What follows belongs to an exercise in optimizing a design on an open flow for small area; a production flow would make more cautious choices.
Where RTL was checked, it was by simulation tests only, not by an equivalence proof against the original.
Some runs may be left out. An edit can pass the tests and still lose a function that they never use.
Function not checked in runs 3 and 4: the RTL went through the layout flow alone.

==> design.v <==
module background_collision (clk, rst, R_bg, G_bg, B_bg, ancora_bg_X, ancora_sp_X, ancora_bg_Y, ancora_sp_Y,
                        max_R_top, max_G_top, max_B_top, min_R_top, min_G_top, min_B_top, avg_R_top, avg_G_top, avg_B_top,
                        max_R_bottom, max_G_bottom, max_B_bottom, min_R_bottom, min_G_bottom, min_B_bottom, avg_R_bottom, avg_G_bottom, avg_B_bottom,
                        max_R_right, max_G_right, max_B_right, min_R_right, min_G_right, min_B_right, avg_R_right, avg_G_right, avg_B_right,
                        max_R_left, max_G_left, max_B_left, min_R_left, min_G_left, min_B_left, avg_R_left, avg_G_left, avg_B_left
                        );
	input wire clk, rst;
	input wire [7:0] R_bg ,G_bg, B_bg;
	input wire [9:0] ancora_bg_X, ancora_sp_X, ancora_bg_Y, ancora_sp_Y;
	output reg [7:0] max_R_top, max_G_top, max_B_top, min_R_top, min_G_top, min_B_top, avg_R_top, avg_G_top, avg_B_top;
	output reg [7:0] max_R_bottom, max_G_bottom, max_B_bottom, min_R_bottom, min_G_bottom, min_B_bottom, avg_R_bottom, avg_G_bottom, avg_B_bottom;
	output reg [7:0] max_R_right, max_G_right, max_B_right, min_R_right, min_G_right, min_B_right, avg_R_right, avg_G_right, avg_B_right;
	output reg [7:0] max_R_left, max_G_left, max_B_left, min_R_left, min_G_left, min_B_left, avg_R_left, avg_G_left, avg_B_left;
	reg [11:0] R_sum_top;
	reg [11:0] G_sum_top;
	reg [11:0] B_sum_top;
	reg [11:0] R_sum_bottom;
	reg [11:0] G_sum_bottom;
	reg [11:0] B_sum_bottom;
	reg [11:0] R_sum_right;
	reg [11:0] G_sum_right;
	reg [11:0] B_sum_right;
	reg [11:0] R_sum_left;
	reg [11:0] G_sum_left;
	reg [11:0] B_sum_left;
    reg [11:0] R_sum_top_next;
    reg [11:0] G_sum_top_next;
    reg [11:0] B_sum_top_next;
    reg [7:0] avg_R_top_next;
    reg [7:0] avg_G_top_next;
    reg [7:0] avg_B_top_next;
    reg [11:0] R_sum_bottom_next;
    reg [11:0] G_sum_bottom_next;
    reg [11:0] B_sum_bottom_next;
    reg [7:0] avg_R_bottom_next;
    reg [7:0] avg_G_bottom_next;
    reg [7:0] avg_B_bottom_next;
    reg [11:0] R_sum_right_next;
    reg [11:0] G_sum_right_next;
    reg [11:0] B_sum_right_next;
    reg [7:0] avg_R_right_next;
    reg [7:0] avg_G_right_next;
    reg [7:0] avg_B_right_next;
    reg [11:0] R_sum_left_next;
    reg [11:0] G_sum_left_next;
    reg [11:0] B_sum_left_next;
    reg [7:0] avg_R_left_next;
    reg [7:0] avg_G_left_next;
    reg [7:0] avg_B_left_next;
    always@(posedge clk)
    begin
        if (rst)
        begin
            max_R_top <= 8'b0;
            max_G_top <= 8'b0;
            max_B_top <= 8'b0;
            min_R_top <= 8'b0;
            min_G_top <= 8'b0;
            min_B_top <= 8'b0;
            avg_R_top <= 8'b0;
            avg_G_top <= 8'b0;
            avg_B_top <= 8'b0;
            max_R_bottom <= 8'b0; 
            max_G_bottom <= 8'b0; 
            max_B_bottom <= 8'b0;
            min_R_bottom <= 8'b0;
            min_G_bottom <= 8'b0;
            min_B_bottom <= 8'b0;
            avg_R_bottom <= 8'b0;
            avg_G_bottom <= 8'b0;
            avg_B_bottom <= 8'b0;
            max_R_right <= 8'b0; 
            max_G_right <= 8'b0;
            max_B_right <= 8'b0;
            min_R_right <= 8'b0;
            min_G_right <= 8'b0;
            min_B_right <= 8'b0;
            avg_R_right <= 8'b0;
            avg_G_right <= 8'b0;
            avg_B_right <= 8'b0;
            max_R_left <= 8'b0; 
            max_G_left <= 8'b0;
            max_B_left <= 8'b0;
            min_R_left <= 8'b0;
            min_G_left <= 8'b0;
            min_B_left <= 8'b0;
            avg_R_left <= 8'b0;
            avg_G_left <= 8'b0;
            avg_B_left <= 8'b0;
            R_sum_top <= 12'b0;
            G_sum_top <= 12'b0;
            B_sum_top <= 12'b0;
            R_sum_bottom <= 12'b0;
            G_sum_bottom <= 12'b0;
            B_sum_bottom <= 12'b0;
            R_sum_right <= 12'b0;
            G_sum_right <= 12'b0;
            B_sum_right <= 12'b0;
            R_sum_left <= 12'b0;
            G_sum_left <= 12'b0;
            B_sum_left <= 12'b0;
        end else begin
            if (ancora_bg_X == ancora_sp_X && ancora_bg_Y >= ancora_sp_Y && ancora_bg_Y <= (ancora_sp_Y + 15))
            begin
                if (R_bg > max_R_top)
                    max_R_top <= R_bg;
                else if (R_bg < min_R_top)
                    min_R_top <= R_bg;
                if (G_bg > max_G_top)
                    max_G_top <= G_bg;
                else if (G_bg < min_G_top)
                    min_G_top <= G_bg;
                if (B_bg > max_B_top)
                    max_B_top <= B_bg;
                else if (B_bg < min_B_top)
                    min_B_top <= B_bg;
                R_sum_top <= R_sum_top_next;
                G_sum_top <= G_sum_top_next;
                B_sum_top <= B_sum_top_next;
                avg_R_top <= avg_R_top_next;
                avg_G_top <= avg_G_top_next;
                avg_B_top <= avg_B_top_next;
            end
            else if (ancora_bg_X  == (ancora_sp_X + 15) && ancora_bg_Y >= ancora_sp_Y && ancora_bg_Y <= (ancora_sp_Y + 15))
            begin
                if (R_bg > max_R_bottom)
                    max_R_bottom <= R_bg;
                else if (R_bg < min_R_bottom)
                    min_R_bottom <= R_bg;
                if (G_bg > max_G_bottom)
                    max_G_bottom <= G_bg;
                else if (G_bg < min_G_bottom)
                    min_G_bottom <= G_bg;
                if (B_bg > max_B_bottom)
                    max_B_bottom <= B_bg;
                else if (B_bg < min_B_bottom)
                    min_B_bottom <= B_bg;
                R_sum_bottom <= R_sum_bottom_next;
                G_sum_bottom <= G_sum_bottom_next;
                B_sum_bottom <= B_sum_bottom_next;
                avg_R_bottom <= avg_R_bottom_next;
                avg_G_bottom <= avg_G_bottom_next;
                avg_B_bottom <= avg_B_bottom_next;
            end
            else if (ancora_bg_X >= ancora_sp_X && ancora_bg_X <= (ancora_sp_X + 15)  && ancora_bg_Y == (ancora_sp_Y + 15))
            begin
                if (R_bg > max_R_right)
                    max_R_right <= R_bg;
                else if (R_bg < min_R_right)
                    min_R_right <= R_bg;
                if (G_bg > max_G_right)
                    max_G_right <= G_bg;
                else if (G_bg < min_G_right)
                    min_G_right <= G_bg;
                if (B_bg > max_B_right)
                    max_B_right <= B_bg;
                else if (B_bg < min_B_right)
                    min_B_right <= B_bg;
                R_sum_right <= R_sum_right_next;
                G_sum_right <= G_sum_right_next;
                B_sum_right <= B_sum_right_next;
                avg_R_right <= avg_R_right_next;
                avg_G_right <= avg_G_right_next;
                avg_B_right <= avg_B_right_next;
            end
            else if (ancora_bg_X >= ancora_sp_X && ancora_bg_X <= (ancora_sp_X + 15)  && ancora_bg_Y == (ancora_sp_Y))
            begin
                if (R_bg > max_R_left)
                    max_R_left <= R_bg;
                else if (R_bg < min_R_left)
                    min_R_left <= R_bg;
                if (G_bg > max_G_left)
                    max_G_left <= G_bg;
                else if (G_bg < min_G_left)
                    min_G_left <= G_bg;
                if (B_bg > max_B_left)
                    max_B_left <= B_bg;
                else if (B_bg < min_B_left)
                    min_B_left <= B_bg;
                R_sum_left <= R_sum_left_next;
                G_sum_left <= G_sum_left_next;
                B_sum_left <= B_sum_left_next;
                avg_R_left <= avg_R_left_next;
                avg_G_left <= avg_G_left_next;
                avg_B_left <= avg_B_left_next;
            end
        end
    end
    always @* begin
        if (ancora_bg_X == ancora_sp_X && ancora_bg_Y >= ancora_sp_Y && ancora_bg_Y <= (ancora_sp_Y + 15))
        begin
            R_sum_top_next = R_sum_top + R_bg;
            G_sum_top_next = G_sum_top + G_bg;
            B_sum_top_next = B_sum_top + B_bg;
            avg_R_top_next = R_sum_top / 16;
            avg_G_top_next = G_sum_top / 16;
            avg_B_top_next = B_sum_top / 16;
        end else begin
            R_sum_top_next = R_sum_top;
            G_sum_top_next = G_sum_top;
            B_sum_top_next = B_sum_top;
            avg_R_top_next = R_sum_top;
            avg_G_top_next = G_sum_top;
            avg_B_top_next = B_sum_top;
        end
        if (ancora_bg_X  == (ancora_sp_X + 15) && ancora_bg_Y >= ancora_sp_Y && ancora_bg_Y <= (ancora_sp_Y + 15))
        begin
            R_sum_bottom_next = R_sum_bottom + R_bg;
            G_sum_bottom_next = G_sum_bottom + G_bg;
            B_sum_bottom_next = B_sum_bottom + B_bg;
            avg_R_bottom_next = R_sum_bottom / 16;
            avg_G_bottom_next = G_sum_bottom / 16;
            avg_B_bottom_next = B_sum_bottom / 16;
        end else begin
            R_sum_bottom_next = R_sum_bottom;
            G_sum_bottom_next = G_sum_bottom;
            B_sum_bottom_next = B_sum_bottom;
            avg_R_bottom_next = R_sum_bottom;
            avg_G_bottom_next = G_sum_bottom;
            avg_B_bottom_next = B_sum_bottom;
        end
        if (ancora_bg_X >= ancora_sp_X && ancora_bg_X <= (ancora_sp_X + 15)  && ancora_bg_Y == (ancora_sp_Y + 15))
        begin
            R_sum_right_next = R_sum_right + R_bg;
            G_sum_right_next = G_sum_right + G_bg;
            B_sum_right_next = B_sum_right + B_bg;
            avg_R_right_next = R_sum_right / 16;
            avg_G_right_next = G_sum_right / 16;
            avg_B_right_next = B_sum_right / 16;
        end else begin
            R_sum_right_next = R_sum_right;
            G_sum_right_next = G_sum_right;
            B_sum_right_next = B_sum_right;
            avg_R_right_next = R_sum_right;
            avg_G_right_next = G_sum_right;
            avg_B_right_next = B_sum_right;
        end
        if (ancora_bg_X >= ancora_sp_X && ancora_bg_X <= (ancora_sp_X + 15)  && ancora_bg_Y == (ancora_sp_Y))
        begin
            R_sum_left_next = R_sum_left + R_bg;
            G_sum_left_next = G_sum_left + G_bg;
            B_sum_left_next = B_sum_left + B_bg;
            avg_R_left_next = R_sum_left / 16;
            avg_G_left_next = G_sum_left / 16;
            avg_B_left_next = B_sum_left / 16;
        end else begin
            R_sum_left_next = R_sum_left;
            G_sum_left_next = G_sum_left;
            B_sum_left_next = B_sum_left;
            avg_R_left_next = R_sum_left;
            avg_G_left_next = G_sum_left;
            avg_B_left_next = B_sum_left;
        end
    end
endmodule
module merge (stopMerge, R_bg, G_bg, B_bg, R_sp, G_sp, B_sp, R_outRegA, G_outRegA, B_outRegA, R_outRegB, G_outRegB, B_outRegB, posX_bg, posY_bg, posX_sp, posY_sp, reset, clk, readVgaSelector,max_R_top, max_G_top, max_B_top, min_R_top, min_G_top, min_B_top, avg_R_top, avg_G_top, avg_B_top,
                        max_R_bottom, max_G_bottom, max_B_bottom, min_R_bottom, min_G_bottom, min_B_bottom, avg_R_bottom, avg_G_bottom, avg_B_bottom,
                        max_R_right, max_G_right, max_B_right, min_R_right, min_G_right, min_B_right, avg_R_right, avg_G_right, avg_B_right,
                        max_R_left, max_G_left, max_B_left, min_R_left, min_G_left, min_B_left, avg_R_left, avg_G_left, avg_B_left);
    input wire clk, reset, readVgaSelector;
    input wire [7:0] R_bg, G_bg, B_bg, R_sp, G_sp, B_sp;
    input wire [9:0] posX_bg, posY_bg, posX_sp, posY_sp;
    output reg [127:0] R_outRegA, G_outRegA, B_outRegA, R_outRegB, G_outRegB, B_outRegB;
    output reg [7:0] max_R_top, max_G_top, max_B_top, min_R_top, min_G_top, min_B_top, avg_R_top, avg_G_top, avg_B_top,
                        max_R_bottom, max_G_bottom, max_B_bottom, min_R_bottom, min_G_bottom, min_B_bottom, avg_R_bottom, avg_G_bottom, avg_B_bottom,
                        max_R_right, max_G_right, max_B_right, min_R_right, min_G_right, min_B_right, avg_R_right, avg_G_right, avg_B_right,
                        max_R_left, max_G_left, max_B_left, min_R_left, min_G_left, min_B_left, avg_R_left, avg_G_left, avg_B_left;
    output stopMerge;                
    localparam R_trans = 8'h17,
               G_trans = 8'h17,
               B_trans = 8'h17;
	reg [3:0] contadorA;
    reg [3:0] contadorA_next;
	reg [6:0] base_indexA;
    reg [3:0] contadorB;
    reg [3:0] contadorB_next;
	reg [6:0] base_indexB;
    reg full_A;
    reg full_B;
    reg [9:0] posicoesX_sp[31:0];
    reg [9:0] posicoesY_sp[31:0]; 
    reg [31:0] contadorPosicao_sp;
    reg [31:0] contadorPosicao_sp_next;
    reg iniciarMerge;
    wire [7:0] max_R_top_wire;
    wire [7:0] max_G_top_wire;
    wire [7:0] max_B_top_wire;
    wire [7:0] min_R_top_wire;
    wire [7:0] min_G_top_wire;
    wire [7:0] min_B_top_wire;
    wire [7:0] avg_R_top_wire;
    wire [7:0] avg_G_top_wire;
    wire [7:0] avg_B_top_wire;
    wire [7:0] max_R_bottom_wire;
    wire [7:0] max_G_bottom_wire;
    wire [7:0] max_B_bottom_wire;
    wire [7:0] min_R_bottom_wire;
    wire [7:0] min_G_bottom_wire;
    wire [7:0] min_B_bottom_wire;
    wire [7:0] avg_R_bottom_wire;
    wire [7:0] avg_G_bottom_wire;
    wire [7:0] avg_B_bottom_wire;
    wire [7:0] max_R_right_wire;
    wire [7:0] max_G_right_wire;
    wire [7:0] max_B_right_wire;
    wire [7:0] min_R_right_wire;
    wire [7:0] min_G_right_wire;
    wire [7:0] min_B_right_wire;
    wire [7:0] avg_R_right_wire;
    wire [7:0] avg_G_right_wire;
    wire [7:0] avg_B_right_wire;
    wire [7:0] max_R_left_wire;
    wire [7:0] max_G_left_wire;
    wire [7:0] max_B_left_wire;
    wire [7:0] min_R_left_wire;
    wire [7:0] min_G_left_wire;
    wire [7:0] min_B_left_wire;
    wire [7:0] avg_R_left_wire;
    wire [7:0] avg_G_left_wire;
    wire [7:0] avg_B_left_wire;
    assign stopMerge = ((readVgaSelector == 1'b1 && full_A == 1'b1) || (readVgaSelector == 1'b0 && full_B == 1'b1));
    always @(posedge clk) begin
        if (reset) begin
            contadorPosicao_sp <= 32'b0;
            iniciarMerge <= 1'b0;
            posicoesX_sp[0] <= 10'b0;
            posicoesY_sp[0] <= 10'b0;
        end
        else begin
            contadorPosicao_sp <= contadorPosicao_sp_next;
            if (contadorPosicao_sp <= 31) begin
                posicoesX_sp[contadorPosicao_sp] <= posX_sp;
                posicoesY_sp[contadorPosicao_sp] <= posY_sp;
            end else begin
                iniciarMerge <= 1'b1;  
            end      
        end
    end
    always @* begin
        if (contadorPosicao_sp <= 31)
            contadorPosicao_sp_next = contadorPosicao_sp + 1;
        else 
            contadorPosicao_sp_next = contadorPosicao_sp;
    end
    always@(posedge clk) 
    begin
        if (reset)
        begin
            R_outRegA <= 128'b0;
            G_outRegA <= 128'b0;
            B_outRegA <= 128'b0;
            R_outRegB <= 128'b0;
            G_outRegB <= 128'b0;
            B_outRegB <= 128'b0;
            contadorA  <= 4'b0;
			contadorB  <= 4'b0;
			full_A <= 1'b0;
			full_B <= 1'b0;
        end
        else
        begin
            if (iniciarMerge) begin
                base_indexA = contadorA * 8;
                base_indexB = contadorB * 8;
                contadorA <= contadorA_next;
                contadorB <= contadorB_next;
                if (readVgaSelector == 1'b1 && !full_A)  
                begin
                    full_B <= 1'b0;  
                    if (R_sp == R_trans && G_sp == G_trans && B_sp == B_trans)  
                    begin 
                        R_outRegA[base_indexA +: 8] <= R_bg;
                        G_outRegA[base_indexA +: 8] <= G_bg;
                        B_outRegA[base_indexA +: 8] <= B_bg;
                    end
                    else begin
                        R_outRegA[base_indexA +: 8] <= R_sp;
                        G_outRegA[base_indexA +: 8] <= G_sp;
                        B_outRegA[base_indexA +: 8] <= B_sp;
                    end
                    if (contadorA == 15)
                        full_A <= 1;
                end else if (readVgaSelector == 1'b0 && !full_B) begin
                    full_A <= 1'b0;  
                    if (R_sp == R_trans && G_sp == G_trans && B_sp == B_trans)  
                    begin 
                        R_outRegB[base_indexB +: 8] <= R_bg;
                        G_outRegB[base_indexB +: 8] <= G_bg;
                        B_outRegB[base_indexB +: 8] <= B_bg;
                    end
                    else begin
                        R_outRegB[base_indexB +: 8] <= R_sp;
                        G_outRegB[base_indexB +: 8] <= G_sp;
                        B_outRegB[base_indexB +: 8] <= B_sp;
                    end
                    if (contadorA == 15)
                        full_B <= 1;
                end
            end
        end
    end
    always @* begin
        if ((contadorA < 15) && readVgaSelector == 1'b1)  
            contadorA_next = contadorA + 1;
        else begin
            contadorA_next = 4'b0;  
        end
    end
    always @* begin
        if ((contadorB < 15) && readVgaSelector == 1'b0)  
            contadorB_next = contadorB + 1;
        else begin
            contadorB_next = 4'b0;  
        end
    end
always @(posedge clk) begin
    max_R_top <= max_R_top_wire;
    max_G_top <= max_G_top_wire;
    max_B_top <= max_B_top_wire;
    min_R_top <= min_R_top_wire;
    min_G_top <= min_G_top_wire;
    min_B_top <= min_B_top_wire;
    avg_R_top <= avg_R_top_wire;
    avg_G_top <= avg_G_top_wire;
    avg_B_top <= avg_B_top_wire;
    max_R_bottom <= max_R_bottom_wire;
    max_G_bottom <= max_G_bottom_wire;
    max_B_bottom <= max_B_bottom_wire;
    min_R_bottom <= min_R_bottom_wire;
    min_G_bottom <= min_G_bottom_wire;
    min_B_bottom <= min_B_bottom_wire;
    avg_R_bottom <= avg_R_bottom_wire;
    avg_G_bottom <= avg_G_bottom_wire;
    avg_B_bottom <= avg_B_bottom_wire;
    max_R_right <= max_R_right_wire;
    max_G_right <= max_G_right_wire;
    max_B_right <= max_B_right_wire;
    min_R_right <= min_R_right_wire;
    min_G_right <= min_G_right_wire;
    min_B_right <= min_B_right_wire;
    avg_R_right <= avg_R_right_wire;
    avg_G_right <= avg_G_right_wire;
    avg_B_right <= avg_B_right_wire;
    max_R_left <= max_R_left_wire;
    max_G_left <= max_G_left_wire;
    max_B_left <= max_B_left_wire;
    min_R_left <= min_R_left_wire;
    min_G_left <= min_G_left_wire;
    min_B_left <= min_B_left_wire;
    avg_R_left <= avg_R_left_wire;
    avg_G_left <= avg_G_left_wire;
    avg_B_left <= avg_B_left_wire;
end
background_collision sprite01 (
    .clk(clk),
    .rst(reset),
    .R_bg(R_bg),
    .G_bg(G_bg),
    .B_bg(B_bg),
    .ancora_bg_X(posX_bg),
    .ancora_bg_Y(posY_bg),
    .ancora_sp_Y(posicoesY_sp[0]),
    .ancora_sp_X(posicoesX_sp[0]),
    .max_R_top(max_R_top_wire),
    .max_G_top(max_G_top_wire),
    .max_B_top(max_B_top_wire),
    .min_R_top(min_R_top_wire),
    .min_G_top(min_G_top_wire),
    .min_B_top(min_B_top_wire),
    .avg_R_top(avg_R_top_wire),
    .avg_G_top(avg_G_top_wire),
    .avg_B_top(avg_B_top_wire),
    .max_R_bottom(max_R_bottom_wire),
    .max_G_bottom(max_G_bottom_wire),
    .max_B_bottom(max_B_bottom_wire),
    .min_R_bottom(min_R_bottom_wire),
    .min_G_bottom(min_G_bottom_wire),
    .min_B_bottom(min_B_bottom_wire),
    .avg_R_bottom(avg_R_bottom_wire),
    .avg_G_bottom(avg_G_bottom_wire),
    .avg_B_bottom(avg_B_bottom_wire),
    .max_R_right(max_R_right_wire),
    .max_G_right(max_G_right_wire),
    .max_B_right(max_B_right_wire),
    .min_R_right(min_R_right_wire),
    .min_G_right(min_G_right_wire),
    .min_B_right(min_B_right_wire),
    .avg_R_right(avg_R_right_wire),
    .avg_G_right(avg_G_right_wire),
    .avg_B_right(avg_B_right_wire),
    .max_R_left(max_R_left_wire),
    .max_G_left(max_G_left_wire),
    .max_B_left(max_B_left_wire),
    .min_R_left(min_R_left_wire),
    .min_G_left(min_G_left_wire),
    .min_B_left(min_B_left_wire),
    .avg_R_left(avg_R_left_wire),
    .avg_G_left(avg_G_left_wire),
    .avg_B_left(avg_B_left_wire)
);
endmodule
==> run.sh <==
#!/bin/bash
# synth_recipe.tcl (not shown) runs the flow's synth.tcl, then flattens the netlist and writes it again
# the make line also repeats each setting of config.mk as NAME=value (left out here)
make -C /OpenROAD-flow-scripts/flow DESIGN_CONFIG=/design/flow/config.mk WORK_HOME=/design/flow/orfs CLKGATE_MAP_FILE= SYNTH_SCRIPT=/design/flow/synth_recipe.tcl finish
==> config.mk <==
export PLATFORM = sky130hd
export DESIGN_NAME = merge
export DESIGN_NICKNAME = merge
export VERILOG_FILES = /design/flow/design.v
export SDC_FILE = /design/flow/constraint.sdc
export NUM_CORES = 4
export LEC_CHECK = 0
export CAP_MARGIN = 20
export CORE_MARGIN = 2
export CORE_UTILIZATION = 40
export SLEW_MARGIN = 20
==> constraint.sdc <==
create_clock -name core_clock -period 10.0 [get_ports {clk}]
set_input_delay 2.0000 -clock core_clock [delete_from_list [all_inputs] [get_ports {clk}]]
set_output_delay 2.0000 -clock core_clock [all_outputs]
set_load 0.01 [all_outputs]
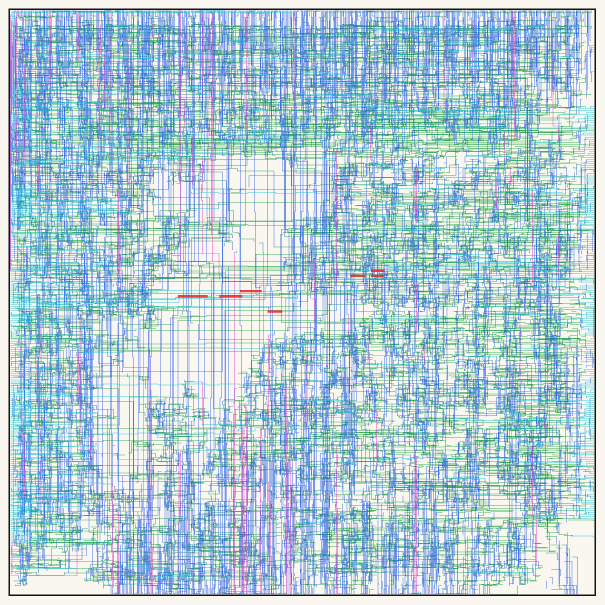
run_1/layers.png
Scale: 1.5 px per um.
Key: M1 = green [wire length 96.1 mm]; M4 = magenta [wire length 9510 um]; M3 = cyan [wire length 19300 um]; M5 = red [wire length 76.4 um]; M2 = blue [wire length 108 mm]
routed wire length per instance: 24.09 um
wirelength, routed: 232.7 mm
GR Util All Layers: 0.2945
number of vias after detailed routing: 50440

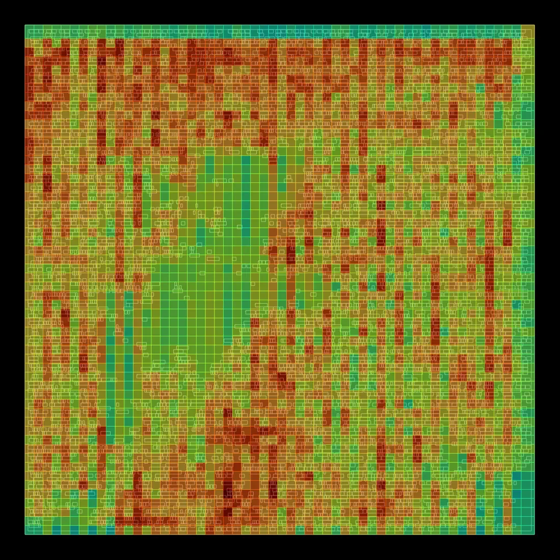
run_1/congestion_map.png
final core occ: 0.5304
met1 GRT Util: 0.3693
met3 track demand over resource in global routing: 0.08199
met2 capacity usage during global routing: 0.4792

==> out/results.txt, run 1 <==
The clock tree cell share of total cell area works out to 0.07130. The fraction of area in registers was 0.3990. At the worst endpoint, the arrival time is 3.75 ns. The time the final worst path needs with I/O delays and setup is 5.754 ns. Layout cell share with drive strength beyond 1: 0.05981.

Worst hold path startpoint: sprite01.avg_G_left[7]. After synthesis, the netlist uses 76 different library cells. Traced cell by cell, the critical path runs through clkdlybuf4s50_1 > o21ai_0 > clkdlybuf4s50_1. The clock tree buffer depth is 3. The class of the tightest hold or removal check was reg -> reg.

From left edge to right edge, the die measures 389.7 um. End point of the critical path: stopMerge. The number of antenna violations at the first check in global routing is 26.

The destination of the worst register-to-register timing path is sprite01.G_sum_left[9]. In the routed design, unresolved DRC markers number 0. The logs give 0 for the number of gates resized after cts and 1551 for the number of flip-flops and latches. Layout buffer count excluding clock buffers: 1252. After the first detailed-routing iteration, the DRC count stood at 3498. The highest layer touched by signal routing is met5.

The register-to-register path setup slack is 5.31 ns, and the synthesized flop and latch total is 1551. Derived from the worst setup path, the maximum achievable clock frequency is 173.8 MHz. The number of global-route vias before repair is 47070. The library cells used most frequently in the layout, excluding fill and tap cells, are dfxtp_1, clkdlybuf4s50_1, nor2_1, nand2_1, a21oi_1.

The run gives 0.2567 as the worst slew slack as a fraction of its limit. After synthesis, the most frequently instantiated cells are dfxtp_1, nor2_1, nand2_1.

For the sequential area share after synthesis, the log shows 0.5251. The number of vias per cell is 5.220. The worst setup path is of the in -> out kind. On the worst path, the slowest cell contributes a delay of 0.75 ns.

The overall die height is 389.7 um. Once routing completed, OpenROAD measured the worst setup slack at 4.246 ns. The run gives 78320 um^2 as the total non-filler cell area in the finished layout. The logs give 167 for the number of buffers inserted during clock tree synthesis and 25750 um^2 for the total area of multi-input combinational cells. Summed over all nets, wire length on met3 after detailed routing comes to 19.34 mm.

Count of warnings emitted by yosys: 2. The run finished with no timing, DRC or antenna violations. The sum of negative setup slack was 0 ns; the global-route wire length before repair was 329.6 mm. The number of H-tree levels came out at 4. The tools report the area of the core as 147700 um^2. A synthesized cell averages 8.982 um^2. The number of cells on the worst reg-to-reg path is 15.

The die covers 151900 um^2. The global routing stage identified its most utilized layer as met2.

4367 cells are multi-input combinational gates. The pre-antenna-repair detailed-routing pass consisted of 7 iterations. Entering global routing, the biggest net connects 218 pins. The area share of buffers outside the clock network was 0.1574; the count of pins over their slew limit was 0. The final critical-path share of the clock period is 0.5754. The worst setup path is captured at an output pin. Excluding fillers, the count of instances in the completed layout stands at 9663.
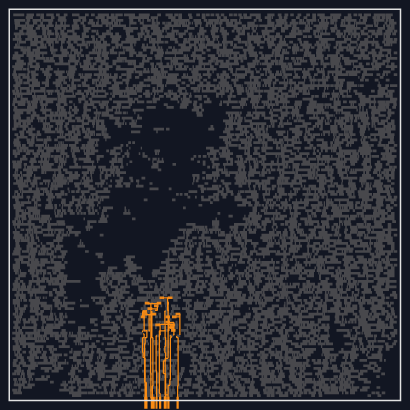
run_1/port_trees.png
Scale: 1 px per um.
Key: posX_bg = orange [bits 10, direction input, edge bottom, end cells 19, buffers 10, wire 998 um]
I/O pins: 1148
Port Buf Inserts: 1147

==> run 2: a larger rewrite; changed files in full <==
==> design.v <==
module background_collision (clk, rst, R_bg, G_bg, B_bg, ancora_bg_X, ancora_sp_X, ancora_bg_Y, ancora_sp_Y,
                        max_R_top, max_G_top, max_B_top, min_R_top, min_G_top, min_B_top, avg_R_top, avg_G_top, avg_B_top,
                        max_R_bottom, max_G_bottom, max_B_bottom, min_R_bottom, min_G_bottom, min_B_bottom, avg_R_bottom, avg_G_bottom, avg_B_bottom,
                        max_R_right, max_G_right, max_B_right, min_R_right, min_G_right, min_B_right, avg_R_right, avg_G_right, avg_B_right,
                        max_R_left, max_G_left, max_B_left, min_R_left, min_G_left, min_B_left, avg_R_left, avg_G_left, avg_B_left
                        );
    input wire clk, rst;
    input wire [7:0] R_bg, G_bg, B_bg;
    input wire [9:0] ancora_bg_X, ancora_sp_X, ancora_bg_Y, ancora_sp_Y;
    output wire [7:0] max_R_top, max_G_top, max_B_top, min_R_top, min_G_top, min_B_top, avg_R_top, avg_G_top, avg_B_top;
    output wire [7:0] max_R_bottom, max_G_bottom, max_B_bottom, min_R_bottom, min_G_bottom, min_B_bottom, avg_R_bottom, avg_G_bottom, avg_B_bottom;
    output wire [7:0] max_R_right, max_G_right, max_B_right, min_R_right, min_G_right, min_B_right, avg_R_right, avg_G_right, avg_B_right;
    output wire [7:0] max_R_left, max_G_left, max_B_left, min_R_left, min_G_left, min_B_left, avg_R_left, avg_G_left, avg_B_left;
    wire [10:0] dX = {1'b0, ancora_bg_X} - {1'b0, ancora_sp_X};
    wire [10:0] dY = {1'b0, ancora_bg_Y} - {1'b0, ancora_sp_Y};
    wire inXY = ~dX[10] & ~|dX[9:4] & ~dY[10] & ~|dY[9:4];
    wire x0 = dX[3:0] == 4'd0;
    wire x15 = &dX[3:0];
    wire y0 = dY[3:0] == 4'd0;
    wire y15 = &dY[3:0];
    wire hit = inXY & (x0 | x15 | y0 | y15);
    wire [1:0] reg_idx = x0 ? 2'd0 : x15 ? 2'd1 : y15 ? 2'd2 : 2'd3;
    reg rd, hd;
    reg [1:0] idx;
    reg [23:0] cd;
    always @(posedge clk) begin
        rd  <= rst;
        hd  <= hit;
        idx <= reg_idx;
        cd  <= {B_bg, G_bg, R_bg};
    end
    reg [143:0] S;
    reg [95:0]  MX;
    reg [95:0]  AV;
    genvar r, c;
    generate
        for (c = 0; c < 3; c = c + 1) begin : ch
            wire [7:0]  col  = cd[8*c +: 8];
            reg  [11:0] selS;
            reg  [7:0]  selM;
            always @* begin
                case (idx)
                    2'd0: begin selS = S[12*c +: 12];     selM = MX[8*c +: 8];     end
                    2'd1: begin selS = S[12*(3+c) +: 12]; selM = MX[8*(3+c) +: 8]; end
                    2'd2: begin selS = S[12*(6+c) +: 12]; selM = MX[8*(6+c) +: 8]; end
                    default: begin selS = S[12*(9+c) +: 12]; selM = MX[8*(9+c) +: 8]; end
                endcase
            end
            wire [11:0] nsum = selS + {4'd0, col};
            wire gt = col > selM;
            wire [11:0] wsum = rd ? 12'd0 : nsum;
            wire [7:0]  wavg = rd ? 8'd0 : selS[11:4];
            wire [7:0]  wcol = rd ? 8'd0 : col;
            for (r = 0; r < 4; r = r + 1) begin : rg
                wire upd = rd | (hd & (idx == r));
                always @(posedge clk) begin
                    if (upd) begin
                        S[12*(3*r + c) +: 12] <= wsum;
                        AV[8*(3*r + c) +: 8] <= wavg;
                    end
                    if (upd & (rd | gt))
                        MX[8*(3*r + c) +: 8] <= wcol;
                end
            end
        end
    endgenerate
    assign {max_B_top, max_G_top, max_R_top}          = MX[23:0];
    assign {max_B_bottom, max_G_bottom, max_R_bottom} = MX[47:24];
    assign {max_B_right, max_G_right, max_R_right}    = MX[71:48];
    assign {max_B_left, max_G_left, max_R_left}       = MX[95:72];
    assign {avg_B_top, avg_G_top, avg_R_top}          = AV[23:0];
    assign {avg_B_bottom, avg_G_bottom, avg_R_bottom} = AV[47:24];
    assign {avg_B_right, avg_G_right, avg_R_right}    = AV[71:48];
    assign {avg_B_left, avg_G_left, avg_R_left}       = AV[95:72];
    assign {min_B_top, min_G_top, min_R_top}          = 24'd0;
    assign {min_B_bottom, min_G_bottom, min_R_bottom} = 24'd0;
    assign {min_B_right, min_G_right, min_R_right}    = 24'd0;
    assign {min_B_left, min_G_left, min_R_left}       = 24'd0;
endmodule
module merge (stopMerge, R_bg, G_bg, B_bg, R_sp, G_sp, B_sp, R_outRegA, G_outRegA, B_outRegA, R_outRegB, G_outRegB, B_outRegB, posX_bg, posY_bg, posX_sp, posY_sp, reset, clk, readVgaSelector,max_R_top, max_G_top, max_B_top, min_R_top, min_G_top, min_B_top, avg_R_top, avg_G_top, avg_B_top,
                        max_R_bottom, max_G_bottom, max_B_bottom, min_R_bottom, min_G_bottom, min_B_bottom, avg_R_bottom, avg_G_bottom, avg_B_bottom,
                        max_R_right, max_G_right, max_B_right, min_R_right, min_G_right, min_B_right, avg_R_right, avg_G_right, avg_B_right,
                        max_R_left, max_G_left, max_B_left, min_R_left, min_G_left, min_B_left, avg_R_left, avg_G_left, avg_B_left);
    input wire clk, reset, readVgaSelector;
    input wire [7:0] R_bg, G_bg, B_bg, R_sp, G_sp, B_sp;
    input wire [9:0] posX_bg, posY_bg, posX_sp, posY_sp;
    output reg [127:0] R_outRegA, G_outRegA, B_outRegA, R_outRegB, G_outRegB, B_outRegB;
    output wire [7:0] max_R_top, max_G_top, max_B_top, min_R_top, min_G_top, min_B_top, avg_R_top, avg_G_top, avg_B_top,
                        max_R_bottom, max_G_bottom, max_B_bottom, min_R_bottom, min_G_bottom, min_B_bottom, avg_R_bottom, avg_G_bottom, avg_B_bottom,
                        max_R_right, max_G_right, max_B_right, min_R_right, min_G_right, min_B_right, avg_R_right, avg_G_right, avg_B_right,
                        max_R_left, max_G_left, max_B_left, min_R_left, min_G_left, min_B_left, avg_R_left, avg_G_left, avg_B_left;
    output stopMerge;
    reg [5:0] cnt;
    wire iniciarMerge = cnt[5] & cnt[0];
    reg [9:0] ancX, ancY;
    always @(posedge clk) begin
        if (reset) begin
            cnt  <= 6'd0;
            ancX <= 10'd0;
            ancY <= 10'd0;
        end else begin
            if (!iniciarMerge)
                cnt <= cnt + 6'd1;
            if (cnt == 6'd0) begin
                ancX <= posX_sp;
                ancY <= posY_sp;
            end
        end
    end
    reg [3:0] contadorA, contadorB;
    reg full_A, full_B;
    assign stopMerge = readVgaSelector ? full_A : full_B;
    wire goA = iniciarMerge &  readVgaSelector & ~full_A;
    wire goB = iniciarMerge & ~readVgaSelector & ~full_B;
    wire trans = (R_sp == 8'h17) & (G_sp == 8'h17) & (B_sp == 8'h17);
    wire [23:0] pix  = trans ? {B_bg, G_bg, R_bg} : {B_sp, G_sp, R_sp};
    wire [23:0] wpix = reset ? 24'd0 : pix;
    always @(posedge clk) begin
        if (reset) begin
            contadorA <= 4'd0;
            contadorB <= 4'd0;
            full_A <= 1'b0;
            full_B <= 1'b0;
        end else if (iniciarMerge) begin
            contadorA <= (readVgaSelector && contadorA != 4'd15) ? contadorA + 4'd1 : 4'd0;
            contadorB <= (!readVgaSelector && contadorB != 4'd15) ? contadorB + 4'd1 : 4'd0;
            if (goA) begin
                full_B <= 1'b0;
                if (contadorA == 4'd15) full_A <= 1'b1;
            end else if (goB) begin
                full_A <= 1'b0;
                if (contadorA == 4'd15) full_B <= 1'b1;
            end
        end
    end
    genvar i;
    generate
        for (i = 0; i < 16; i = i + 1) begin : slot
            wire weA = reset | (goA & (contadorA == i));
            wire weB = reset | (goB & (contadorB == i));
            always @(posedge clk) begin
                if (weA) begin
                    R_outRegA[8*i +: 8] <= wpix[7:0];
                    G_outRegA[8*i +: 8] <= wpix[15:8];
                    B_outRegA[8*i +: 8] <= wpix[23:16];
                end
                if (weB) begin
                    R_outRegB[8*i +: 8] <= wpix[7:0];
                    G_outRegB[8*i +: 8] <= wpix[15:8];
                    B_outRegB[8*i +: 8] <= wpix[23:16];
                end
            end
        end
    endgenerate
    background_collision sprite01 (
        .clk(clk), .rst(reset),
        .R_bg(R_bg), .G_bg(G_bg), .B_bg(B_bg),
        .ancora_bg_X(posX_bg), .ancora_bg_Y(posY_bg),
        .ancora_sp_X(ancX), .ancora_sp_Y(ancY),
        .max_R_top(max_R_top), .max_G_top(max_G_top), .max_B_top(max_B_top),
        .min_R_top(min_R_top), .min_G_top(min_G_top), .min_B_top(min_B_top),
        .avg_R_top(avg_R_top), .avg_G_top(avg_G_top), .avg_B_top(avg_B_top),
        .max_R_bottom(max_R_bottom), .max_G_bottom(max_G_bottom), .max_B_bottom(max_B_bottom),
        .min_R_bottom(min_R_bottom), .min_G_bottom(min_G_bottom), .min_B_bottom(min_B_bottom),
        .avg_R_bottom(avg_R_bottom), .avg_G_bottom(avg_G_bottom), .avg_B_bottom(avg_B_bottom),
        .max_R_right(max_R_right), .max_G_right(max_G_right), .max_B_right(max_B_right),
        .min_R_right(min_R_right), .min_G_right(min_G_right), .min_B_right(min_B_right),
        .avg_R_right(avg_R_right), .avg_G_right(avg_G_right), .avg_B_right(avg_B_right),
        .max_R_left(max_R_left), .max_G_left(max_G_left), .max_B_left(max_B_left),
        .min_R_left(min_R_left), .min_G_left(min_G_left), .min_B_left(min_B_left),
        .avg_R_left(avg_R_left), .avg_G_left(avg_G_left), .avg_B_left(avg_B_left)
    );
endmodule
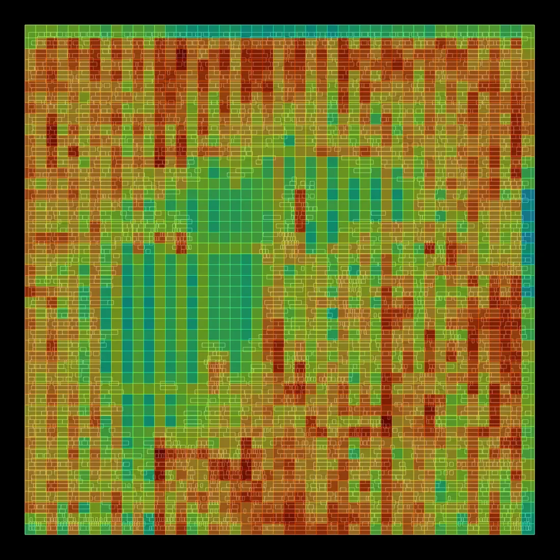
run_2/congestion_map.png
final core occ: 0.5641
met1 GRT Util: 0.3063
GR Util All Layers: 0.2701
routed wire length per instance: 30.86 um

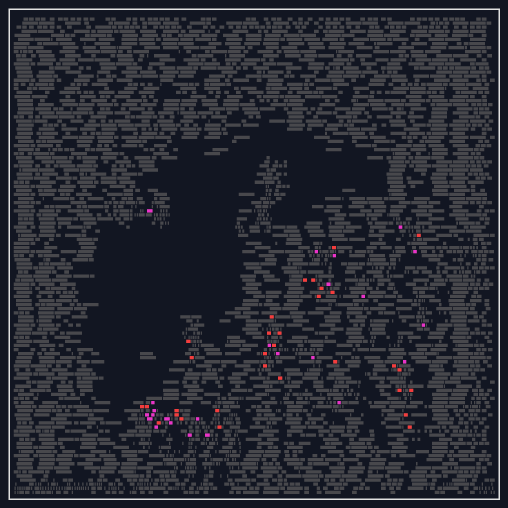
run_2/gates.png
Scale: 1.5 px per um.
Key: xor and xnor cells = red [cells 31, most used xnor2_1]; non-inverting ao/oa cells = magenta [cells 24, most used o21a_1]
commonest non-fill, non-tap cell in the layout: edfxtp_1
share of cell area taken by multi-input logic gates: 0.1113
Finished Layout Cells: 4758

==> out/results.txt, run 2 <==
The main flop type after synthesis was edfxtp_1. The worst hold path passes through 2 cells. The number of setup buffers added after CTS is 0. The total standard cell area after synthesis is 41380 um^2, and the worst slew slack as a fraction of its limit is 0.2582.

The layout cell share with drive strength beyond 1 was 0.1043. Counting instances in the post-synthesis netlist gives the leading cell types as edfxtp_1, buf_4, nor2_1. The worst path meets setup with 4.421 ns of slack.

The tightest hold path in the finished design has a slack of 0.4552 ns. Entering global routing, the biggest net connects 70 pins. The clock tree cell share of total cell area is 0.06596. The clock buffer instance count of the final layout was 155; the synthesized area per cell was 19.68 um^2. The DRC violation count after routing was 0. The startpoint identified for the worst register-to-register timing path is sprite01.idx[0]. The peak-usage layer in the global routing report was met2. The end point of the critical path is stopMerge.

The die is 325.6 um wide. Relative to the synthesized area, the layout overhead comes to 39.31%. Among cell families on the critical path, the largest total delay comes from buffers and inverters. The fraction of area in registers works out to 0.5974.

The die area is 106000 um^2. The final critical-path share of the clock period was 0.5579. The detailed router used layers up to and including met4.

The data arrival time of the critical path is 3.58 ns. The net total in the final layout is 3453. The worst hold path startpoint was ancX[8]. The total area of multi-input combinational cells came out at 6415 um^2.

After global routing the overflow that remains totals 0. The synthesized design contains 1168 register bits. The count of unique library cells instantiated by Yosys was 60.

The layout buffer count excluding clock buffers was 1104; the area fraction in compound gates after synthesis was 0.03248. The run finished with no timing, DRC or antenna violations.

The run gives 74.93 mm as the met2 routed wirelength. The worst setup path is captured at an output pin. At the end of routability-driven placement, the weighted congestion stood at 0.9142. After detailed placement, the design holds a cell count of 4528.

The global-route wire length before repair is 200.3 mm. In the detailed route, the total length drawn on met3 is 14.06 mm. CTS built an H-tree with a depth of 3. The CTS sink count came out at 1168. Fraction of synthesized cell area in xor and xnor cells: 0.006562.

The total non-filler cell area in the finished layout was 57640 um^2. Post-CTS repair changed the size of 0 cells. Across the whole layout, storage elements account for 34440 um^2. The number of antenna violations at the first check in global routing was 9; the HPWL after detailed placement was 103.5 mm.

Across all register-to-register paths, the minimum setup slack is 5.75 ns. The first routing iteration left 2317 violations.

The top-level I/O count is 1148, and the number of flip-flops and latches is 1168. For the count of pins over their slew limit, the log shows 0. Clock skew on the completed layout was measured at 0.04238 ns.

The count of endpoints failing setup in the final report is 0, and the number of enable-type register cells in the synthesized netlist is 1104. The smallest clock period supported by the final layout is computed as 5.579 ns. In the routed layout, each cell is associated on average with a via count of 5.122. The simple-gate portion of the synthesized area works out to 0.03849. The library cells used most frequently in the layout, excluding fill and tap cells, are edfxtp_1, clkdlybuf4s50_1, clkbuf_16, conb_1, inv_1.

The detailed-router iteration count before antenna repair came out at 5. Sorting the synthesized cells by area gives the leading types as edfxtp_1, mux4_2, dfxtp_1, ha_1, buf_4. The worst register-to-register path ends at sprite01.MX[55]. The final layout contains routed wiring with a total length of 146.8 mm. Summing over every cut layer, the via total after detailed routing is 24370. For the max-cap check violation count, the log shows 0.

The count of warnings emitted by yosys is 2, and the highest cell delay on the worst timing path is 0.49 ns. The run gives 24780 as the number of global-route vias before repair. The tools report the sum of negative setup slack as 0 ns. The critical path goes through clkdlybuf4s50_1 > buf_4 > mux2_2 > clkdlybuf4s50_1.

The mux contribution to synthesized area came out at 0.03441. By instance count, the leading cell after synthesis is edfxtp_1. The setup path with the least slack is of type in -> out.

Clock transition at the registers of the reported paths: 0.06 ns. The count of multi-input combinational gates is 803. The critical path starts at readVgaSelector.

The sequential area share after synthesis is 0.8322. The count of nets left with antenna violations once routing finished came out at 0. The overall die height works out to 325.6 um. Setup repair after global routing left no endpoint under its margin.

The run gives 0 as the cts-stage hold buffer count. Derived from the worst setup path, the maximum achievable clock frequency is 179.2 MHz. For this design, the slowest cell found on the critical path is clkdlybuf4s50_1. The longest clock path from root to sink contains 3 buffers. Counting flops per register, the top entry is sprite01.S.

The cell taking the most area after synthesis was edfxtp_1. The area of the core is 102200 um^2. The run gives 0.09305 as the global routing met3 resource utilization. The worst-margin pin slew is 1.110 ns. The min-delay analysis places its worst path in the category reg -> reg. The area share of buffers outside the clock network works out to 0.1897. The number of cells traversed by the worst register-to-register path was 10.

The share of the synthesized area in the top cell type was 0.8012. The critical path contains buffers and inverters numbering 3 combined. The number of buffers inserted during clock tree synthesis was 116. The count of endpoints failing hold in the final timing report came out at 0. The number of standard-cell rows in the floorplan is 117, and the met2 capacity usage during global routing is 0.4753.

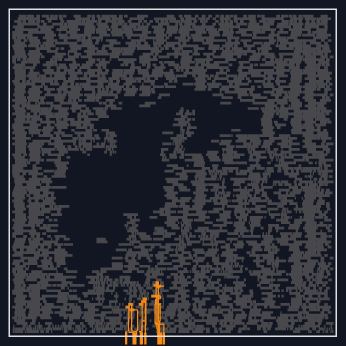
run_2/port_trees.png
Scale: 1 px per um.
Key: posX_bg = orange [bits 10, direction input, edge bottom, end cells 11, buffers 10, wire 427 um]
Port Buf Inserts: 1051

==> run 2 -> run 3 <==
--- a/design.v
+++ b/design.v
@@ -50,14 +50,13 @@
             wire gt = col > selM;
-            wire [11:0] wsum = rd ? 12'd0 : nsum;
-            wire [7:0]  wavg = rd ? 8'd0 : selS[11:4];
-            wire [7:0]  wcol = rd ? 8'd0 : col;
             for (r = 0; r < 4; r = r + 1) begin : rg
-                wire upd = rd | (hd & (idx == r));
+                wire x  = hd & (idx == r);
+                wire xm = x & gt;
+                wire [11:0] wS = {12{ x & ~rd}};
+                wire [11:0] hS = {12{~x & ~rd}};
+                wire [7:0]  wM = {8{ xm & ~rd}};
+                wire [7:0]  hM = {8{~xm & ~rd}};
                 always @(posedge clk) begin
-                    if (upd) begin
-                        S[12*(3*r + c) +: 12] <= wsum;
-                        AV[8*(3*r + c) +: 8] <= wavg;
-                    end
-                    if (upd & (rd | gt))
-                        MX[8*(3*r + c) +: 8] <= wcol;
+                    S[12*(3*r + c) +: 12] <= (wS & nsum) | (hS & S[12*(3*r + c) +: 12]);
+                    AV[8*(3*r + c) +: 8]  <= (wS[7:0] & selS[11:4]) | (hS[7:0] & AV[8*(3*r + c) +: 8]);
+                    MX[8*(3*r + c) +: 8]  <= (wM & col) | (hM & MX[8*(3*r + c) +: 8]);
                 end
@@ -116,3 +115,2 @@
     wire [23:0] pix  = trans ? {B_bg, G_bg, R_bg} : {B_sp, G_sp, R_sp};
-    wire [23:0] wpix = reset ? 24'd0 : pix;
     always @(posedge clk) begin
@@ -138,15 +136,13 @@
         for (i = 0; i < 16; i = i + 1) begin : slot
-            wire weA = reset | (goA & (contadorA == i));
-            wire weB = reset | (goB & (contadorB == i));
+            wire xA = goA & (contadorA == i);
+            wire xB = goB & (contadorB == i);
+            wire [23:0] wA = {24{ xA & ~reset}};
+            wire [23:0] hA = {24{~xA & ~reset}};
+            wire [23:0] wB = {24{ xB & ~reset}};
+            wire [23:0] hB = {24{~xB & ~reset}};
             always @(posedge clk) begin
-                if (weA) begin
-                    R_outRegA[8*i +: 8] <= wpix[7:0];
-                    G_outRegA[8*i +: 8] <= wpix[15:8];
-                    B_outRegA[8*i +: 8] <= wpix[23:16];
-                end
-                if (weB) begin
-                    R_outRegB[8*i +: 8] <= wpix[7:0];
-                    G_outRegB[8*i +: 8] <= wpix[15:8];
-                    B_outRegB[8*i +: 8] <= wpix[23:16];
-                end
+                {B_outRegA[8*i +: 8], G_outRegA[8*i +: 8], R_outRegA[8*i +: 8]} <=
+                    (wA & pix) | (hA & {B_outRegA[8*i +: 8], G_outRegA[8*i +: 8], R_outRegA[8*i +: 8]});
+                {B_outRegB[8*i +: 8], G_outRegB[8*i +: 8], R_outRegB[8*i +: 8]} <=
+                    (wB & pix) | (hB & {B_outRegB[8*i +: 8], G_outRegB[8*i +: 8], R_outRegB[8*i +: 8]});
             end
==> flow/run.sh (new file) <==
#!/bin/bash
# Standard ORFS layout; the port buffers are the smallest buffer cell and the
# clock tree uses clkbuf_4.
set -euo pipefail
bash standard.sh \
  "BUFFER_PORTS_ARGS=-buffer_cell sky130_fd_sc_hd__buf_1" \
  "CTS_BUF_LIST=sky130_fd_sc_hd__clkbuf_4" \
  finish > standard_make.log 2>&1
==> standard.sh (new file) <==
#!/bin/bash
# synth_recipe.tcl (not shown) runs the flow's synth.tcl, then flattens the netlist and writes it again
# the make line also repeats each setting of config.mk as NAME=value (left out here)
make -C /OpenROAD-flow-scripts/flow DESIGN_CONFIG=/design/flow/config.mk WORK_HOME=/design/flow/orfs CLKGATE_MAP_FILE= SYNTH_SCRIPT=/design/flow/synth_recipe.tcl "${@:-finish}"
removed: run.sh
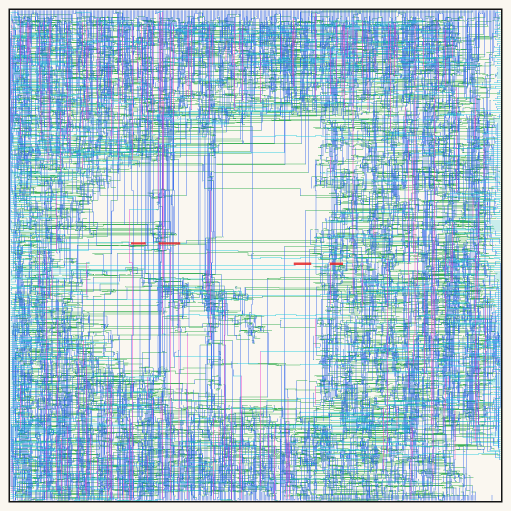
run_3/layers.png
Scale: 1.5 px per um.
Key: M3 = cyan [wire length 17400 um]; M4 = magenta [wire length 7980 um]; M5 = red [wire length 38.6 um]; M2 = blue [wire length 84.6 mm]; M1 = green [wire length 70.6 mm]
wirelength, routed: 180.7 mm
number of vias after detailed routing: 38270
GR Util All Layers: 0.3243
routed wire length per instance: 25.48 um

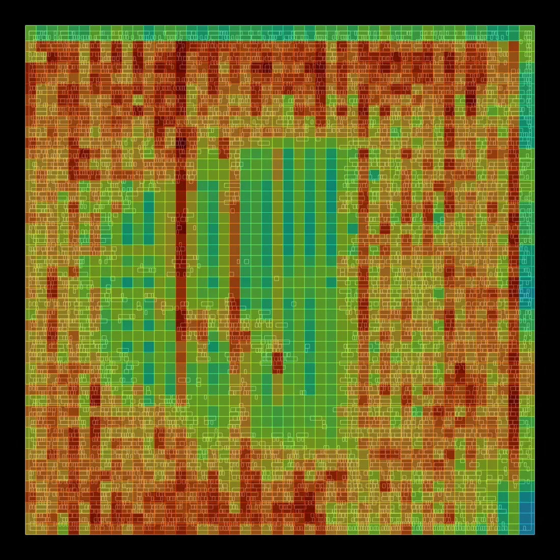
run_3/congestion_map.png
met3 track demand over resource in global routing: 0.08920
Most Crowded Layer GR: met2
met1 GRT Util: 0.4015
final core occ: 0.4887
met2 capacity usage during global routing: 0.5211

==> out/results.txt, run 3 <==
The finished cells cover 50650 um^2. The sequential area share after synthesis came out at 0.5594. Following the worst setup path forward leads to its endpoint at stopMerge. The area fraction in compound gates after synthesis is 0.1950.

Routability-driven placement finished with a final weighted congestion of 0.8966. The worst setup path is captured at an output pin.

In the routed layout, each cell is associated on average with a via count of 5.396. The tools report the clock skew after layout as 0.1067 ns. By startpoint and endpoint, the worst setup path is classified as in -> out.

Entering global routing, the biggest net connects 70 pins. The register-to-register path setup slack was 5.49 ns; the worst slew slack as a fraction of its limit was 0.2054. The critical path starts at readVgaSelector.

The register with the most flip-flops in the final layout is sprite01.S. The area growth from synthesis to layout came out at 21.18%. The number of global-route vias before repair is 36430.

The number of gates resized after CTS was 0. Leaving out filler cells and counting taps, the final layout contains 7091. The worst hold path startpoint is G_outRegA[65]. The count of buffers added on input and output ports is 1051. The HPWL after detailed placement was 125.4 mm; the layout buffer count excluding clock buffers was 1127. The area share of buffers outside the clock network was 0.09016; the max-cap check violation count was 0.

The cell taking the most area after synthesis is dfxtp_1. The overall die height is 327.3 um, and the count of pins over their slew limit is 0. The depth of the worst hold-timing path was 2; the detailed-router iteration count before antenna repair was 6. The logs give 1168 for the number of flip-flops and latches and 0 ns for the sum of negative setup slack.

Among cell families on the critical path, the largest total delay comes from buffers and inverters. The initial DRC count was 3856. Based on the critical path, the design can be clocked at up to 192.6 MHz.

The signal on the critical path passes through buf_1 > mux2_2 > buf_1. The fraction of area in multi-input gates is 0.3335. The run finished with no timing, DRC or antenna violations. For the worst path setup slack after routing, the log shows 4.807 ns. The tightest min-delay check is of the reg -> reg type. For the CTS sink count, the log shows 1168.

The clock transition at the registers of the reported paths was 0.06 ns; the number of standard-cell rows in the floorplan was 118. From left edge to right edge, the die measures 327.3 um. 2810 cells are multi-input combinational gates. The area of the core is 103600 um^2, and the synthesized area per cell is 9.576 um^2. The mux contribution to synthesized area works out to 0.03984. The H-tree was split into 5 levels. The number of antenna violations at the first check in global routing is 14. The final critical-path share of the clock period is 0.5193.

The clock buffer instance count of the final layout is 442. The tools report the final hold slack as 0.4452 ns. In this run, synthesis inferred 0 flip-flops with an integrated enable.

The highest layer touched by signal routing is met5. In the layout the commonest cells are dfxtp_1, buf_1, nand2_1, o21ai_0, clkbuf_4. In the final design database the tool counted 5681 nets. The clock tree cell share of total cell area is 0.07430, and the time the final worst path needs with I/O delays and setup is 5.193 ns. Setup violations remaining at the end of the flow were counted as 0.
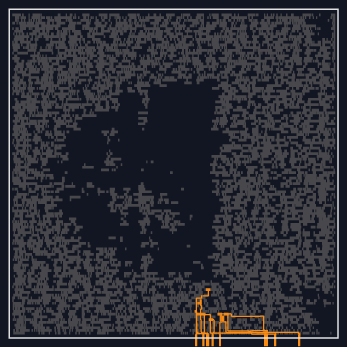
run_3/port_trees.png
Scale: 1 px per um.
Key: posX_bg = orange [bits 10, direction input, edge bottom, end cells 11, buffers 10, wire 537 um]

==> run 3 -> run 4 <==
==> flow/run.sh (replaced) <==
#!/bin/bash
# Standard ORFS layout; the port buffers are the smallest buffer cell, the
# clock tree uses small clock buffers and no dummy loads.
set -euo pipefail
bash standard.sh \
  "BUFFER_PORTS_ARGS=-buffer_cell sky130_fd_sc_hd__buf_1" \
  "CTS_ARGS=-sink_clustering_enable -repair_clock_nets -buf_list {sky130_fd_sc_hd__clkbuf_2 sky130_fd_sc_hd__clkbuf_4} -dont_use_dummy_load" \
  finish > standard_make.log 2>&1
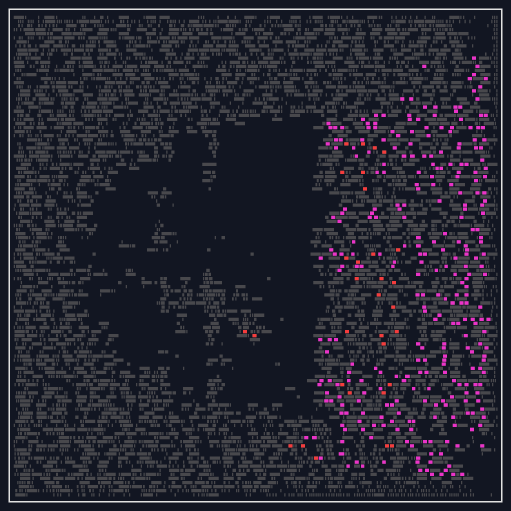
run_4/gates.png
Scale: 1.5 px per um.
Key: non-inverting ao/oa cells = magenta [cells 298, most used a22o_1]; xor and xnor cells = red [cells 31, most used xnor2_1]
Finished Layout Cells: 6897
commonest non-fill, non-tap cell in the layout: dfxtp_1
share of cell area taken by multi-input logic gates: 0.3426

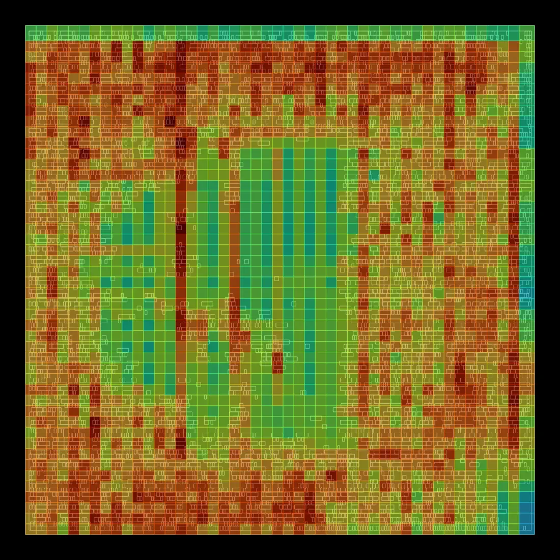
run_4/congestion_map.png
met2 capacity usage during global routing: 0.5199
GR Util All Layers: 0.3231
routed wire length per instance: 26.09 um

==> out/results.txt, run 4 <==
The global routing met3 resource utilization was 0.08793; the number of cells traversed by the worst register-to-register path was 8. The floorplan step defined a die boundary enclosing 107100 um^2. In this run the worst setup path terminates at stopMerge.

In the layout the commonest cells are dfxtp_1, buf_1, nand2_1, o21ai_0, clkbuf_4. The floorplan has 118 rows. By count the netlist is led by dfxtp_1, nand2_1, o21ai_0.

The die is 327.3 um wide. The met1 layer usage reported by global route was 0.4021. 1148 I/O pins were placed. The detail route stage leaves a number of antenna-violating nets equal to 0.

The netlist uses 70 different library cells. STA classifies the critical path endpoint as an output pin. The synthesized flop and latch total came out at 1168. The run gives 36060 as the number of global-route vias before repair.

Setup repair after global routing left no endpoint under its margin. The multi-input combinational cells in the finished layout cover a total of 16890 um^2. The largest net degree at the start of global routing is 70, and the count of pins over their slew limit is 0.

The sum of negative setup slack came out at 0 ns. Highest routing layer actually used: met5. Including well taps, the total number of placed cells is 6562. The worst slew slack as a fraction of its limit was 0.1865; the fraction of synthesized cell area in xor and xnor cells was 0.006496. Synthesized area per cell: 9.576 um^2. The area share of buffers outside the clock network was 0.09262. Clock-pin slew was measured on the worst setup and hold paths at 0.06 ns. After detailed routing, the number of remaining DRC violations is 0.

The count of endpoints failing setup in the final report was 0. The run gives 0.5594 as the sequential area share after synthesis.

The share of the synthesized area in the top cell type is 0.5594. The HPWL after detailed placement is 125.4 mm. Measured along the y axis, the die boundary spans 327.3 um. The layout cell share with drive strength beyond 1 is 0.1046, and the worst-margin pin slew is 1.217 ns.

Final hold analysis gives a worst-case slack of 0.4449 ns. The tools report the area of the core as 103600 um^2.

Area fraction in compound gates after synthesis: 0.1950. The clock tree buffer depth was 4. The number of buffers inserted during clock tree synthesis was 321. The mux contribution to synthesized area is 0.03984, and the number of antenna violations at the first check in global routing is 14. After the first detailed-routing iteration, the DRC count stood at 3587.

The destination of the worst register-to-register timing path is sprite01.S[59]. After global routing the overflow that remains totals 0. At the end of routability-driven placement, the weighted congestion stood at 0.8966.

Grouping stages by cell kind, the critical path spends the most delay in buffers and inverters. The flow ran to the end and the layout has no timing, DRC or antenna violations. Sorting the synthesized cells by area gives the leading types as dfxtp_1, nand2_1, o21ai_0, a22o_1, mux4_2.

Final critical-path share of the clock period: 0.5176. The count of multi-input combinational gates was 2810. met2 is the most crowded layer.

In this run the critical register-to-register path is launched from sprite01.idx[0]. In the routed layout, each cell is associated on average with a via count of 5.512. The class of the tightest hold or removal check was reg -> reg. The clock tree cell share of total cell area was 0.04887. For this design, the CTS-stage hold fixing added 0 buffers. The highest cell delay on the worst timing path was 0.63 ns. The H-tree generated during clock tree synthesis spans 5 levels.

Met2 routed wirelength: 83.99 mm. The critical path starts at readVgaSelector. Simple-gate portion of the synthesized area: 0.1153. By startpoint and endpoint, the worst setup path is classified as in -> out. The first global-routing pass estimated 254.1 mm of wire. Clock tree synthesis found a total of 1168 sinks. Once the clock tree was built, the setup fixing pass inserted 0 buffers. The largest individual stage delay along the critical path comes from the cell buf_1. The number of gates resized after cts came out at 0. In the post-route analysis, the smallest setup slack over all paths is 4.824 ns.

The logs give 321 for the clock buffer instance count of the final layout and 0.4758 for the utilization of the core after routing.

Walking the worst path, the cells encountered are buf_1 > mux2_2 > buf_1. For this run, the number of Yosys warnings is 2. The buffer and inverter count on the worst path is 2, and the data arrival time of the critical path is 3.18 ns.
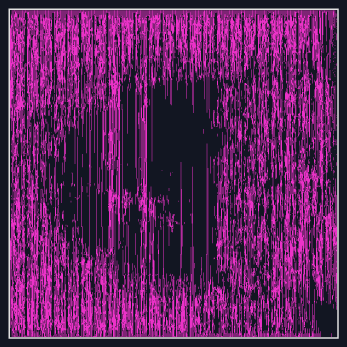
run_4/m2.png
Scale: 1 px per um.
The wires run mostly vertical. The layer holds 47% of the routed length. 4692 nets have wire on it.
wirelength, routed: 179.9 mm
number of vias after detailed routing: 38020

==> run 4 -> run 5 <==
--- a/design.v
+++ b/design.v
@@ -13,4 +13,17 @@
     output wire [7:0] max_R_left, max_G_left, max_B_left, min_R_left, min_G_left, min_B_left, avg_R_left, avg_G_left, avg_B_left;
-    wire [10:0] dX = {1'b0, ancora_bg_X} - {1'b0, ancora_sp_X};
-    wire [10:0] dY = {1'b0, ancora_bg_Y} - {1'b0, ancora_sp_Y};
+    wire [10:0] dX, dY;
+    wire [10:0] bX, bY;
+    assign bX[0] = 1'b1;
+    assign bY[0] = 1'b1;
+    genvar b;
+    generate
+        for (b = 0; b < 10; b = b + 1) begin : sub
+            assign dX[b] = ancora_bg_X[b] ^ ~ancora_sp_X[b] ^ bX[b];
+            assign bX[b+1] = (ancora_bg_X[b] & ~ancora_sp_X[b]) | (bX[b] & (ancora_bg_X[b] ^ ~ancora_sp_X[b]));
+            assign dY[b] = ancora_bg_Y[b] ^ ~ancora_sp_Y[b] ^ bY[b];
+            assign bY[b+1] = (ancora_bg_Y[b] & ~ancora_sp_Y[b]) | (bY[b] & (ancora_bg_Y[b] ^ ~ancora_sp_Y[b]));
+        end
+    endgenerate
+    assign dX[10] = ~bX[10];
+    assign dY[10] = ~bY[10];
     wire inXY = ~dX[10] & ~|dX[9:4] & ~dY[10] & ~|dY[9:4];
@@ -48,4 +61,16 @@
             end
-            wire [11:0] nsum = selS + {4'd0, col};
-            wire gt = col > selM;
+            wire [11:0] nsum;
+            wire [12:0] cy;
+            wire [8:0]  gc;
+            assign cy[0] = 1'b0;
+            assign gc[0] = 1'b0;
+            for (b = 0; b < 12; b = b + 1) begin : add
+                wire cb = (b < 8) ? col[b] : 1'b0;
+                assign nsum[b] = selS[b] ^ cb ^ cy[b];
+                assign cy[b+1] = (selS[b] & cb) | (cy[b] & (selS[b] ^ cb));
+            end
+            for (b = 0; b < 8; b = b + 1) begin : cmp
+                assign gc[b+1] = (col[b] & ~selM[b]) | (gc[b] & ~(col[b] ^ selM[b]));
+            end
+            wire gt = gc[8];
             for (r = 0; r < 4; r = r + 1) begin : rg
==> flow/run.sh (replaced) <==
#!/bin/bash
# Standard ORFS layout; the port buffers are the smallest buffer cell, the
# clock tree uses small clock buffers and no dummy loads.
set -euo pipefail
bash standard.sh \
  "BUFFER_PORTS_ARGS=-buffer_cell sky130_fd_sc_hd__buf_1" \
  "CTS_ARGS=-sink_clustering_enable -repair_clock_nets -buf_list {sky130_fd_sc_hd__clkbuf_2 sky130_fd_sc_hd__clkbuf_4} -dont_use_dummy_load " \
  finish > standard_make.log 2>&1
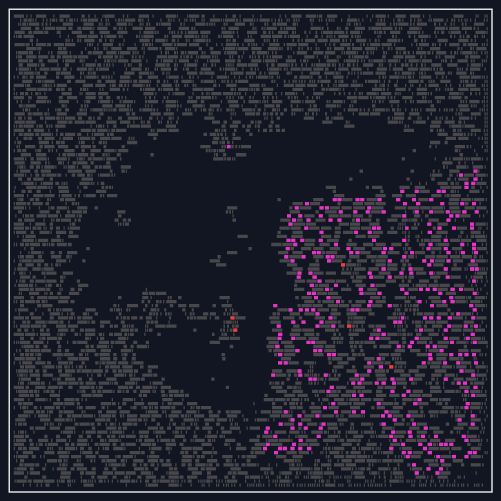
run_5/gates.png
Scale: 1.5 px per um.
Key: xor and xnor cells = red [cells 5, most used xnor2_1]; non-inverting ao/oa cells = magenta [cells 334, most used a22o_1]
share of cell area taken by multi-input logic gates: 0.3241
Finished Layout Cells: 6134

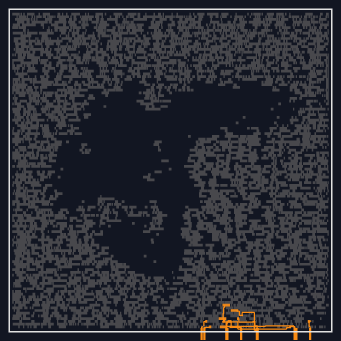
run_5/port_trees.png
Scale: 1 px per um.
Key: posX_bg = orange [bits 10, direction input, edge bottom, end cells 10, buffers 10, wire 340 um]

==> out/results.txt, run 5 <==
The number of vias per cell is 5.636, and the met2 routed wirelength is 79.33 mm. The area fraction in compound gates after synthesis works out to 0.2247. Broken down by cell family, the worst path's largest delay share belongs to adder cells. The most common library cell in the layout ignoring fill and taps was dfxtp_1. The count of pins over their slew limit is 0.

The run finished with no timing, DRC or antenna violations. The buffer and inverter count on the worst path was 1. The worst setup path is captured at a flip-flop. The run gives 1168 as the CTS sink count. The final critical-path share of the clock period is 0.6061.

At the end of routability-driven placement, the weighted congestion stood at 0.9287. The logs give 0.5821 for the sequential area share after synthesis and 0 for the count of endpoints failing setup in the final report. The depth of the worst hold-timing path was 2; the number of gates resized after cts was 0. The run gives 57 as the count of unique library cells instantiated by Yosys.

The number of hold buffers added after CTS was 0. Yosys printed 2 warnings. The synthesized netlist occupies a cell area of 40170 um^2. The worst register-to-register path has a setup slack of 3.94 ns.

The finished cells cover 47670 um^2. The routed via count is 34570. Once placement completed, the tool counted placed cells totaling 5811. In the layout the tool counted multi-input logic cells amounting to 2151. For the HPWL after detailed placement, the log shows 118.5 mm.

Of all cell types, the one taking the most synthesized area is dfxtp_1. Ranked by total cell area, the synthesized netlist is headed by dfxtp_1, o2bb2ai_1, a22o_1, nand2_1, o21ai_0. Highest-delay cell along the critical path: dfxtp_4. The mux contribution to synthesized area came out at 0.03507. The global routing stage identified its most utilized layer as met2. Synthesized area per cell: 10.90 um^2.

The commonest cells after synthesis are dfxtp_1, nand2_1, o2bb2ai_1. Setup repair after global routing left no endpoint under its margin. The layout has 315 clock buffers.

The share of the synthesized area in the top cell type is 0.5821, and the area of the core is 99860 um^2. The startpoint identified for the worst hold timing path is B_outRegB[116]. The critical path goes through buf_4 > mux4_2 > ha_1 > fa_1 > fa_1 > fa_1 > fa_1 > fa_1 > fa_1 > fa_1 > ha_1 > ha_1 > ha_1 > xnor2_1 > o21ai_0.

The logs give 64 for the largest net degree at the start of global routing and 103000 um^2 for the die area. Counting I/O delays and the setup requirement, the final critical path takes 6.061 ns. The synthesized flop and latch total was 1168. Static timing analysis puts the maximum clock frequency at 165.0 MHz.

The overall die height works out to 320.9 um. The fraction of area in registers was 0.4907. The clock skew after layout came out at 0.1173 ns.

For the count of endpoints failing hold in the final timing report, the log shows 0. The clock tree cell share of total cell area was 0.04961. Port buffering added 1051 buffers. Wires add up to 170.7 mm. Main flop type after synthesis: dfxtp_1.

The highest cell delay on the worst timing path is 0.57 ns. The setup path with the least slack is of type reg -> reg. Counting along the longest clock path gives a buffer depth of 4. The area share of buffers outside the clock network is 0.09597. For the number of antenna violations at the first check in global routing, the log shows 12. Simple-gate portion of the synthesized area: 0.06765. More flip-flops sit in one register than any other, and that register is sprite01.S. The DRC violation count after routing is 0.

The total overflow left after global routing is 0. The detailed-router iteration count before antenna repair is 6, and the worst path setup slack after routing is 3.939 ns. The detail route stage leaves a number of antenna-violating nets equal to 0. The utilization of the core after routing was 0.4774; the number of cells traversed by the worst register-to-register path was 15.
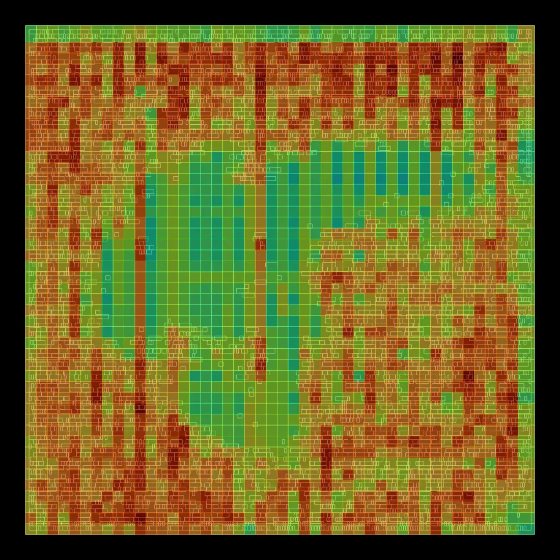
run_5/congestion_map.png
met2 capacity usage during global routing: 0.5079
met1 GRT Util: 0.3914
met3 track demand over resource in global routing: 0.1026
GR Util All Layers: 0.3179

==> run 5 -> run 6 <==
==> flow/run.sh (replaced) <==
#!/bin/bash
# Standard ORFS layout; the port buffers are the smallest buffer cell, the
# clock tree uses small clock buffers and no dummy loads.
set -euo pipefail
bash standard.sh \
  "BUFFER_PORTS_ARGS=-buffer_cell sky130_fd_sc_hd__buf_1" \
  "CTS_ARGS=-sink_clustering_enable -repair_clock_nets -buf_list {sky130_fd_sc_hd__clkbuf_8} -dont_use_dummy_load " \
  finish > standard_make.log 2>&1
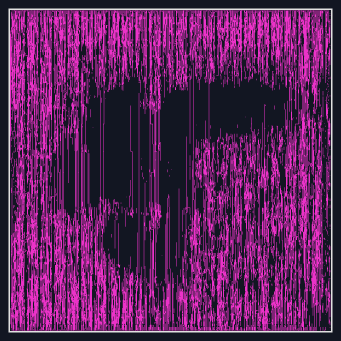
run_6/m2.png
Scale: 1 px per um.
The wires run mostly vertical. The layer holds 46% of the routed length. The layer carries 78.5 mm of wire. The longest straight run is 180 um.
number of vias after detailed routing: 33930
met2 capacity usage during global routing: 0.5069
wirelength, routed: 169.7 mm

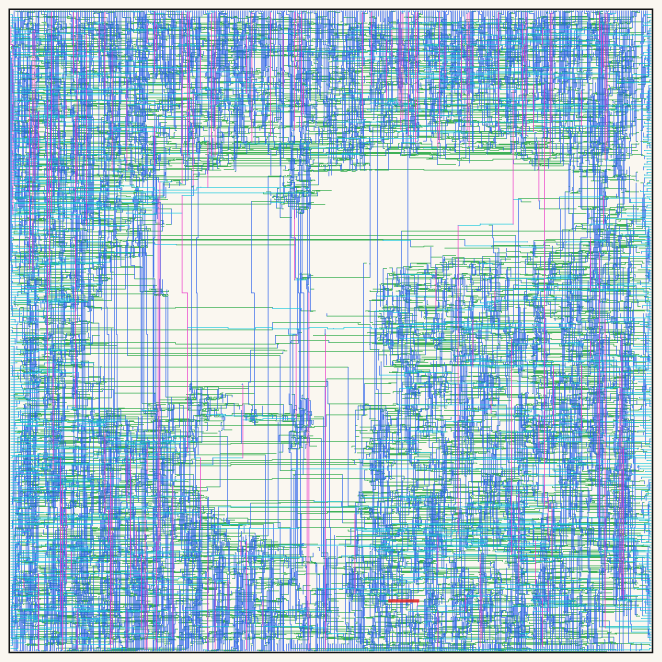
run_6/layers.png
Scale: 2 px per um.
Key: M4 = magenta [wire length 7280 um]; M3 = cyan [wire length 16300 um]; M5 = red [wire length 13.8 um]; M2 = blue [wire length 78.5 mm]; M1 = green [wire length 67.6 mm]
routed wire length per instance: 28.24 um
GR Util All Layers: 0.3159

==> out/results.txt, run 6 <==
The mux contribution to synthesized area works out to 0.03507. Setup violations remaining at the end of the flow were counted as 0. The area growth from synthesis to layout is 19.23%. Setup repair after global routing left no endpoint under its margin.

In this run the tool buffered the top-level ports with 1051 buffer cells. More flip-flops sit in one register than any other, and that register is sprite01.S. For the count of endpoints failing hold in the final timing report, the log shows 0.

Cell taking the most area after synthesis: dfxtp_1. The library cell used most frequently in the layout, excluding fill and tap cells, is dfxtp_1. The worst register-to-register path has a depth of 15. In the routed design, unresolved DRC markers number 0. After layout, the buffer instance count without clock buffers stands at 1129. In this design, the largest share of critical-path delay is due to adder cells.

The number of buffers inserted during clock tree synthesis was 188; the layout cell share with drive strength beyond 1 was 0.08869. Summing all multi-input logic gate instances after layout gives 15450 um^2.

The adder and majority cell fraction of the synthesized area is 0.03345. Once layout is done, the placed cells without fillers occupy 47890 um^2. Overall die height: 320.9 um. The tools report the inserted tap cell count as 1298.

In the post-synthesis netlist, the cell with the most instances is dfxtp_1. For this design, the CTS-stage hold fixing added 0 buffers. Before antenna repair, the detailed router went through 5 iterations.

The destination of the worst register-to-register timing path was sprite01.S[35]. Entering global routing, the biggest net connects 64 pins. For the count of unique library cells instantiated by Yosys, the log shows 57.

The time the final worst path needs with I/O delays and setup is 6.013 ns. The logs give 1168 for the number of flip-flops and latches and 103000 um^2 for the die area. Top-level I/O count: 1148. The path class of the tightest hold or removal check is reg -> reg. The final critical-path share of the clock period was 0.6013.

The number of gates resized after cts was 0; the buffer and inverter count on the worst path was 1. By area the synthesized netlist is led by dfxtp_1, o2bb2ai_1, a22o_1, nand2_1, o21ai_0. Summed over all failing endpoints, the final setup total negative slack is 0 ns. Synthesis produced 3684 cells. The start point of the critical path is sprite01.idx[0]. The number of setup buffers added after CTS is 0. The tools report the critical path launch point type as a flip-flop. The critical path is of the reg -> reg type.

After clock tree synthesis, the clock-pin slew on the worst setup and hold paths is 0.05 ns. The count of nets left with antenna violations once routing finished came out at 0. The number of enable-type register cells in the synthesized netlist came out at 0. The tools report the total congestion overflow after global routing as 0. The register-to-register path setup slack was 3.99 ns.

The run gives 0.09627 as the global routing met3 resource utilization. Yosys printed 2 warnings. The simple-gate portion of the synthesized area is 0.06765. The number of H-tree levels is 4.

The final hold slack is 0.4431 ns. The worst-margin pin slew is 1.182 ns. The clock tree buffer depth is 3.

For the number of antenna violations at the first check in global routing, the log shows 12. Sorting the synthesized cells by how often they occur yields dfxtp_1, nand2_1, o2bb2ai_1. The final RePlAce weighted congestion was 0.9287. Utilization of the core after routing: 0.4796. Walking the worst path, the cells encountered are buf_4 > mux4_2 > ha_1 > fa_1 > fa_1 > fa_1 > fa_1 > fa_1 > fa_1 > fa_1 > ha_1 > ha_1 > ha_1 > xnor2_1 > o21ai_0.

The share of the synthesized area in the top cell type was 0.5821; the detailed-routed wire length on met3 was 16.29 mm. Between clock sinks in the finished design, the worst skew comes to 0.08983 ns. The met2 routed wirelength was 78.51 mm; the global-route wire length before repair was 236.8 mm. The tools report the total standard cell area after synthesis as 40170 um^2. The final layout contains 4879 nets. On the worst path, the slowest cell contributes a delay of 0.56 ns.

The count of pins over their slew limit was 0. The number of vias per cell is 5.647. Counting flops and latches in the post-synthesis netlist gives 1168.

The slowest stage of the critical path is the dfxtp_4 cell. The worst slew slack as a fraction of its limit was 0.2100. The worst setup path is captured at a flip-flop. After floorplanning, the core was divided into 116 placement rows. The run gives 0.4023 as the effective utilization at floorplan.

In this run the mean area of a mapped cell was 10.90 um^2. The root buffer cell chosen for the clock tree is clkbuf_8. The worst path setup slack after routing is 3.987 ns. The largest fanout on the critical path is 24. Met1 layer usage reported by global route: 0.3927. The worst register-to-register path begins at sprite01.idx[0]. The die boundary width works out to 320.9 um.

The fraction of area in registers came out at 0.4884. The clock tree cell share of total cell area was 0.05402. The worst hold path begins at B_outRegB[116]. The depth of the worst hold-timing path came out at 2. The max-cap check violation count was 0; the area of the core was 99860 um^2. The top cell types in the final layout, fill and taps aside, are dfxtp_1, buf_1, nand2_1, o2bb2ai_1, a22o_1. Area share of buffers outside the clock network: 0.09551. For the count of multi-input combinational gates, the log shows 2151. The fraction of synthesized cell area in xor and xnor cells is 0.001090. The area fraction in compound gates after synthesis works out to 0.2247. The CTS sink count was 1168. The sequential area share after synthesis came out at 0.5821. Highest routing layer actually used: met5. The number of global-route vias before repair is 31810, and the clock buffer instance count of the final layout is 188. The run gives 45260 um^2 as the cell area after placement.

STA puts the critical path data arrival time at 6.68 ns. The main flop type after synthesis was dfxtp_1. The run finished with no timing, DRC or antenna violations. The logs give 166.3 MHz for the highest clock frequency the design can meet and 118.5 mm for the HPWL after detailed placement. In this run, placement finished with an instance count of 5811.

After the first detailed-routing iteration, the DRC count stood at 3303. met2 is the most crowded layer. Across the whole layout, storage elements account for 23390 um^2. Following the worst setup path forward leads to its endpoint at sprite01.S[35].
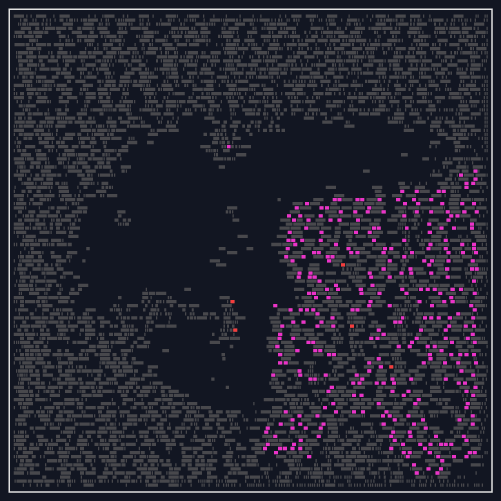
run_6/gates.png
Scale: 1.5 px per um.
Key: non-inverting ao/oa cells = magenta [cells 334, most used a22o_1]; xor and xnor cells = red [cells 5, most used xnor2_1]
Finished Layout Cells: 6009
share of cell area taken by multi-input logic gates: 0.3226

==> run 6 -> run 7 <==
--- a/flow/run.sh
+++ b/flow/run.sh
@@ -6,3 +6,3 @@
   "BUFFER_PORTS_ARGS=-buffer_cell sky130_fd_sc_hd__buf_1" \
-  "CTS_ARGS=-sink_clustering_enable -repair_clock_nets -buf_list {sky130_fd_sc_hd__clkbuf_8} -dont_use_dummy_load " \
+  "CTS_ARGS=-sink_clustering_enable -repair_clock_nets -buf_list {sky130_fd_sc_hd__clkbuf_4} -dont_use_dummy_load -sink_clustering_size 9 -sink_clustering_max_diameter 35" \
   finish > standard_make.log 2>&1
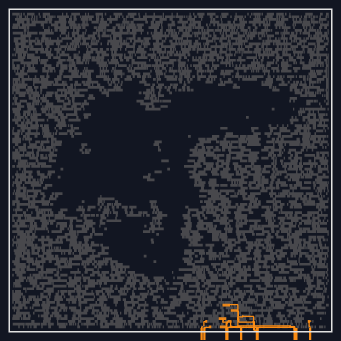
run_7/port_trees.png
Scale: 1 px per um.
Key: posX_bg = orange [bits 10, direction input, edge bottom, end cells 10, buffers 10, wire 325 um]

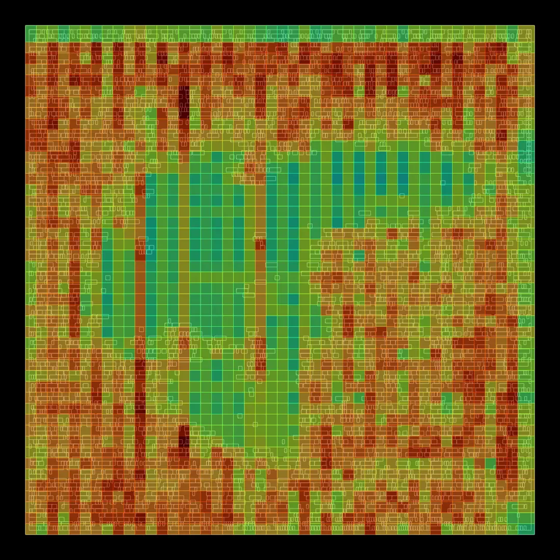
run_7/congestion_map.png
routed wire length per instance: 28.15 um
met1 GRT Util: 0.3903
final core occ: 0.4675
GR Util All Layers: 0.3146

==> out/results.txt, run 7 <==
The run finished with no timing, DRC or antenna violations. Setup repair after global routing left no endpoint under its margin. The critical path is of the reg -> reg type. Counting the buffers created by CTS gives 183.

The finished layout holds 6001 standard cells, fillers aside. In this run the standard cell core region covers 99860 um^2. The tools report the hold path endpoint as B_outRegB[116]. The most critical setup path has its endpoint at sprite01.S[35].

The time the final worst path needs with I/O delays and setup was 6.048 ns; the number of global-route vias before repair was 31540. The clock transition at the registers of the reported paths was 0.09 ns. Counting cells, the worst reg-to-reg path comes to 15. The tools report the cts-stage hold buffer count as 0. The worst path setup slack after routing is 3.952 ns, and the layout cell share with drive strength beyond 1 is 0.08791. No sink is reached through more buffers than the 3 on the longest clock path. The congestion estimate from routability-driven global placement came to 0.9287.

dfxtp_1 is the most common cell in the netlist. Once placement finished, the instance area stood at 45260 um^2. The cell taking the most area after synthesis is dfxtp_1. The total standard cell area after synthesis was 40170 um^2; the simple-gate portion of the synthesized area was 0.06765. The logs give 0 for the remaining number of nets flagged by the antenna check after routing and 5811 for the total placed cells including tap cells.

The global routing met3 resource utilization was 0.09759; the data arrival time of the critical path was 6.96 ns. For the worst setup path, the data required time is 10.91 ns. The most critical setup path has its startpoint at sprite01.idx[0].

The final critical-path share of the clock period came out at 0.6048. sprite01.S holds more flip-flops than any other register.

The HPWL after detailed placement is 118.5 mm. The tools report the count of unique library cells instantiated by Yosys as 57. Setup total negative slack on the finished layout was measured at 0 ns.

The tools report the kind of capture point of the worst setup path as a flip-flop. In this run the critical register-to-register path is captured at sprite01.S[35]. The commonest cells after synthesis are dfxtp_1, nand2_1, o2bb2ai_1.

The tools report the critical path launch point type as a flip-flop. Measured along the y axis, the die boundary spans 320.9 um. The area share of buffers outside the clock network came out at 0.09830. The non-clock inverters instantiated in the layout total 66. Area fraction in compound gates after synthesis: 0.2247. Count of endpoints failing setup in the final report: 0. The fraction of area in registers was 0.5010; the mux contribution to synthesized area was 0.03507.

The flip-flop count of the largest register after layout came out at 144. The net total in the final layout came out at 4875. In the routed design, unresolved DRC markers number 0. For the highest clock frequency the design can meet, the log shows 165.3 MHz.

The critical path goes through buf_4 > mux4_2 > ha_1 > fa_1 > fa_1 > fa_1 > fa_1 > fa_1 > fa_1 > fa_1 > ha_1 > ha_1 > ha_1 > xnor2_1 > o21ai_0. For the worst-skew pair, the clock arrives at the later sink with an insertion delay of 1.12 ns. Wire segments on met2 add up to 78.49 mm in the final route. In the layout the commonest cells are dfxtp_1, buf_1, nand2_1, o2bb2ai_1, a22o_1. The CTS sink count came out at 1168. Inserted tap cell count: 1298. The fraction of synthesized cell area in xor and xnor cells was 0.001090; the worst-margin pin slew was 1.165 ns.

The library cell used most frequently in the layout, excluding fill and tap cells, is dfxtp_1. The count of pins over their slew limit came out at 0. Counting every instance in the synthesized netlist gives 3684. In this run the number of H-tree levels came out at 4. The clock skew after layout is 0.1493 ns. After the first detailed-routing iteration, the DRC count stood at 3193. Wire segments on met3 add up to 16.56 mm in the final route. The multi-input combinational cells in the finished layout cover a total of 15450 um^2.

In this run the core area contains 116 standard-cell rows. The total non-filler cell area in the finished layout is 46690 um^2. Yosys attributes the largest share of cell area to dfxtp_1, o2bb2ai_1, a22o_1, nand2_1, o21ai_0. After filler insertion, the fill cell instance count of the layout stands at 9641. In this design, the largest share of critical-path delay is due to adder cells. The die area is 103000 um^2, and the share of the synthesized area in the top cell type is 0.5821. By area, sequential cells come first. Count of warnings emitted by yosys: 2.

The run gives 3.95 ns as the register-to-register path setup slack. The number of flip-flops and latches is 1168. The effective utilization at floorplan was 0.4023; the count of endpoints failing hold in the final timing report was 0. The plain and repair buffers instantiated in the layout total 1130. Of all nets on the critical path, the largest fanout is 24. The number of gates resized after cts was 0; the depth of the worst hold-timing path was 2.

Fraction of area in multi-input gates: 0.3309. The area growth from synthesis to layout works out to 16.22%. After clock tree synthesis, the setup repair step added 0 buffers.

The synthesized area per cell is 10.90 um^2. The number of enable-type register cells in the synthesized netlist is 0.

The run gives 11 as the number of antenna violations at the first check in global routing. The startpoint identified for the worst hold timing path is B_outRegB[116]. Main flop type after synthesis: dfxtp_1. Worst slew slack as a fraction of its limit: 0.2217. During I/O placement, the number of pins put on the boundary was 1148. The max-cap check violation count is 0.

The async set-or-reset flop fraction in the synthesized netlist was 0; the antenna diode count was 5. The total congestion overflow after global routing was 0.

The tightest min-delay check is of the reg -> reg type. The number of vias per cell is 5.642, and the final hold slack is 0.4469 ns. After detailed routing, no signal wire sits above met5. In the final layout, flip-flops and latches occupy 23390 um^2. The startpoint of the worst-slack reg-to-reg timing path was sprite01.idx[0].

The tools report the detailed-router iteration count before antenna repair as 6. TritonCTS built the clock tree. Synthesized flop and latch total: 1168. On the worst path, the slowest cell contributes a delay of 0.56 ns. The main combinational cell family by area after synthesis is compound AO/OA/AOI/OAI gates. The buffer and inverter count on the worst path is 1. The sequential area share after synthesis was 0.5821. The die boundary width is 320.9 um.

The adder and majority cell fraction of the synthesized area is 0.03345. The cell sitting at the root of the clock tree is a clkbuf_4. Highest-delay cell along the critical path: dfxtp_4. The layout has 183 clock buffers.

Timing analysis after detailed placement gives a worst setup slack of 3.268 ns. The clock tree cell share of total cell area works out to 0.02943. For this run, combinational gates with multiple inputs come to 2151. The peak-usage layer in the global routing report was met2. The first global-routing pass estimated 235.5 mm of wire. Entering global routing, the biggest net connects 64 pins. Input and output buffers added on the ports amount to 1051.
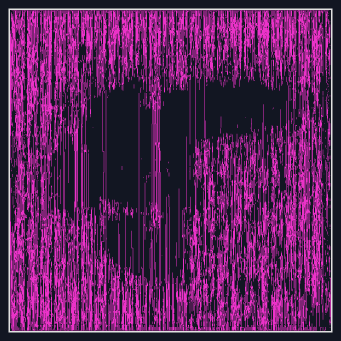
run_7/m2.png
Scale: 1 px per um.
The longest straight run is 185 um. The layer carries 78.5 mm of wire. The wires run mostly vertical. The layer holds 46% of the routed length.
wirelength, routed: 168.9 mm
met2 capacity usage during global routing: 0.5069
number of vias after detailed routing: 33860

==> run 7 -> run 8 <==
==> flow/run.sh (replaced) <==
#!/bin/bash
# Standard ORFS layout; the port buffers are the smallest buffer cell, the
# clock tree uses small clock buffers and no dummy loads.
set -euo pipefail
bash standard.sh \
  "BUFFER_PORTS_ARGS=-buffer_cell sky130_fd_sc_hd__buf_1" \
  "CTS_ARGS=-sink_clustering_enable -repair_clock_nets -buf_list {sky130_fd_sc_hd__clkbuf_8} -dont_use_dummy_load -sink_clustering_size 30 -sink_clustering_max_diameter 80" \
  finish > standard_make.log 2>&1
--- a/config.mk
+++ b/config.mk
@@ -9,3 +9,4 @@
 export CORE_MARGIN = 2
-export CORE_UTILIZATION = 40
+export CORE_UTILIZATION = 65
+export PLACE_DENSITY = 0.75
 export SLEW_MARGIN = 20
==> out/results.txt, run 8 <==
The post-synthesis instance total came out at 3684. The total standard cell area after synthesis was 40170 um^2; the simple-gate portion of the synthesized area was 0.06765. By area the synthesized netlist is led by dfxtp_1, o2bb2ai_1, a22o_1, nand2_1, o21ai_0. Among all cell types in the netlist, the one instantiated most often is dfxtp_1.

The flow stopped in 3_2_place_iop. Synthesized flop and latch total: 1168. The mux contribution to synthesized area was 0.03507.

The main combinational cell family by area after synthesis was compound AO/OA/AOI/OAI gates. Each instance of the synthesized netlist takes up on average 10.90 um^2. After synthesis, the most frequently instantiated cells are dfxtp_1, nand2_1, o2bb2ai_1.

The flow did not finish. The die boundary width was 252.6 um; the area fraction in compound gates after synthesis was 0.2247. From bottom edge to top edge, the die measures 252.6 um. Effective utilization at floorplan: 0.6545. The async set-or-reset flop fraction in the synthesized netlist works out to 0. The sequential area share after synthesis is 0.5821, and the number of standard-cell rows in the floorplan is 91. In the synthesized netlist the dominant register cell turns out to be dfxtp_1. The count of warnings emitted by yosys was 2; the share of the synthesized area in the top cell type was 0.5821. Summed over all instances, the cell type with the most area after synthesis is dfxtp_1.

The adder and majority cell fraction of the synthesized area works out to 0.03345. The count of unique library cells instantiated by Yosys came out at 57. The fraction of synthesized cell area in xor and xnor cells came out at 0.001090. The first error in the log reads "[ERROR PPL-0024] Number of IO pins (1148) exceeds maximum number of available positions (910). Increase the die perimeter from 1010.38um to 1561.28um".

Yosys mapped a number of flops with a built-in enable equal to 0.
==> run 8 -> run 9 <==
==> flow/run.sh (replaced) <==
#!/bin/bash
# Standard ORFS layout; the port buffers are the smallest buffer cell, the
# clock tree uses small clock buffers and no dummy loads.
set -euo pipefail
bash standard.sh \
  "BUFFER_PORTS_ARGS=-buffer_cell sky130_fd_sc_hd__buf_1" \
  "CTS_ARGS=-sink_clustering_enable -repair_clock_nets -buf_list {sky130_fd_sc_hd__clkbuf_4} -dont_use_dummy_load -sink_clustering_size 10 -sink_clustering_max_diameter 35" \
  finish > standard_make.log 2>&1
--- a/config.mk
+++ b/config.mk
@@ -9,4 +9,4 @@
 export CORE_MARGIN = 2
-export CORE_UTILIZATION = 65
-export PLACE_DENSITY = 0.75
+export CORE_UTILIZATION = 40
+export PLACE_DENSITY = 0.85
 export SLEW_MARGIN = 20
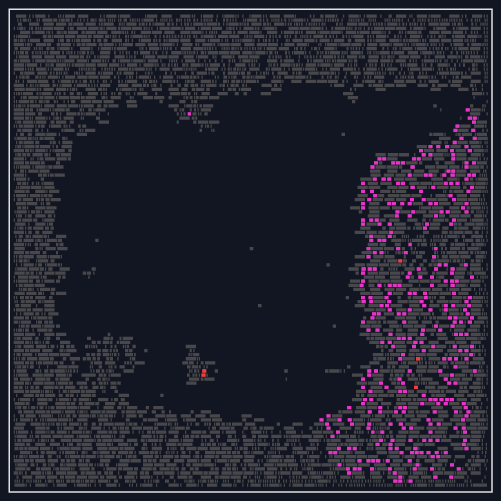
run_9/gates.png
Scale: 1.5 px per um.
Key: xor and xnor cells = red [cells 5, most used xnor2_1]; non-inverting ao/oa cells = magenta [cells 334, most used a22o_1]
Finished Layout Cells: 5980
share of cell area taken by multi-input logic gates: 0.3316

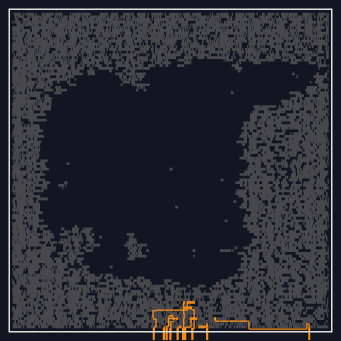
run_9/port_trees.png
Scale: 1 px per um.
Key: posX_bg = orange [bits 10, direction input, edge bottom, end cells 10, buffers 10, wire 339 um]

==> out/results.txt, run 9 <==
The die covers 103000 um^2. The detailed router finished its first iteration with 4030 violations. The layout cell share with drive strength beyond 1 is 0.08303, and the fraction of synthesized cell area in xor and xnor cells is 0.001090. Ranked by instance count, the synthesized netlist is headed by dfxtp_1, nand2_1, o2bb2ai_1. The combined global-route utilization of all metal layers came out at 0.2846.

STA puts the critical path data required time at 10.89 ns. The multi-input combinational cells in the finished layout cover a total of 15410 um^2. The met2 capacity usage during global routing is 0.4442. Summed over all nets, wire length on met2 after detailed routing comes to 70.68 mm. By area the synthesized netlist is led by dfxtp_1, o2bb2ai_1, a22o_1, nand2_1, o21ai_0.

The worst slew slack as a fraction of its limit is 0.1729. The average instance in the mapped netlist occupies 10.90 um^2. After global routing, the most crowded layer is met2. End point of the critical path: sprite01.hd.

The largest fanout on the critical path was 1; the total congestion overflow after global routing was 0. The sum of negative setup slack is 0 ns, and the buffer and inverter count on the worst path is 7. The detailed-route wire length is 156.0 mm. The cts-stage hold buffer count is 0. The largest net degree at the start of global routing is 69, and the highest clock frequency the design can meet is 166.4 MHz. The data arrival time of the critical path was 6.90 ns; the net total in the final layout was 4850. The count of multi-input combinational gates is 2151. The tools report the met1 layer usage reported by global route as 0.3263.

In the synthesized netlist the dominant register cell turns out to be dfxtp_1. The run gives 0.1705 ns as the clock skew after layout. The cell count after synthesis came out at 3684. Counting flops with a built-in enable in the synthesized netlist gives 0. For the worst-skew pair, the clock arrives at the later sink with an insertion delay of 1.07 ns. The highest metal layer carrying signal wires in the routed design is met5.

The global routing met3 resource utilization came out at 0.09835. The class of the most critical setup path was in -> reg. Inserted tap cell count: 1298. The setup check on the worst reg-to-reg path leaves a slack of 4.06 ns.

The fraction of area in registers was 0.5032. STA classifies the critical path endpoint as a flip-flop. Largest register by flop count: sprite01.S. In this run the most critical hold path is launched from G_outRegB[18].

The flip-flop count of the largest register after layout works out to 144. The first global-routing pass estimated 218.3 mm of wire. The simple-gate portion of the synthesized area works out to 0.06765.

The overall die height came out at 320.9 um. The count of endpoints failing hold in the final timing report was 0. The count of endpoints failing setup in the final report came out at 0.

The cell taking the most area after synthesis is dfxtp_1. The number of gates resized after cts was 0. The detailed-router iteration count before antenna repair was 6; the effective utilization at floorplan was 0.4023.

The mux contribution to synthesized area is 0.03507, and the number of global-route vias before repair is 32890. Yosys instantiated no cell more often than dfxtp_1. For the top-level I/O count, the log shows 1148. The detailed-routed wire length on met3 came out at 19.73 mm. The total standard cell area after synthesis was 40170 um^2. Yosys printed 2 warnings. The biggest slice of the area belongs to sequential cells.

Setup repair after global routing left no endpoint under its margin. The flow ran to the end and the layout has no timing, DRC or antenna violations. Routability-driven placement finished with a final weighted congestion of 0.9312. In this run the critical register-to-register path is launched from sprite01.idx[0]. The clock tree cell share of total cell area came out at 0.02616. The area fraction in compound gates after synthesis works out to 0.2247. After filler insertion, the fill cell instance count of the layout stands at 9103.

The layout has 162 clock buffers. Class of the tightest hold or removal check: reg -> reg. The number of flip-flops and latches is 1168. In this run the remaining antenna-violating nets after routing total 0. The count of pins over their slew limit is 0, and the number of logic inverters in the finished layout is 66. The layout buffer count excluding clock buffers was 1126.

Destination of the worst register-to-register timing path: sprite01.S[11].
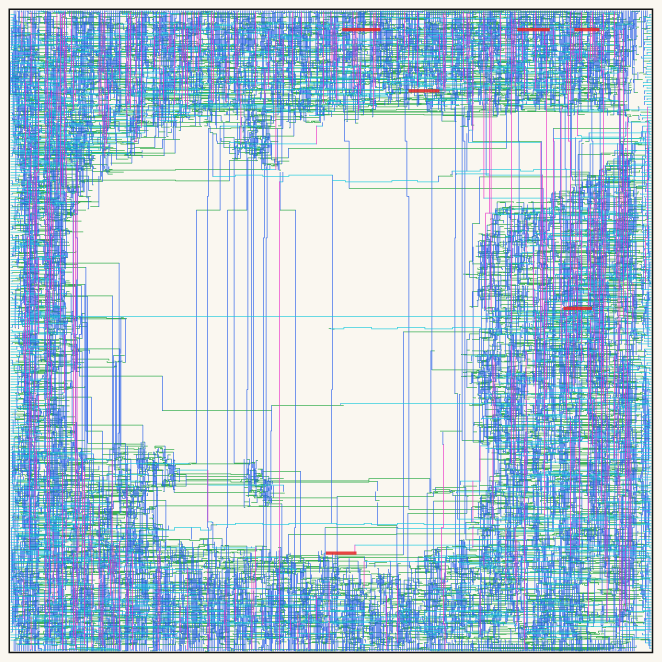
run_9/layers.png
Scale: 2 px per um.
Key: M2 = blue [wire length 70.7 mm]; M5 = red [wire length 83.7 um]; M1 = green [wire length 53.8 mm]; M4 = magenta [wire length 11700 um]; M3 = cyan [wire length 19700 um]
routed wire length per instance: 26.09 um
number of vias after detailed routing: 35240

==> run 9 -> run 10 <==
--- a/flow/run.sh
+++ b/flow/run.sh
@@ -7,2 +7,3 @@
   "CTS_ARGS=-sink_clustering_enable -repair_clock_nets -buf_list {sky130_fd_sc_hd__clkbuf_4} -dont_use_dummy_load -sink_clustering_size 10 -sink_clustering_max_diameter 35" \
+  SKIP_REPAIR_TIE_FANOUT=1 \
   finish > standard_make.log 2>&1
--- a/config.mk
+++ b/config.mk
@@ -7,3 +7,3 @@
 export LEC_CHECK = 0
-export CAP_MARGIN = 20
+export CAP_MARGIN = 5
 export CORE_MARGIN = 2
@@ -11,2 +11,2 @@
 export PLACE_DENSITY = 0.85
-export SLEW_MARGIN = 20
+export SLEW_MARGIN = 5
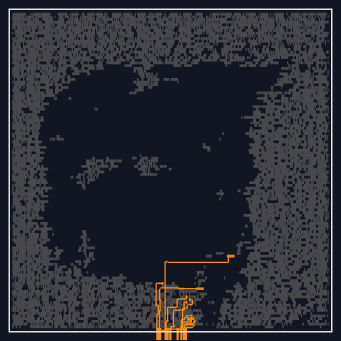
run_10/port_trees.png
Scale: 1 px per um.
Key: posX_bg = orange [bits 10, direction input, edge bottom, end cells 10, buffers 10, wire 518 um]

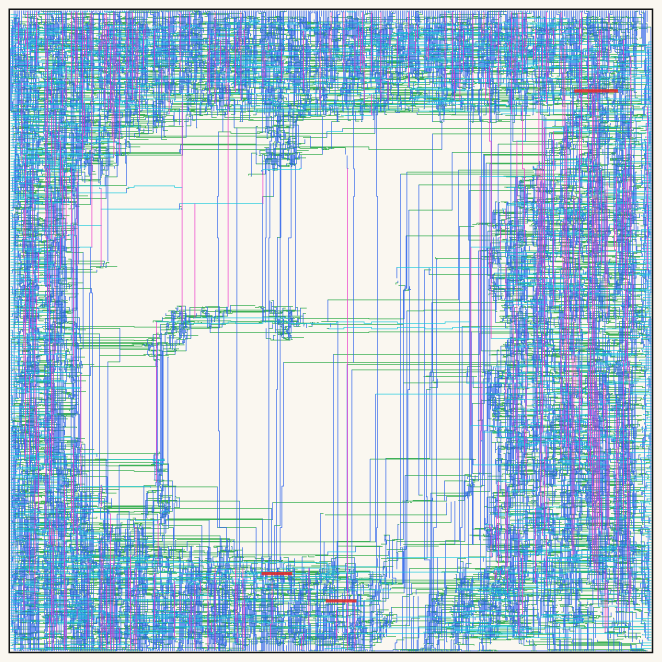
run_10/layers.png
Scale: 2 px per um.
Key: M3 = cyan [wire length 20.3 mm]; M1 = green [wire length 56.0 mm]; M4 = magenta [wire length 11600 um]; M2 = blue [wire length 73.5 mm]; M5 = red [wire length 47.8 um]
routed wire length per instance: 27.45 um
GR Util All Layers: 0.2962
wirelength, routed: 161.4 mm

==> out/results.txt, run 10 <==
The share of the synthesized area in the top cell type was 0.5821; the clock transition at the registers of the reported paths was 0.10 ns. By area, the combinational part of the netlist is dominated by compound AO/OA/AOI/OAI gates. The number of standard-cell rows in the floorplan is 116. The clock drives 1168 sinks. Count of warnings emitted by yosys: 2. Once placement finished, the instance area stood at 44790 um^2. In this run, post-CTS hold repair placed 0 buffers. The area of the core came out at 99860 um^2. The overall die height is 320.9 um.

Each instance of the synthesized netlist takes up on average 10.90 um^2.

Based on the critical path, the design can be clocked at up to 157.7 MHz.

The simple-gate portion of the synthesized area was 0.06765. The tools report the remaining number of nets flagged by the antenna check after routing as 0. Setup repair after global routing left no endpoint under its margin. The detailed-routed wire length on met3 came out at 20.30 mm.

Across all register-to-register paths, the minimum setup slack is 3.66 ns. The cell type with the highest occurrence count on the critical path was fa_1. The flow inserted 1298 tap cells.

In the routed design, unresolved DRC markers number 0. The repair_antennas step left the layout with diodes totalling 9. The most critical setup path has its endpoint at sprite01.S[143].

Post-synthesis instance total: 3684. Leaving out fill and tap cells, the most frequent cell in the layout is dfxtp_1. The final critical-path share of the clock period is 0.6341, and the area share of buffers outside the clock network is 0.09747. Non-clock buffers in the final layout number 1121.

The max-cap check violation count is 0. The number of enable-type register cells in the synthesized netlist is 0, and the area fraction in compound gates after synthesis is 0.2247. In this run the top signal layer used is met5.

The count of unique library cells instantiated by Yosys came out at 57. The number of fill cells in the layout was 9078. TritonCTS built the clock tree. The adder and majority cell fraction of the synthesized area was 0.03345; the mux contribution to synthesized area was 0.03507. The die area is 103000 um^2, and the number of buffers inserted by port buffering is 1051. The clock reaches the later pin of the worst-skew pair after 1.16 ns. The largest net degree at the start of global routing is 97, and the number of antenna violations at the first check in global routing is 18. The final layout contains a sequential cell count of 1168. In this run, the number of DRC markers left after iteration 0 of detailed routing was 4498.

Once routing completed, OpenROAD measured the worst setup slack at 3.659 ns. The destination of the worst register-to-register timing path was sprite01.S[143].

The tools report the sequential area share after synthesis as 0.5821. The number of setup buffers added after CTS is 0. Detailed routing inserted a total of 35370 vias. For the number of global-route vias before repair, the log shows 33260.

The peak-usage layer in the global routing report is met2. At the end of routability-driven placement, the weighted congestion stood at 0.9494. The H-tree was split into 4 levels. Total standard cell area after synthesis: 40170 um^2. Largest register by flop count: sprite01.S. The library cells used most frequently in the layout, excluding fill and tap cells, are dfxtp_1, buf_1, nand2_1, o2bb2ai_1, a22o_1.

Final hold slack: 0.4519 ns. Layout cell share with drive strength beyond 1: 0.08310. The number of buffers inserted during clock tree synthesis was 162; the top-level I/O count was 1148.

The critical path goes through buf_4 > mux4_2 > ha_1 > fa_1 > fa_1 > fa_1 > fa_1 > fa_1 > fa_1 > fa_1 > ha_1 > ha_1 > ha_1 > xnor2_1 > o21ai_0. The tightest min-delay check is of the reg -> reg type. For this run, the post-layout net count is 4750. The data arrival time of the critical path is 7.22 ns, and the largest fanout on the critical path is 39.

The synthesized design spends more area on one cell type than any other, namely dfxtp_1. The area growth from synthesis to layout was 14.60%. For this run, the leading register cell type out of synthesis is dfxtp_1. The worst slew slack as a fraction of its limit came out at 0.1038. In the final design, more cell area goes to sequential cells than to any other class. The count of endpoints failing hold in the final timing report was 0. Number of vias per cell: 6.015. The floorplan step set the die width to 320.9 um.

The number of cells traversed by the worst register-to-register path is 15, and the sum of negative setup slack is 0 ns. The total placed cells including tap cells is 5709. Multi-input combinational cells in the finished layout were counted as 2056.

The clock tree buffer depth is 3. The cell family contributing the most delay on the critical path is adder cells. In the final layout, the multi-input gates occupy 15050 um^2. The time the final worst path needs with I/O delays and setup is 6.341 ns. After detailed routing, the wire length on met1 is 55.99 mm. The highest-delay cell along the critical path is dfxtp_2. The startpoint identified for the worst hold timing path is B_outRegB[113]. The count of endpoints failing setup in the final report was 0; the setup slack after placement was 2.806 ns. Global routing finished with a remaining overflow of 0. The clock buffer instance count of the final layout is 162. The register with the most flip-flops in the layout has 144 of them. The worst setup path is launched from a flip-flop.

The synthesized flop and latch total is 1168. Tracing the worst setup path back leads to its startpoint at sprite01.idx[1].

Summing all flip-flop and latch instances after layout gives 23390 um^2. The buffer and inverter count on the worst path is 1, and the fraction of area in registers is 0.5081. Between clock sinks in the finished design, the worst skew comes to 0.1538 ns. The tools report the startpoint of the worst-slack reg-to-reg timing path as sprite01.idx[1]. After synthesis, the cell types taking the most area are dfxtp_1, o2bb2ai_1, a22o_1, nand2_1, o21ai_0. The layout has 66 inverters outside the clock class. The effective utilization at floorplan was 0.4023.

After synthesis, the most frequently instantiated cells are dfxtp_1, nand2_1, o2bb2ai_1. The run gives 73.48 mm as the met2 routed wirelength. The flow ran to the end and the layout has no timing, DRC or antenna violations.

The HPWL after detailed placement is 110.8 mm. The tree is rooted in a clkbuf_4. The required time of the critical path was 10.87 ns. The finished cells cover 46030 um^2. The tools report the global-route wire length before repair as 224.9 mm. The worst hold path passes through 2 cells. The first detailed-routing pass took 8 iterations. The async set-or-reset flop fraction in the synthesized netlist came out at 0.

The setup path with the least slack is of type reg -> reg. The run gives 0 as the count of pins over their slew limit. Counting buffers and inverters, the worst setup path is 15 cells deep. The clock tree cell share of total cell area is 0.02642, and the worst-margin pin slew is 1.344 ns. The largest single stage delay on the critical path is 0.92 ns. The fraction of synthesized cell area in xor and xnor cells is 0.001090. After the flow finishes, the layout carries non-filler instances totaling 5880. Once the clock tree was built, the resizer swapped 0 gates to a different size. The path with the worst hold slack has its endpoint at B_outRegB[113].

The most instantiated library cell after synthesis was dfxtp_1. Kind of capture point of the worst setup path: a flip-flop. Fraction of area in multi-input gates: 0.3269.
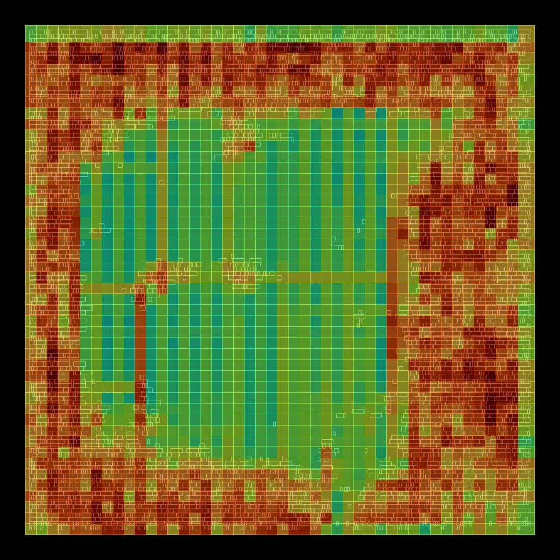
run_10/congestion_map.png
met2 capacity usage during global routing: 0.4683
final core occ: 0.4610
met1 GRT Util: 0.3370
met3 track demand over resource in global routing: 0.1021

==> run 10 -> run 11 <==
==> flow/run.sh (replaced) <==
#!/bin/bash
# Standard ORFS layout; the port buffers are the smallest buffer cell, the
# clock tree uses small clock buffers and no dummy loads.
set -euo pipefail
bash standard.sh \
  "BUFFER_PORTS_ARGS=-buffer_cell sky130_fd_sc_hd__buf_1" \
  "CTS_ARGS=-sink_clustering_enable -repair_clock_nets -buf_list {sky130_fd_sc_hd__clkbuf_8} -dont_use_dummy_load -sink_clustering_size 20 -sink_clustering_max_diameter 40" \
  SKIP_REPAIR_TIE_FANOUT=1 \
  finish > standard_make.log 2>&1
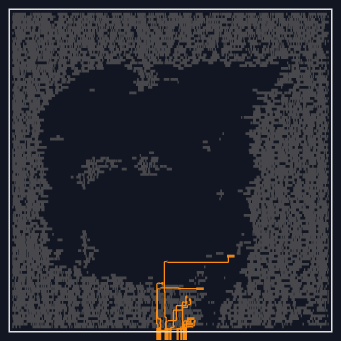
run_11/port_trees.png
Scale: 1 px per um.
Key: posX_bg = orange [bits 10, direction input, edge bottom, end cells 10, buffers 10, wire 506 um]

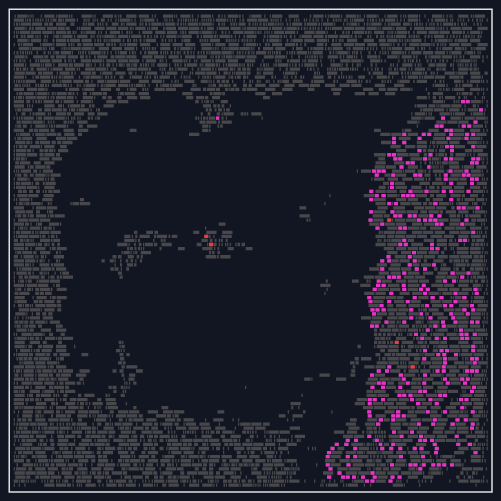
run_11/gates.png
Scale: 1.5 px per um.
Key: non-inverting ao/oa cells = magenta [cells 334, most used a22o_1, where a vertical strip on the right]; xor and xnor cells = red [cells 5, most used xnor2_1]
Finished Layout Cells: 5840
share of cell area taken by multi-input logic gates: 0.3240

==> out/results.txt, run 11 <==
The run finished with no timing, DRC or antenna violations. The number of standard-cell rows in the floorplan is 116, and the highest cell delay on the worst timing path is 0.92 ns. STA classifies the critical path startpoint as a flip-flop. The clock tree cell share of total cell area came out at 0.03496. The highest-delay cell along the critical path was dfxtp_2.

The synthesized flop and latch total was 1168. The largest register by flop count was sprite01.S. The effective utilization at floorplan came out at 0.4023. Following the worst setup path forward leads to its endpoint at sprite01.S[35]. The number of gates resized after cts is 0. The floorplan step set the die height to 320.9 um. The async set-or-reset flop fraction in the synthesized netlist is 0, and the count of endpoints failing setup in the final report is 0. Hold timing on the final database bottoms out at a slack of 0.4492 ns.

TritonCTS built the clock tree. The count of pins over their slew limit is 0. The run gives 0.2953 as the combined global-route utilization of all metal layers. Ranked by total area, the top cell class in this layout is sequential cells. The first TritonRoute pass finished after 6 iterations. The flow inserted 1298 tap cells. Counting every instance in the synthesized netlist gives 3684. The HPWL after detailed placement is 110.8 mm. The run gives 157.6 MHz as the highest clock frequency the design can meet. The synthesized area per cell is 10.90 um^2.

The layout cell share with drive strength beyond 1 was 0.07419; the initial DRC count was 4183. Counting the buffers created by CTS gives 118. In the synthesized netlist, the cells that appear most often are dfxtp_1, nand2_1, o2bb2ai_1.

The global routing stage identified its most utilized layer as met2. Destination of the worst register-to-register timing path: sprite01.S[35]. The run gives 8953 as the number of fill cells in the layout. For this run the aggregate overflow at the end of global routing stands at 0.

In the post-synthesis netlist, the biggest area contributors are dfxtp_1, o2bb2ai_1, a22o_1, nand2_1, o21ai_0. Clock transition at the registers of the reported paths: 0.07 ns. In this run the worst hold path is classified as reg -> reg. The library cell used most frequently in the layout, excluding fill and tap cells, is dfxtp_1. The time the final worst path needs with I/O delays and setup came out at 6.346 ns.

STA classifies the critical path endpoint as a flip-flop. The number of logic stages on the critical path including buffering was 15; the number of setup buffers added after CTS was 0. The clock buffer instance count of the final layout came out at 118. The die area is 103000 um^2, and the cts-stage hold buffer count is 0.

The run gives 17 as the number of antenna violations at the first check in global routing. Worst hold path startpoint: G_outRegB[28]. At the pin with the least slew margin, the transition time is 1.367 ns.

Measured in cells, the most critical reg-to-reg path has a length of 15. Master cell of the clock root buffer: clkbuf_8. The depth of the worst hold-timing path is 2. The fraction of synthesized cell area in xor and xnor cells was 0.001090; the number of global-route vias before repair was 33050. The category of cells accounting for the largest share of critical-path delay was adder cells. The register-to-register path setup slack is 3.65 ns. The count of endpoints failing hold in the final timing report was 0.

Leaving out the clock tree, the finished layout contains an inverter count of 66. Clock latency on the worst-skew pair, taken at its later pin, is 0.84 ns. Setup repair after global routing left no endpoint under its margin. Counting stages on the worst path, the most repeated cell is fa_1.

The run gives 15050 um^2 as the total area of multi-input combinational cells. The worst slew slack as a fraction of its limit came out at 0.08873. For this run, the leading register cell type out of synthesis is dfxtp_1. The clock passes through at most 3 buffers. The number of antenna diodes in the final layout is 13.

The tools report the startpoint of the worst-slack reg-to-reg timing path as sprite01.idx[1]. The buffer and inverter count on the worst path was 1; the final RePlAce weighted congestion was 0.9494. Hold path endpoint: G_outRegB[28]. The adder and majority cell fraction of the synthesized area came out at 0.03345. Prior to clock tree synthesis, the placed netlist has a worst setup slack of 2.806 ns. The run gives 99860 um^2 as the area of the core.
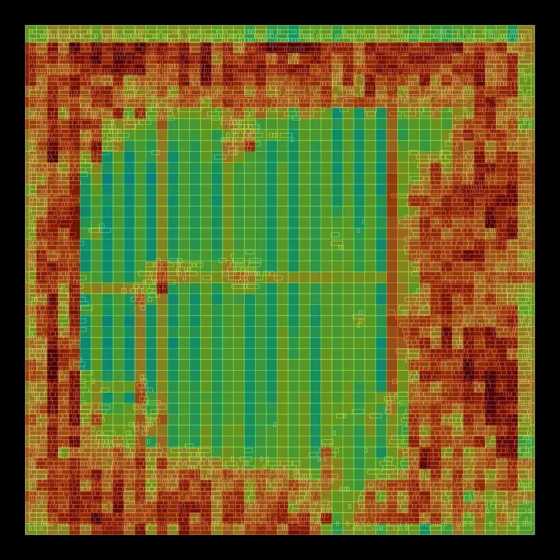
run_11/congestion_map.png
final core occ: 0.4652
met2 capacity usage during global routing: 0.4644
met3 track demand over resource in global routing: 0.09816

==> run 12: too many edits to list; what changed since run 11 <==
design.v: 194 -> 173 lines; modules unchanged: 0
  hold_mux: new, 5 lines
  merge: edited, 91 -> 168 lines
  removed: background_collision
==> module hold_mux as of run 12 <==
module hold_mux (w, h, d, q, y);
    input wire w, h, d, q;
    output wire y;
    assign y = (w & d) | (h & q);
endmodule
==> flow/run.sh (replaced) <==
#!/bin/bash
# Standard ORFS layout; the port buffers are the smallest buffer cell, the
# clock tree uses small clock buffers and no dummy loads.
set -euo pipefail
bash standard.sh \
  "BUFFER_PORTS_ARGS=-buffer_cell sky130_fd_sc_hd__buf_1" \
  "CTS_ARGS=-sink_clustering_enable -repair_clock_nets -buf_list {sky130_fd_sc_hd__clkbuf_4} -dont_use_dummy_load -sink_clustering_size 10 -sink_clustering_max_diameter 30" \
  SKIP_REPAIR_TIE_FANOUT=1 \
  finish > standard_make.log 2>&1
--- a/config.mk
+++ b/config.mk
@@ -7,6 +7,7 @@
 export LEC_CHECK = 0
 export CAP_MARGIN = 5
-export CORE_MARGIN = 2
-export CORE_UTILIZATION = 40
-export PLACE_DENSITY = 0.85
+export CORE_AREA = 2 2 323 323
+export DIE_AREA = 0 0 325 325
+export PLACE_DENSITY = 0.95
 export SLEW_MARGIN = 5
+export SYNTH_HIERARCHICAL = 1
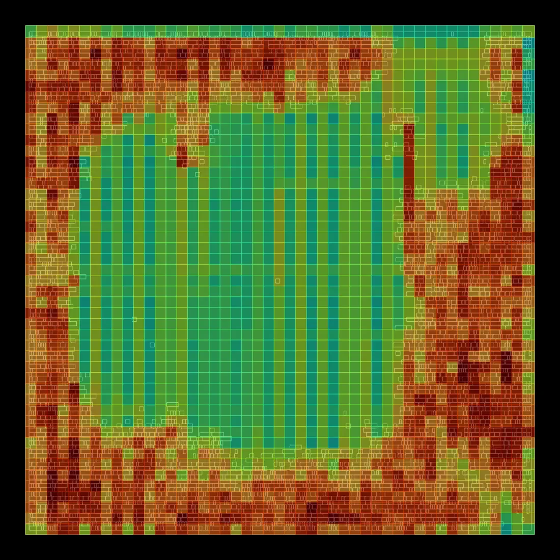
run_12/congestion_map.png
final core occ: 0.4488
met2 capacity usage during global routing: 0.4401
met1 GRT Util: 0.3189
routed wire length per instance: 28.22 um
GR Util All Layers: 0.2815

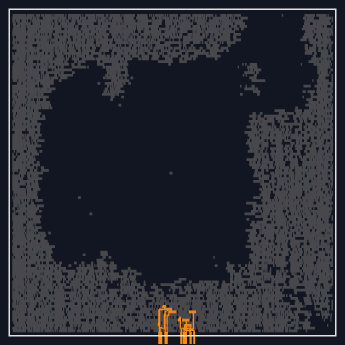
run_12/port_trees.png
Scale: 1 px per um.
Key: posX_bg = orange [bits 10, direction input, edge bottom, end cells 10, buffers 10, wire 248 um]

==> out/results.txt, run 12 <==
The run finished with no timing, DRC or antenna violations. The biggest slice of the area belongs to sequential cells. The total non-filler cell area in the finished layout is 45790 um^2. The number of setup buffers added after CTS is 0, and the number of flip-flops and latches is 1169. Setup violations remaining at the end of the flow were counted as 0. The run gives 0 as the DRC violation count after routing. Main flop type after synthesis: dfxtp_1. The number of vias per cell is 6.287, and the total congestion overflow after global routing is 0. The sequential cell area in the final layout was 23410 um^2. The routed design could run at a clock period as short as 5.797 ns. TritonCTS built the clock tree. The floorplan has 117 rows. The clock tree cell share of total cell area is 0.03016, and the count of endpoints failing hold in the final timing report is 0.

The count of pins over their slew limit is 0, and the fraction of synthesized cell area in xor and xnor cells is 0.001131. The number of buffers inserted by port buffering works out to 1051. S holds more flip-flops than any other register.

For the worst path setup slack after routing, the log shows 4.203 ns. Category of cells accounting for the largest share of critical-path delay: adder cells. The critical path ends at S[131].

In this run the worst path has a maximum fanout of 43. The worst hold path begins at ancX[6]. The number of logic inverters in the finished layout is 101.

STA classifies the critical path startpoint as a flip-flop. Clock-pin slew was measured on the worst setup and hold paths at 0.08 ns. Peak-usage layer in the global routing report: met2. The effective utilization at floorplan was 0.3796; the count of unique library cells instantiated by Yosys was 46. Across the routed clock network, the largest skew measured is 0.2175 ns. For this block, wires on met1 add up to 53.61 mm. The final RePlAce weighted congestion is 0.9481. The number of enable-type register cells in the synthesized netlist is 0.

The tree is rooted in a clkbuf_4. The adder and majority cell fraction of the synthesized area works out to 0.03469. In this run, synthesis produced a sequential element count of 1169. The startpoint of the worst-slack reg-to-reg timing path is ad[2]. The highest clock frequency the design can meet was 172.5 MHz; the met2 routed wirelength was 70.38 mm. The setup slack after placement came out at 3.702 ns.

The worst hold path passes through 2 cells. dfxtp_1 is the most common cell in the netlist. Hold is met by 0.4577 ns.

The core region is 102000 um^2. Register-to-register path setup slack: 4.20 ns.

The die area came out at 105600 um^2. The tools report the clock buffer instance count of the final layout as 184. The logs give 0 for the remaining number of nets flagged by the antenna check after routing and 4442 for the net total in the final layout.

The worst-margin pin slew is 1.375 ns. The critical path is of the reg -> reg type. The cell taking the most area after synthesis is dfxtp_1. Area fraction in compound gates after synthesis: 0.2942.

Dividing the synthesized area by the synthesized cell count gives 12.48 um^2. The area share of buffers outside the clock network works out to 0.09853. The detailed-router iteration count before antenna repair was 8; the number of buffers inserted during clock tree synthesis was 184.

The run gives 1169 as the CTS sink count. The run gives 0.09232 as the global routing met3 resource utilization. In this run the cell area measured after placement is 44390 um^2. The worst slew slack as a fraction of its limit is 0.08344. From synthesis to final layout, the design area changed by 18.23%. The number of standard cells in the final layout excluding fillers came out at 5640.

The clock tree buffer depth was 3; the fraction of area in multi-input gates was 0.3141. For the sequential area share after synthesis, the log shows 0.6042. The number of placed instances, taps included, is 5449.

The endpoint identified for the worst register-to-register timing path is S[131]. The post-synthesis instance total is 3103. For the number of global-route vias before repair, the log shows 34370. In this run the number of cells on the critical path is 18.

The logs give 8902 for the number of fill cells in the layout and 102.8 mm for the HPWL after detailed placement. Counting plain and timing-repair buffers in the layout gives 1126. Leaving out fill and tap cells, the most frequent cell in the layout is dfxtp_1.
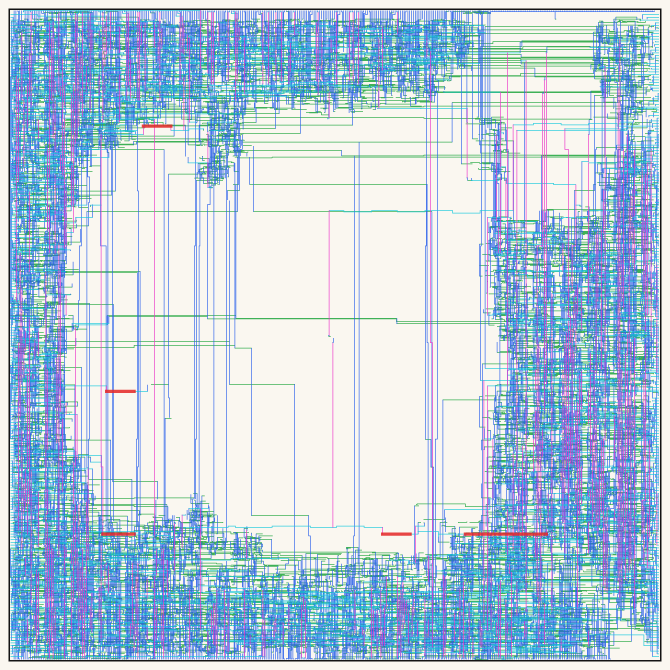
run_12/layers.png
Scale: 2 px per um.
Key: M1 = green [wire length 53.6 mm]; M5 = red [wire length 97.5 um]; M2 = blue [wire length 70.4 mm]; M3 = cyan [wire length 21.1 mm]; M4 = magenta [wire length 14000 um]
wirelength, routed: 159.2 mm
number of vias after detailed routing: 35460


## Gallery

Metal layers overlaid.
picture 1
Scale: 2 px per um.
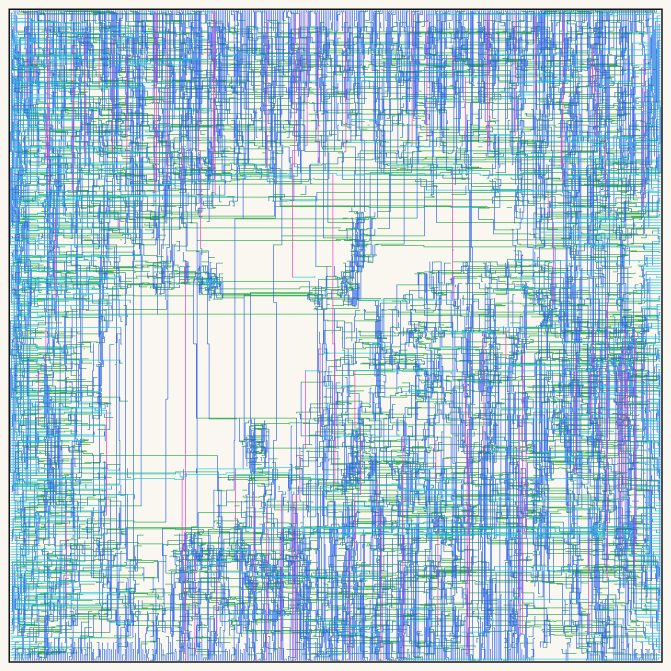
picture 2
Scale: 2 px per um.
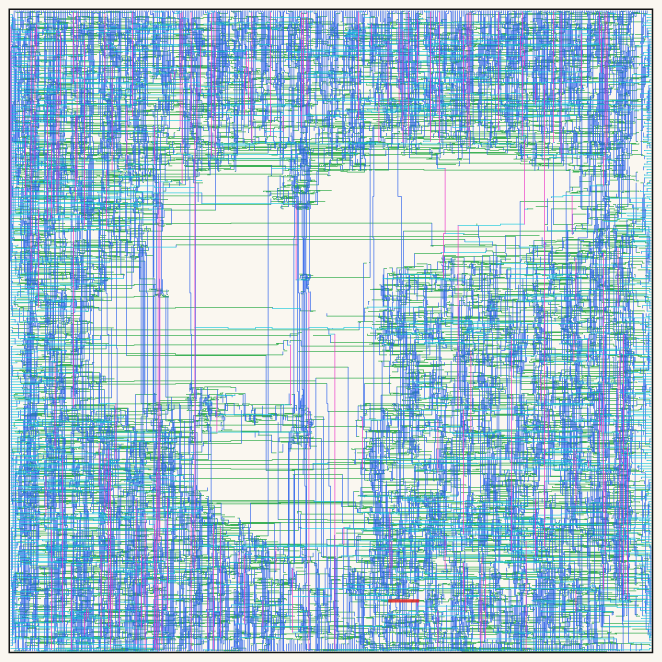
picture 3
Scale: 2 px per um.
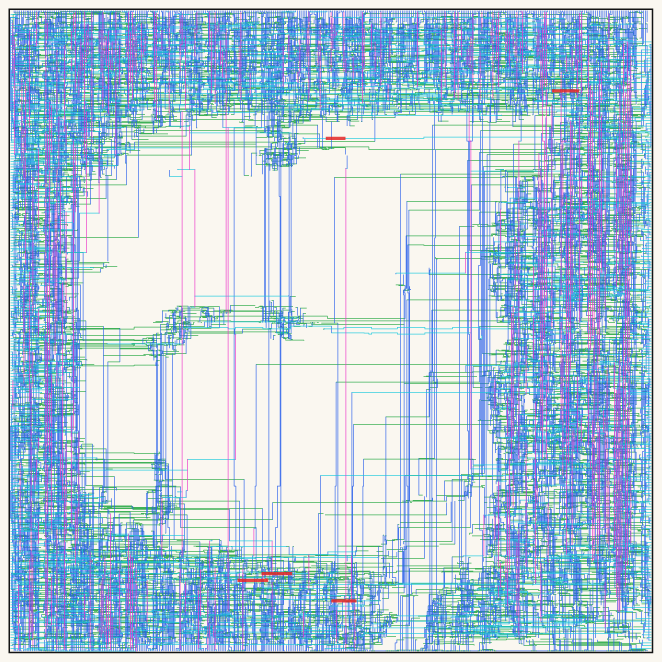
picture 4
Scale: 1.5 px per um.
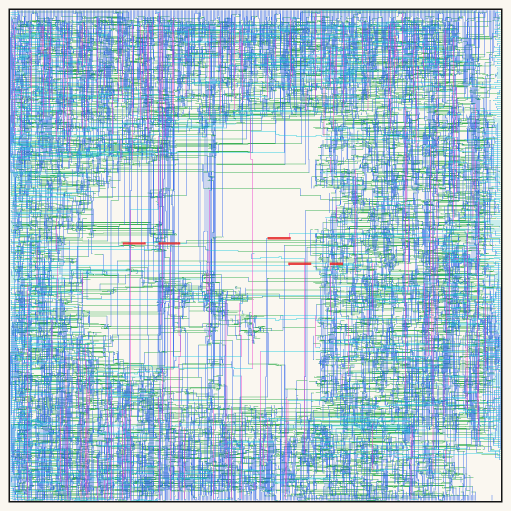
- picture 2 = run 5
- picture 4 = run 4
- picture 1 = run 2
- picture 3 = run 11


==> gallery <==
M2 wires.
Scale: 1 px per um.
(a)
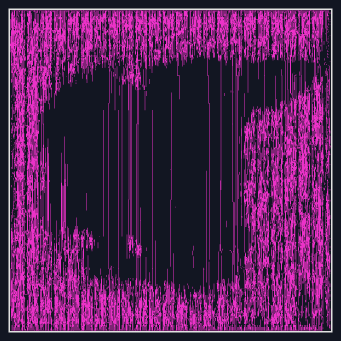
(b)
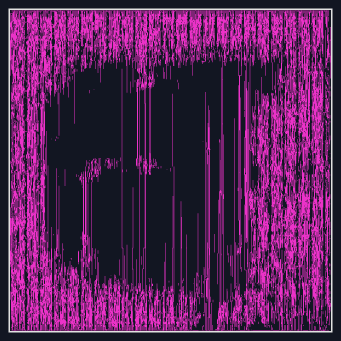
(c)
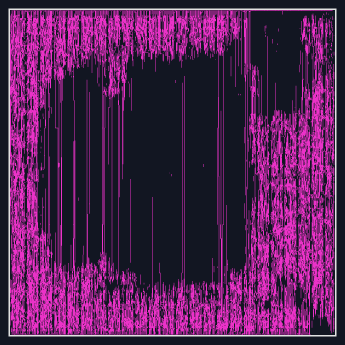
(d)
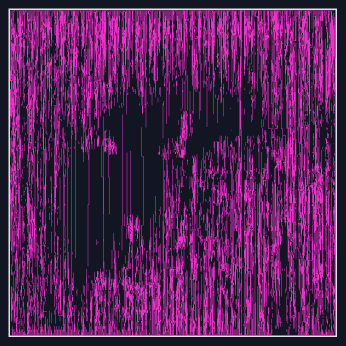
(e)
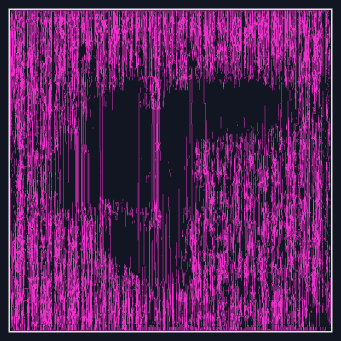
(f)
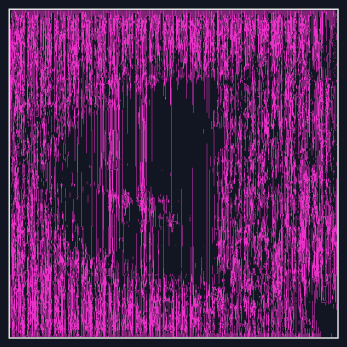
For run 12, see (c).
For run 2, see (d).
For run 3, see (f).
For run 5, see (e).
For run 11, see (b).
For run 9, see (a).

-- static timing again, ports no longer ideal --
How much do the figures lean on ideal ports? The routed layouts below were timed once more, with nothing changed but the port constraints.
Step 1 (the two cells are an assumption about what drives the block):
set clk [get_ports {clk}]
set_driving_cell -lib_cell sky130_fd_sc_hd__clkbuf_16 $clk
set_driving_cell -lib_cell sky130_fd_sc_hd__buf_2 [delete_from_list [all_inputs] $clk]
Step 2 adds t to the input delays and takes it off the output delays; t is the mean of the earliest and latest rising clock arrival at the registers after step 1. Input paths then give back, and output paths get back, about the clock's delay inside the block.
a / b / c = ideal / step 1 / step 2; a / b = the first two.
| run | t, ns | setup WS [ns] | worst setup path at the end |
|---|---|---|---|
| run 1 | 0.855 | 4.246 / 4.222 / 4.100 | input to register |
| run 2 | 0.774 | 4.421 / 4.378 / 4.378 | input to output |
| run 3 | 1.196 | 4.807 / 4.779 / 4.596 | input to register |
| run 4 | 1.211 | 4.824 / 4.796 / 4.547 | input to register |
| run 5 | 1.157 | 3.939 / 3.939 / 3.275 | input to register |
| run 6 | 0.890 | 3.987 / 3.987 / 3.242 | input to register |
| run 7 | 1.127 | 3.952 / 3.952 / 3.242 | input to register |
| run 9 | 1.050 | 3.992 / 4.029 / 2.979 | input to register |
| run 10 | 1.125 | 3.659 / 3.659 / 2.818 | input to register |
| run 11 | 0.833 | 3.654 / 3.654 / 2.896 | input to register |
| run 12 | 1.093 | 4.203 / 4.203 / 3.731 | input to register |
After both steps every run listed still meets setup and hold. For run 9, which loses most, drivers alone change the setup slack by +0.037 ns; drivers and shift together by -1.013 ns.
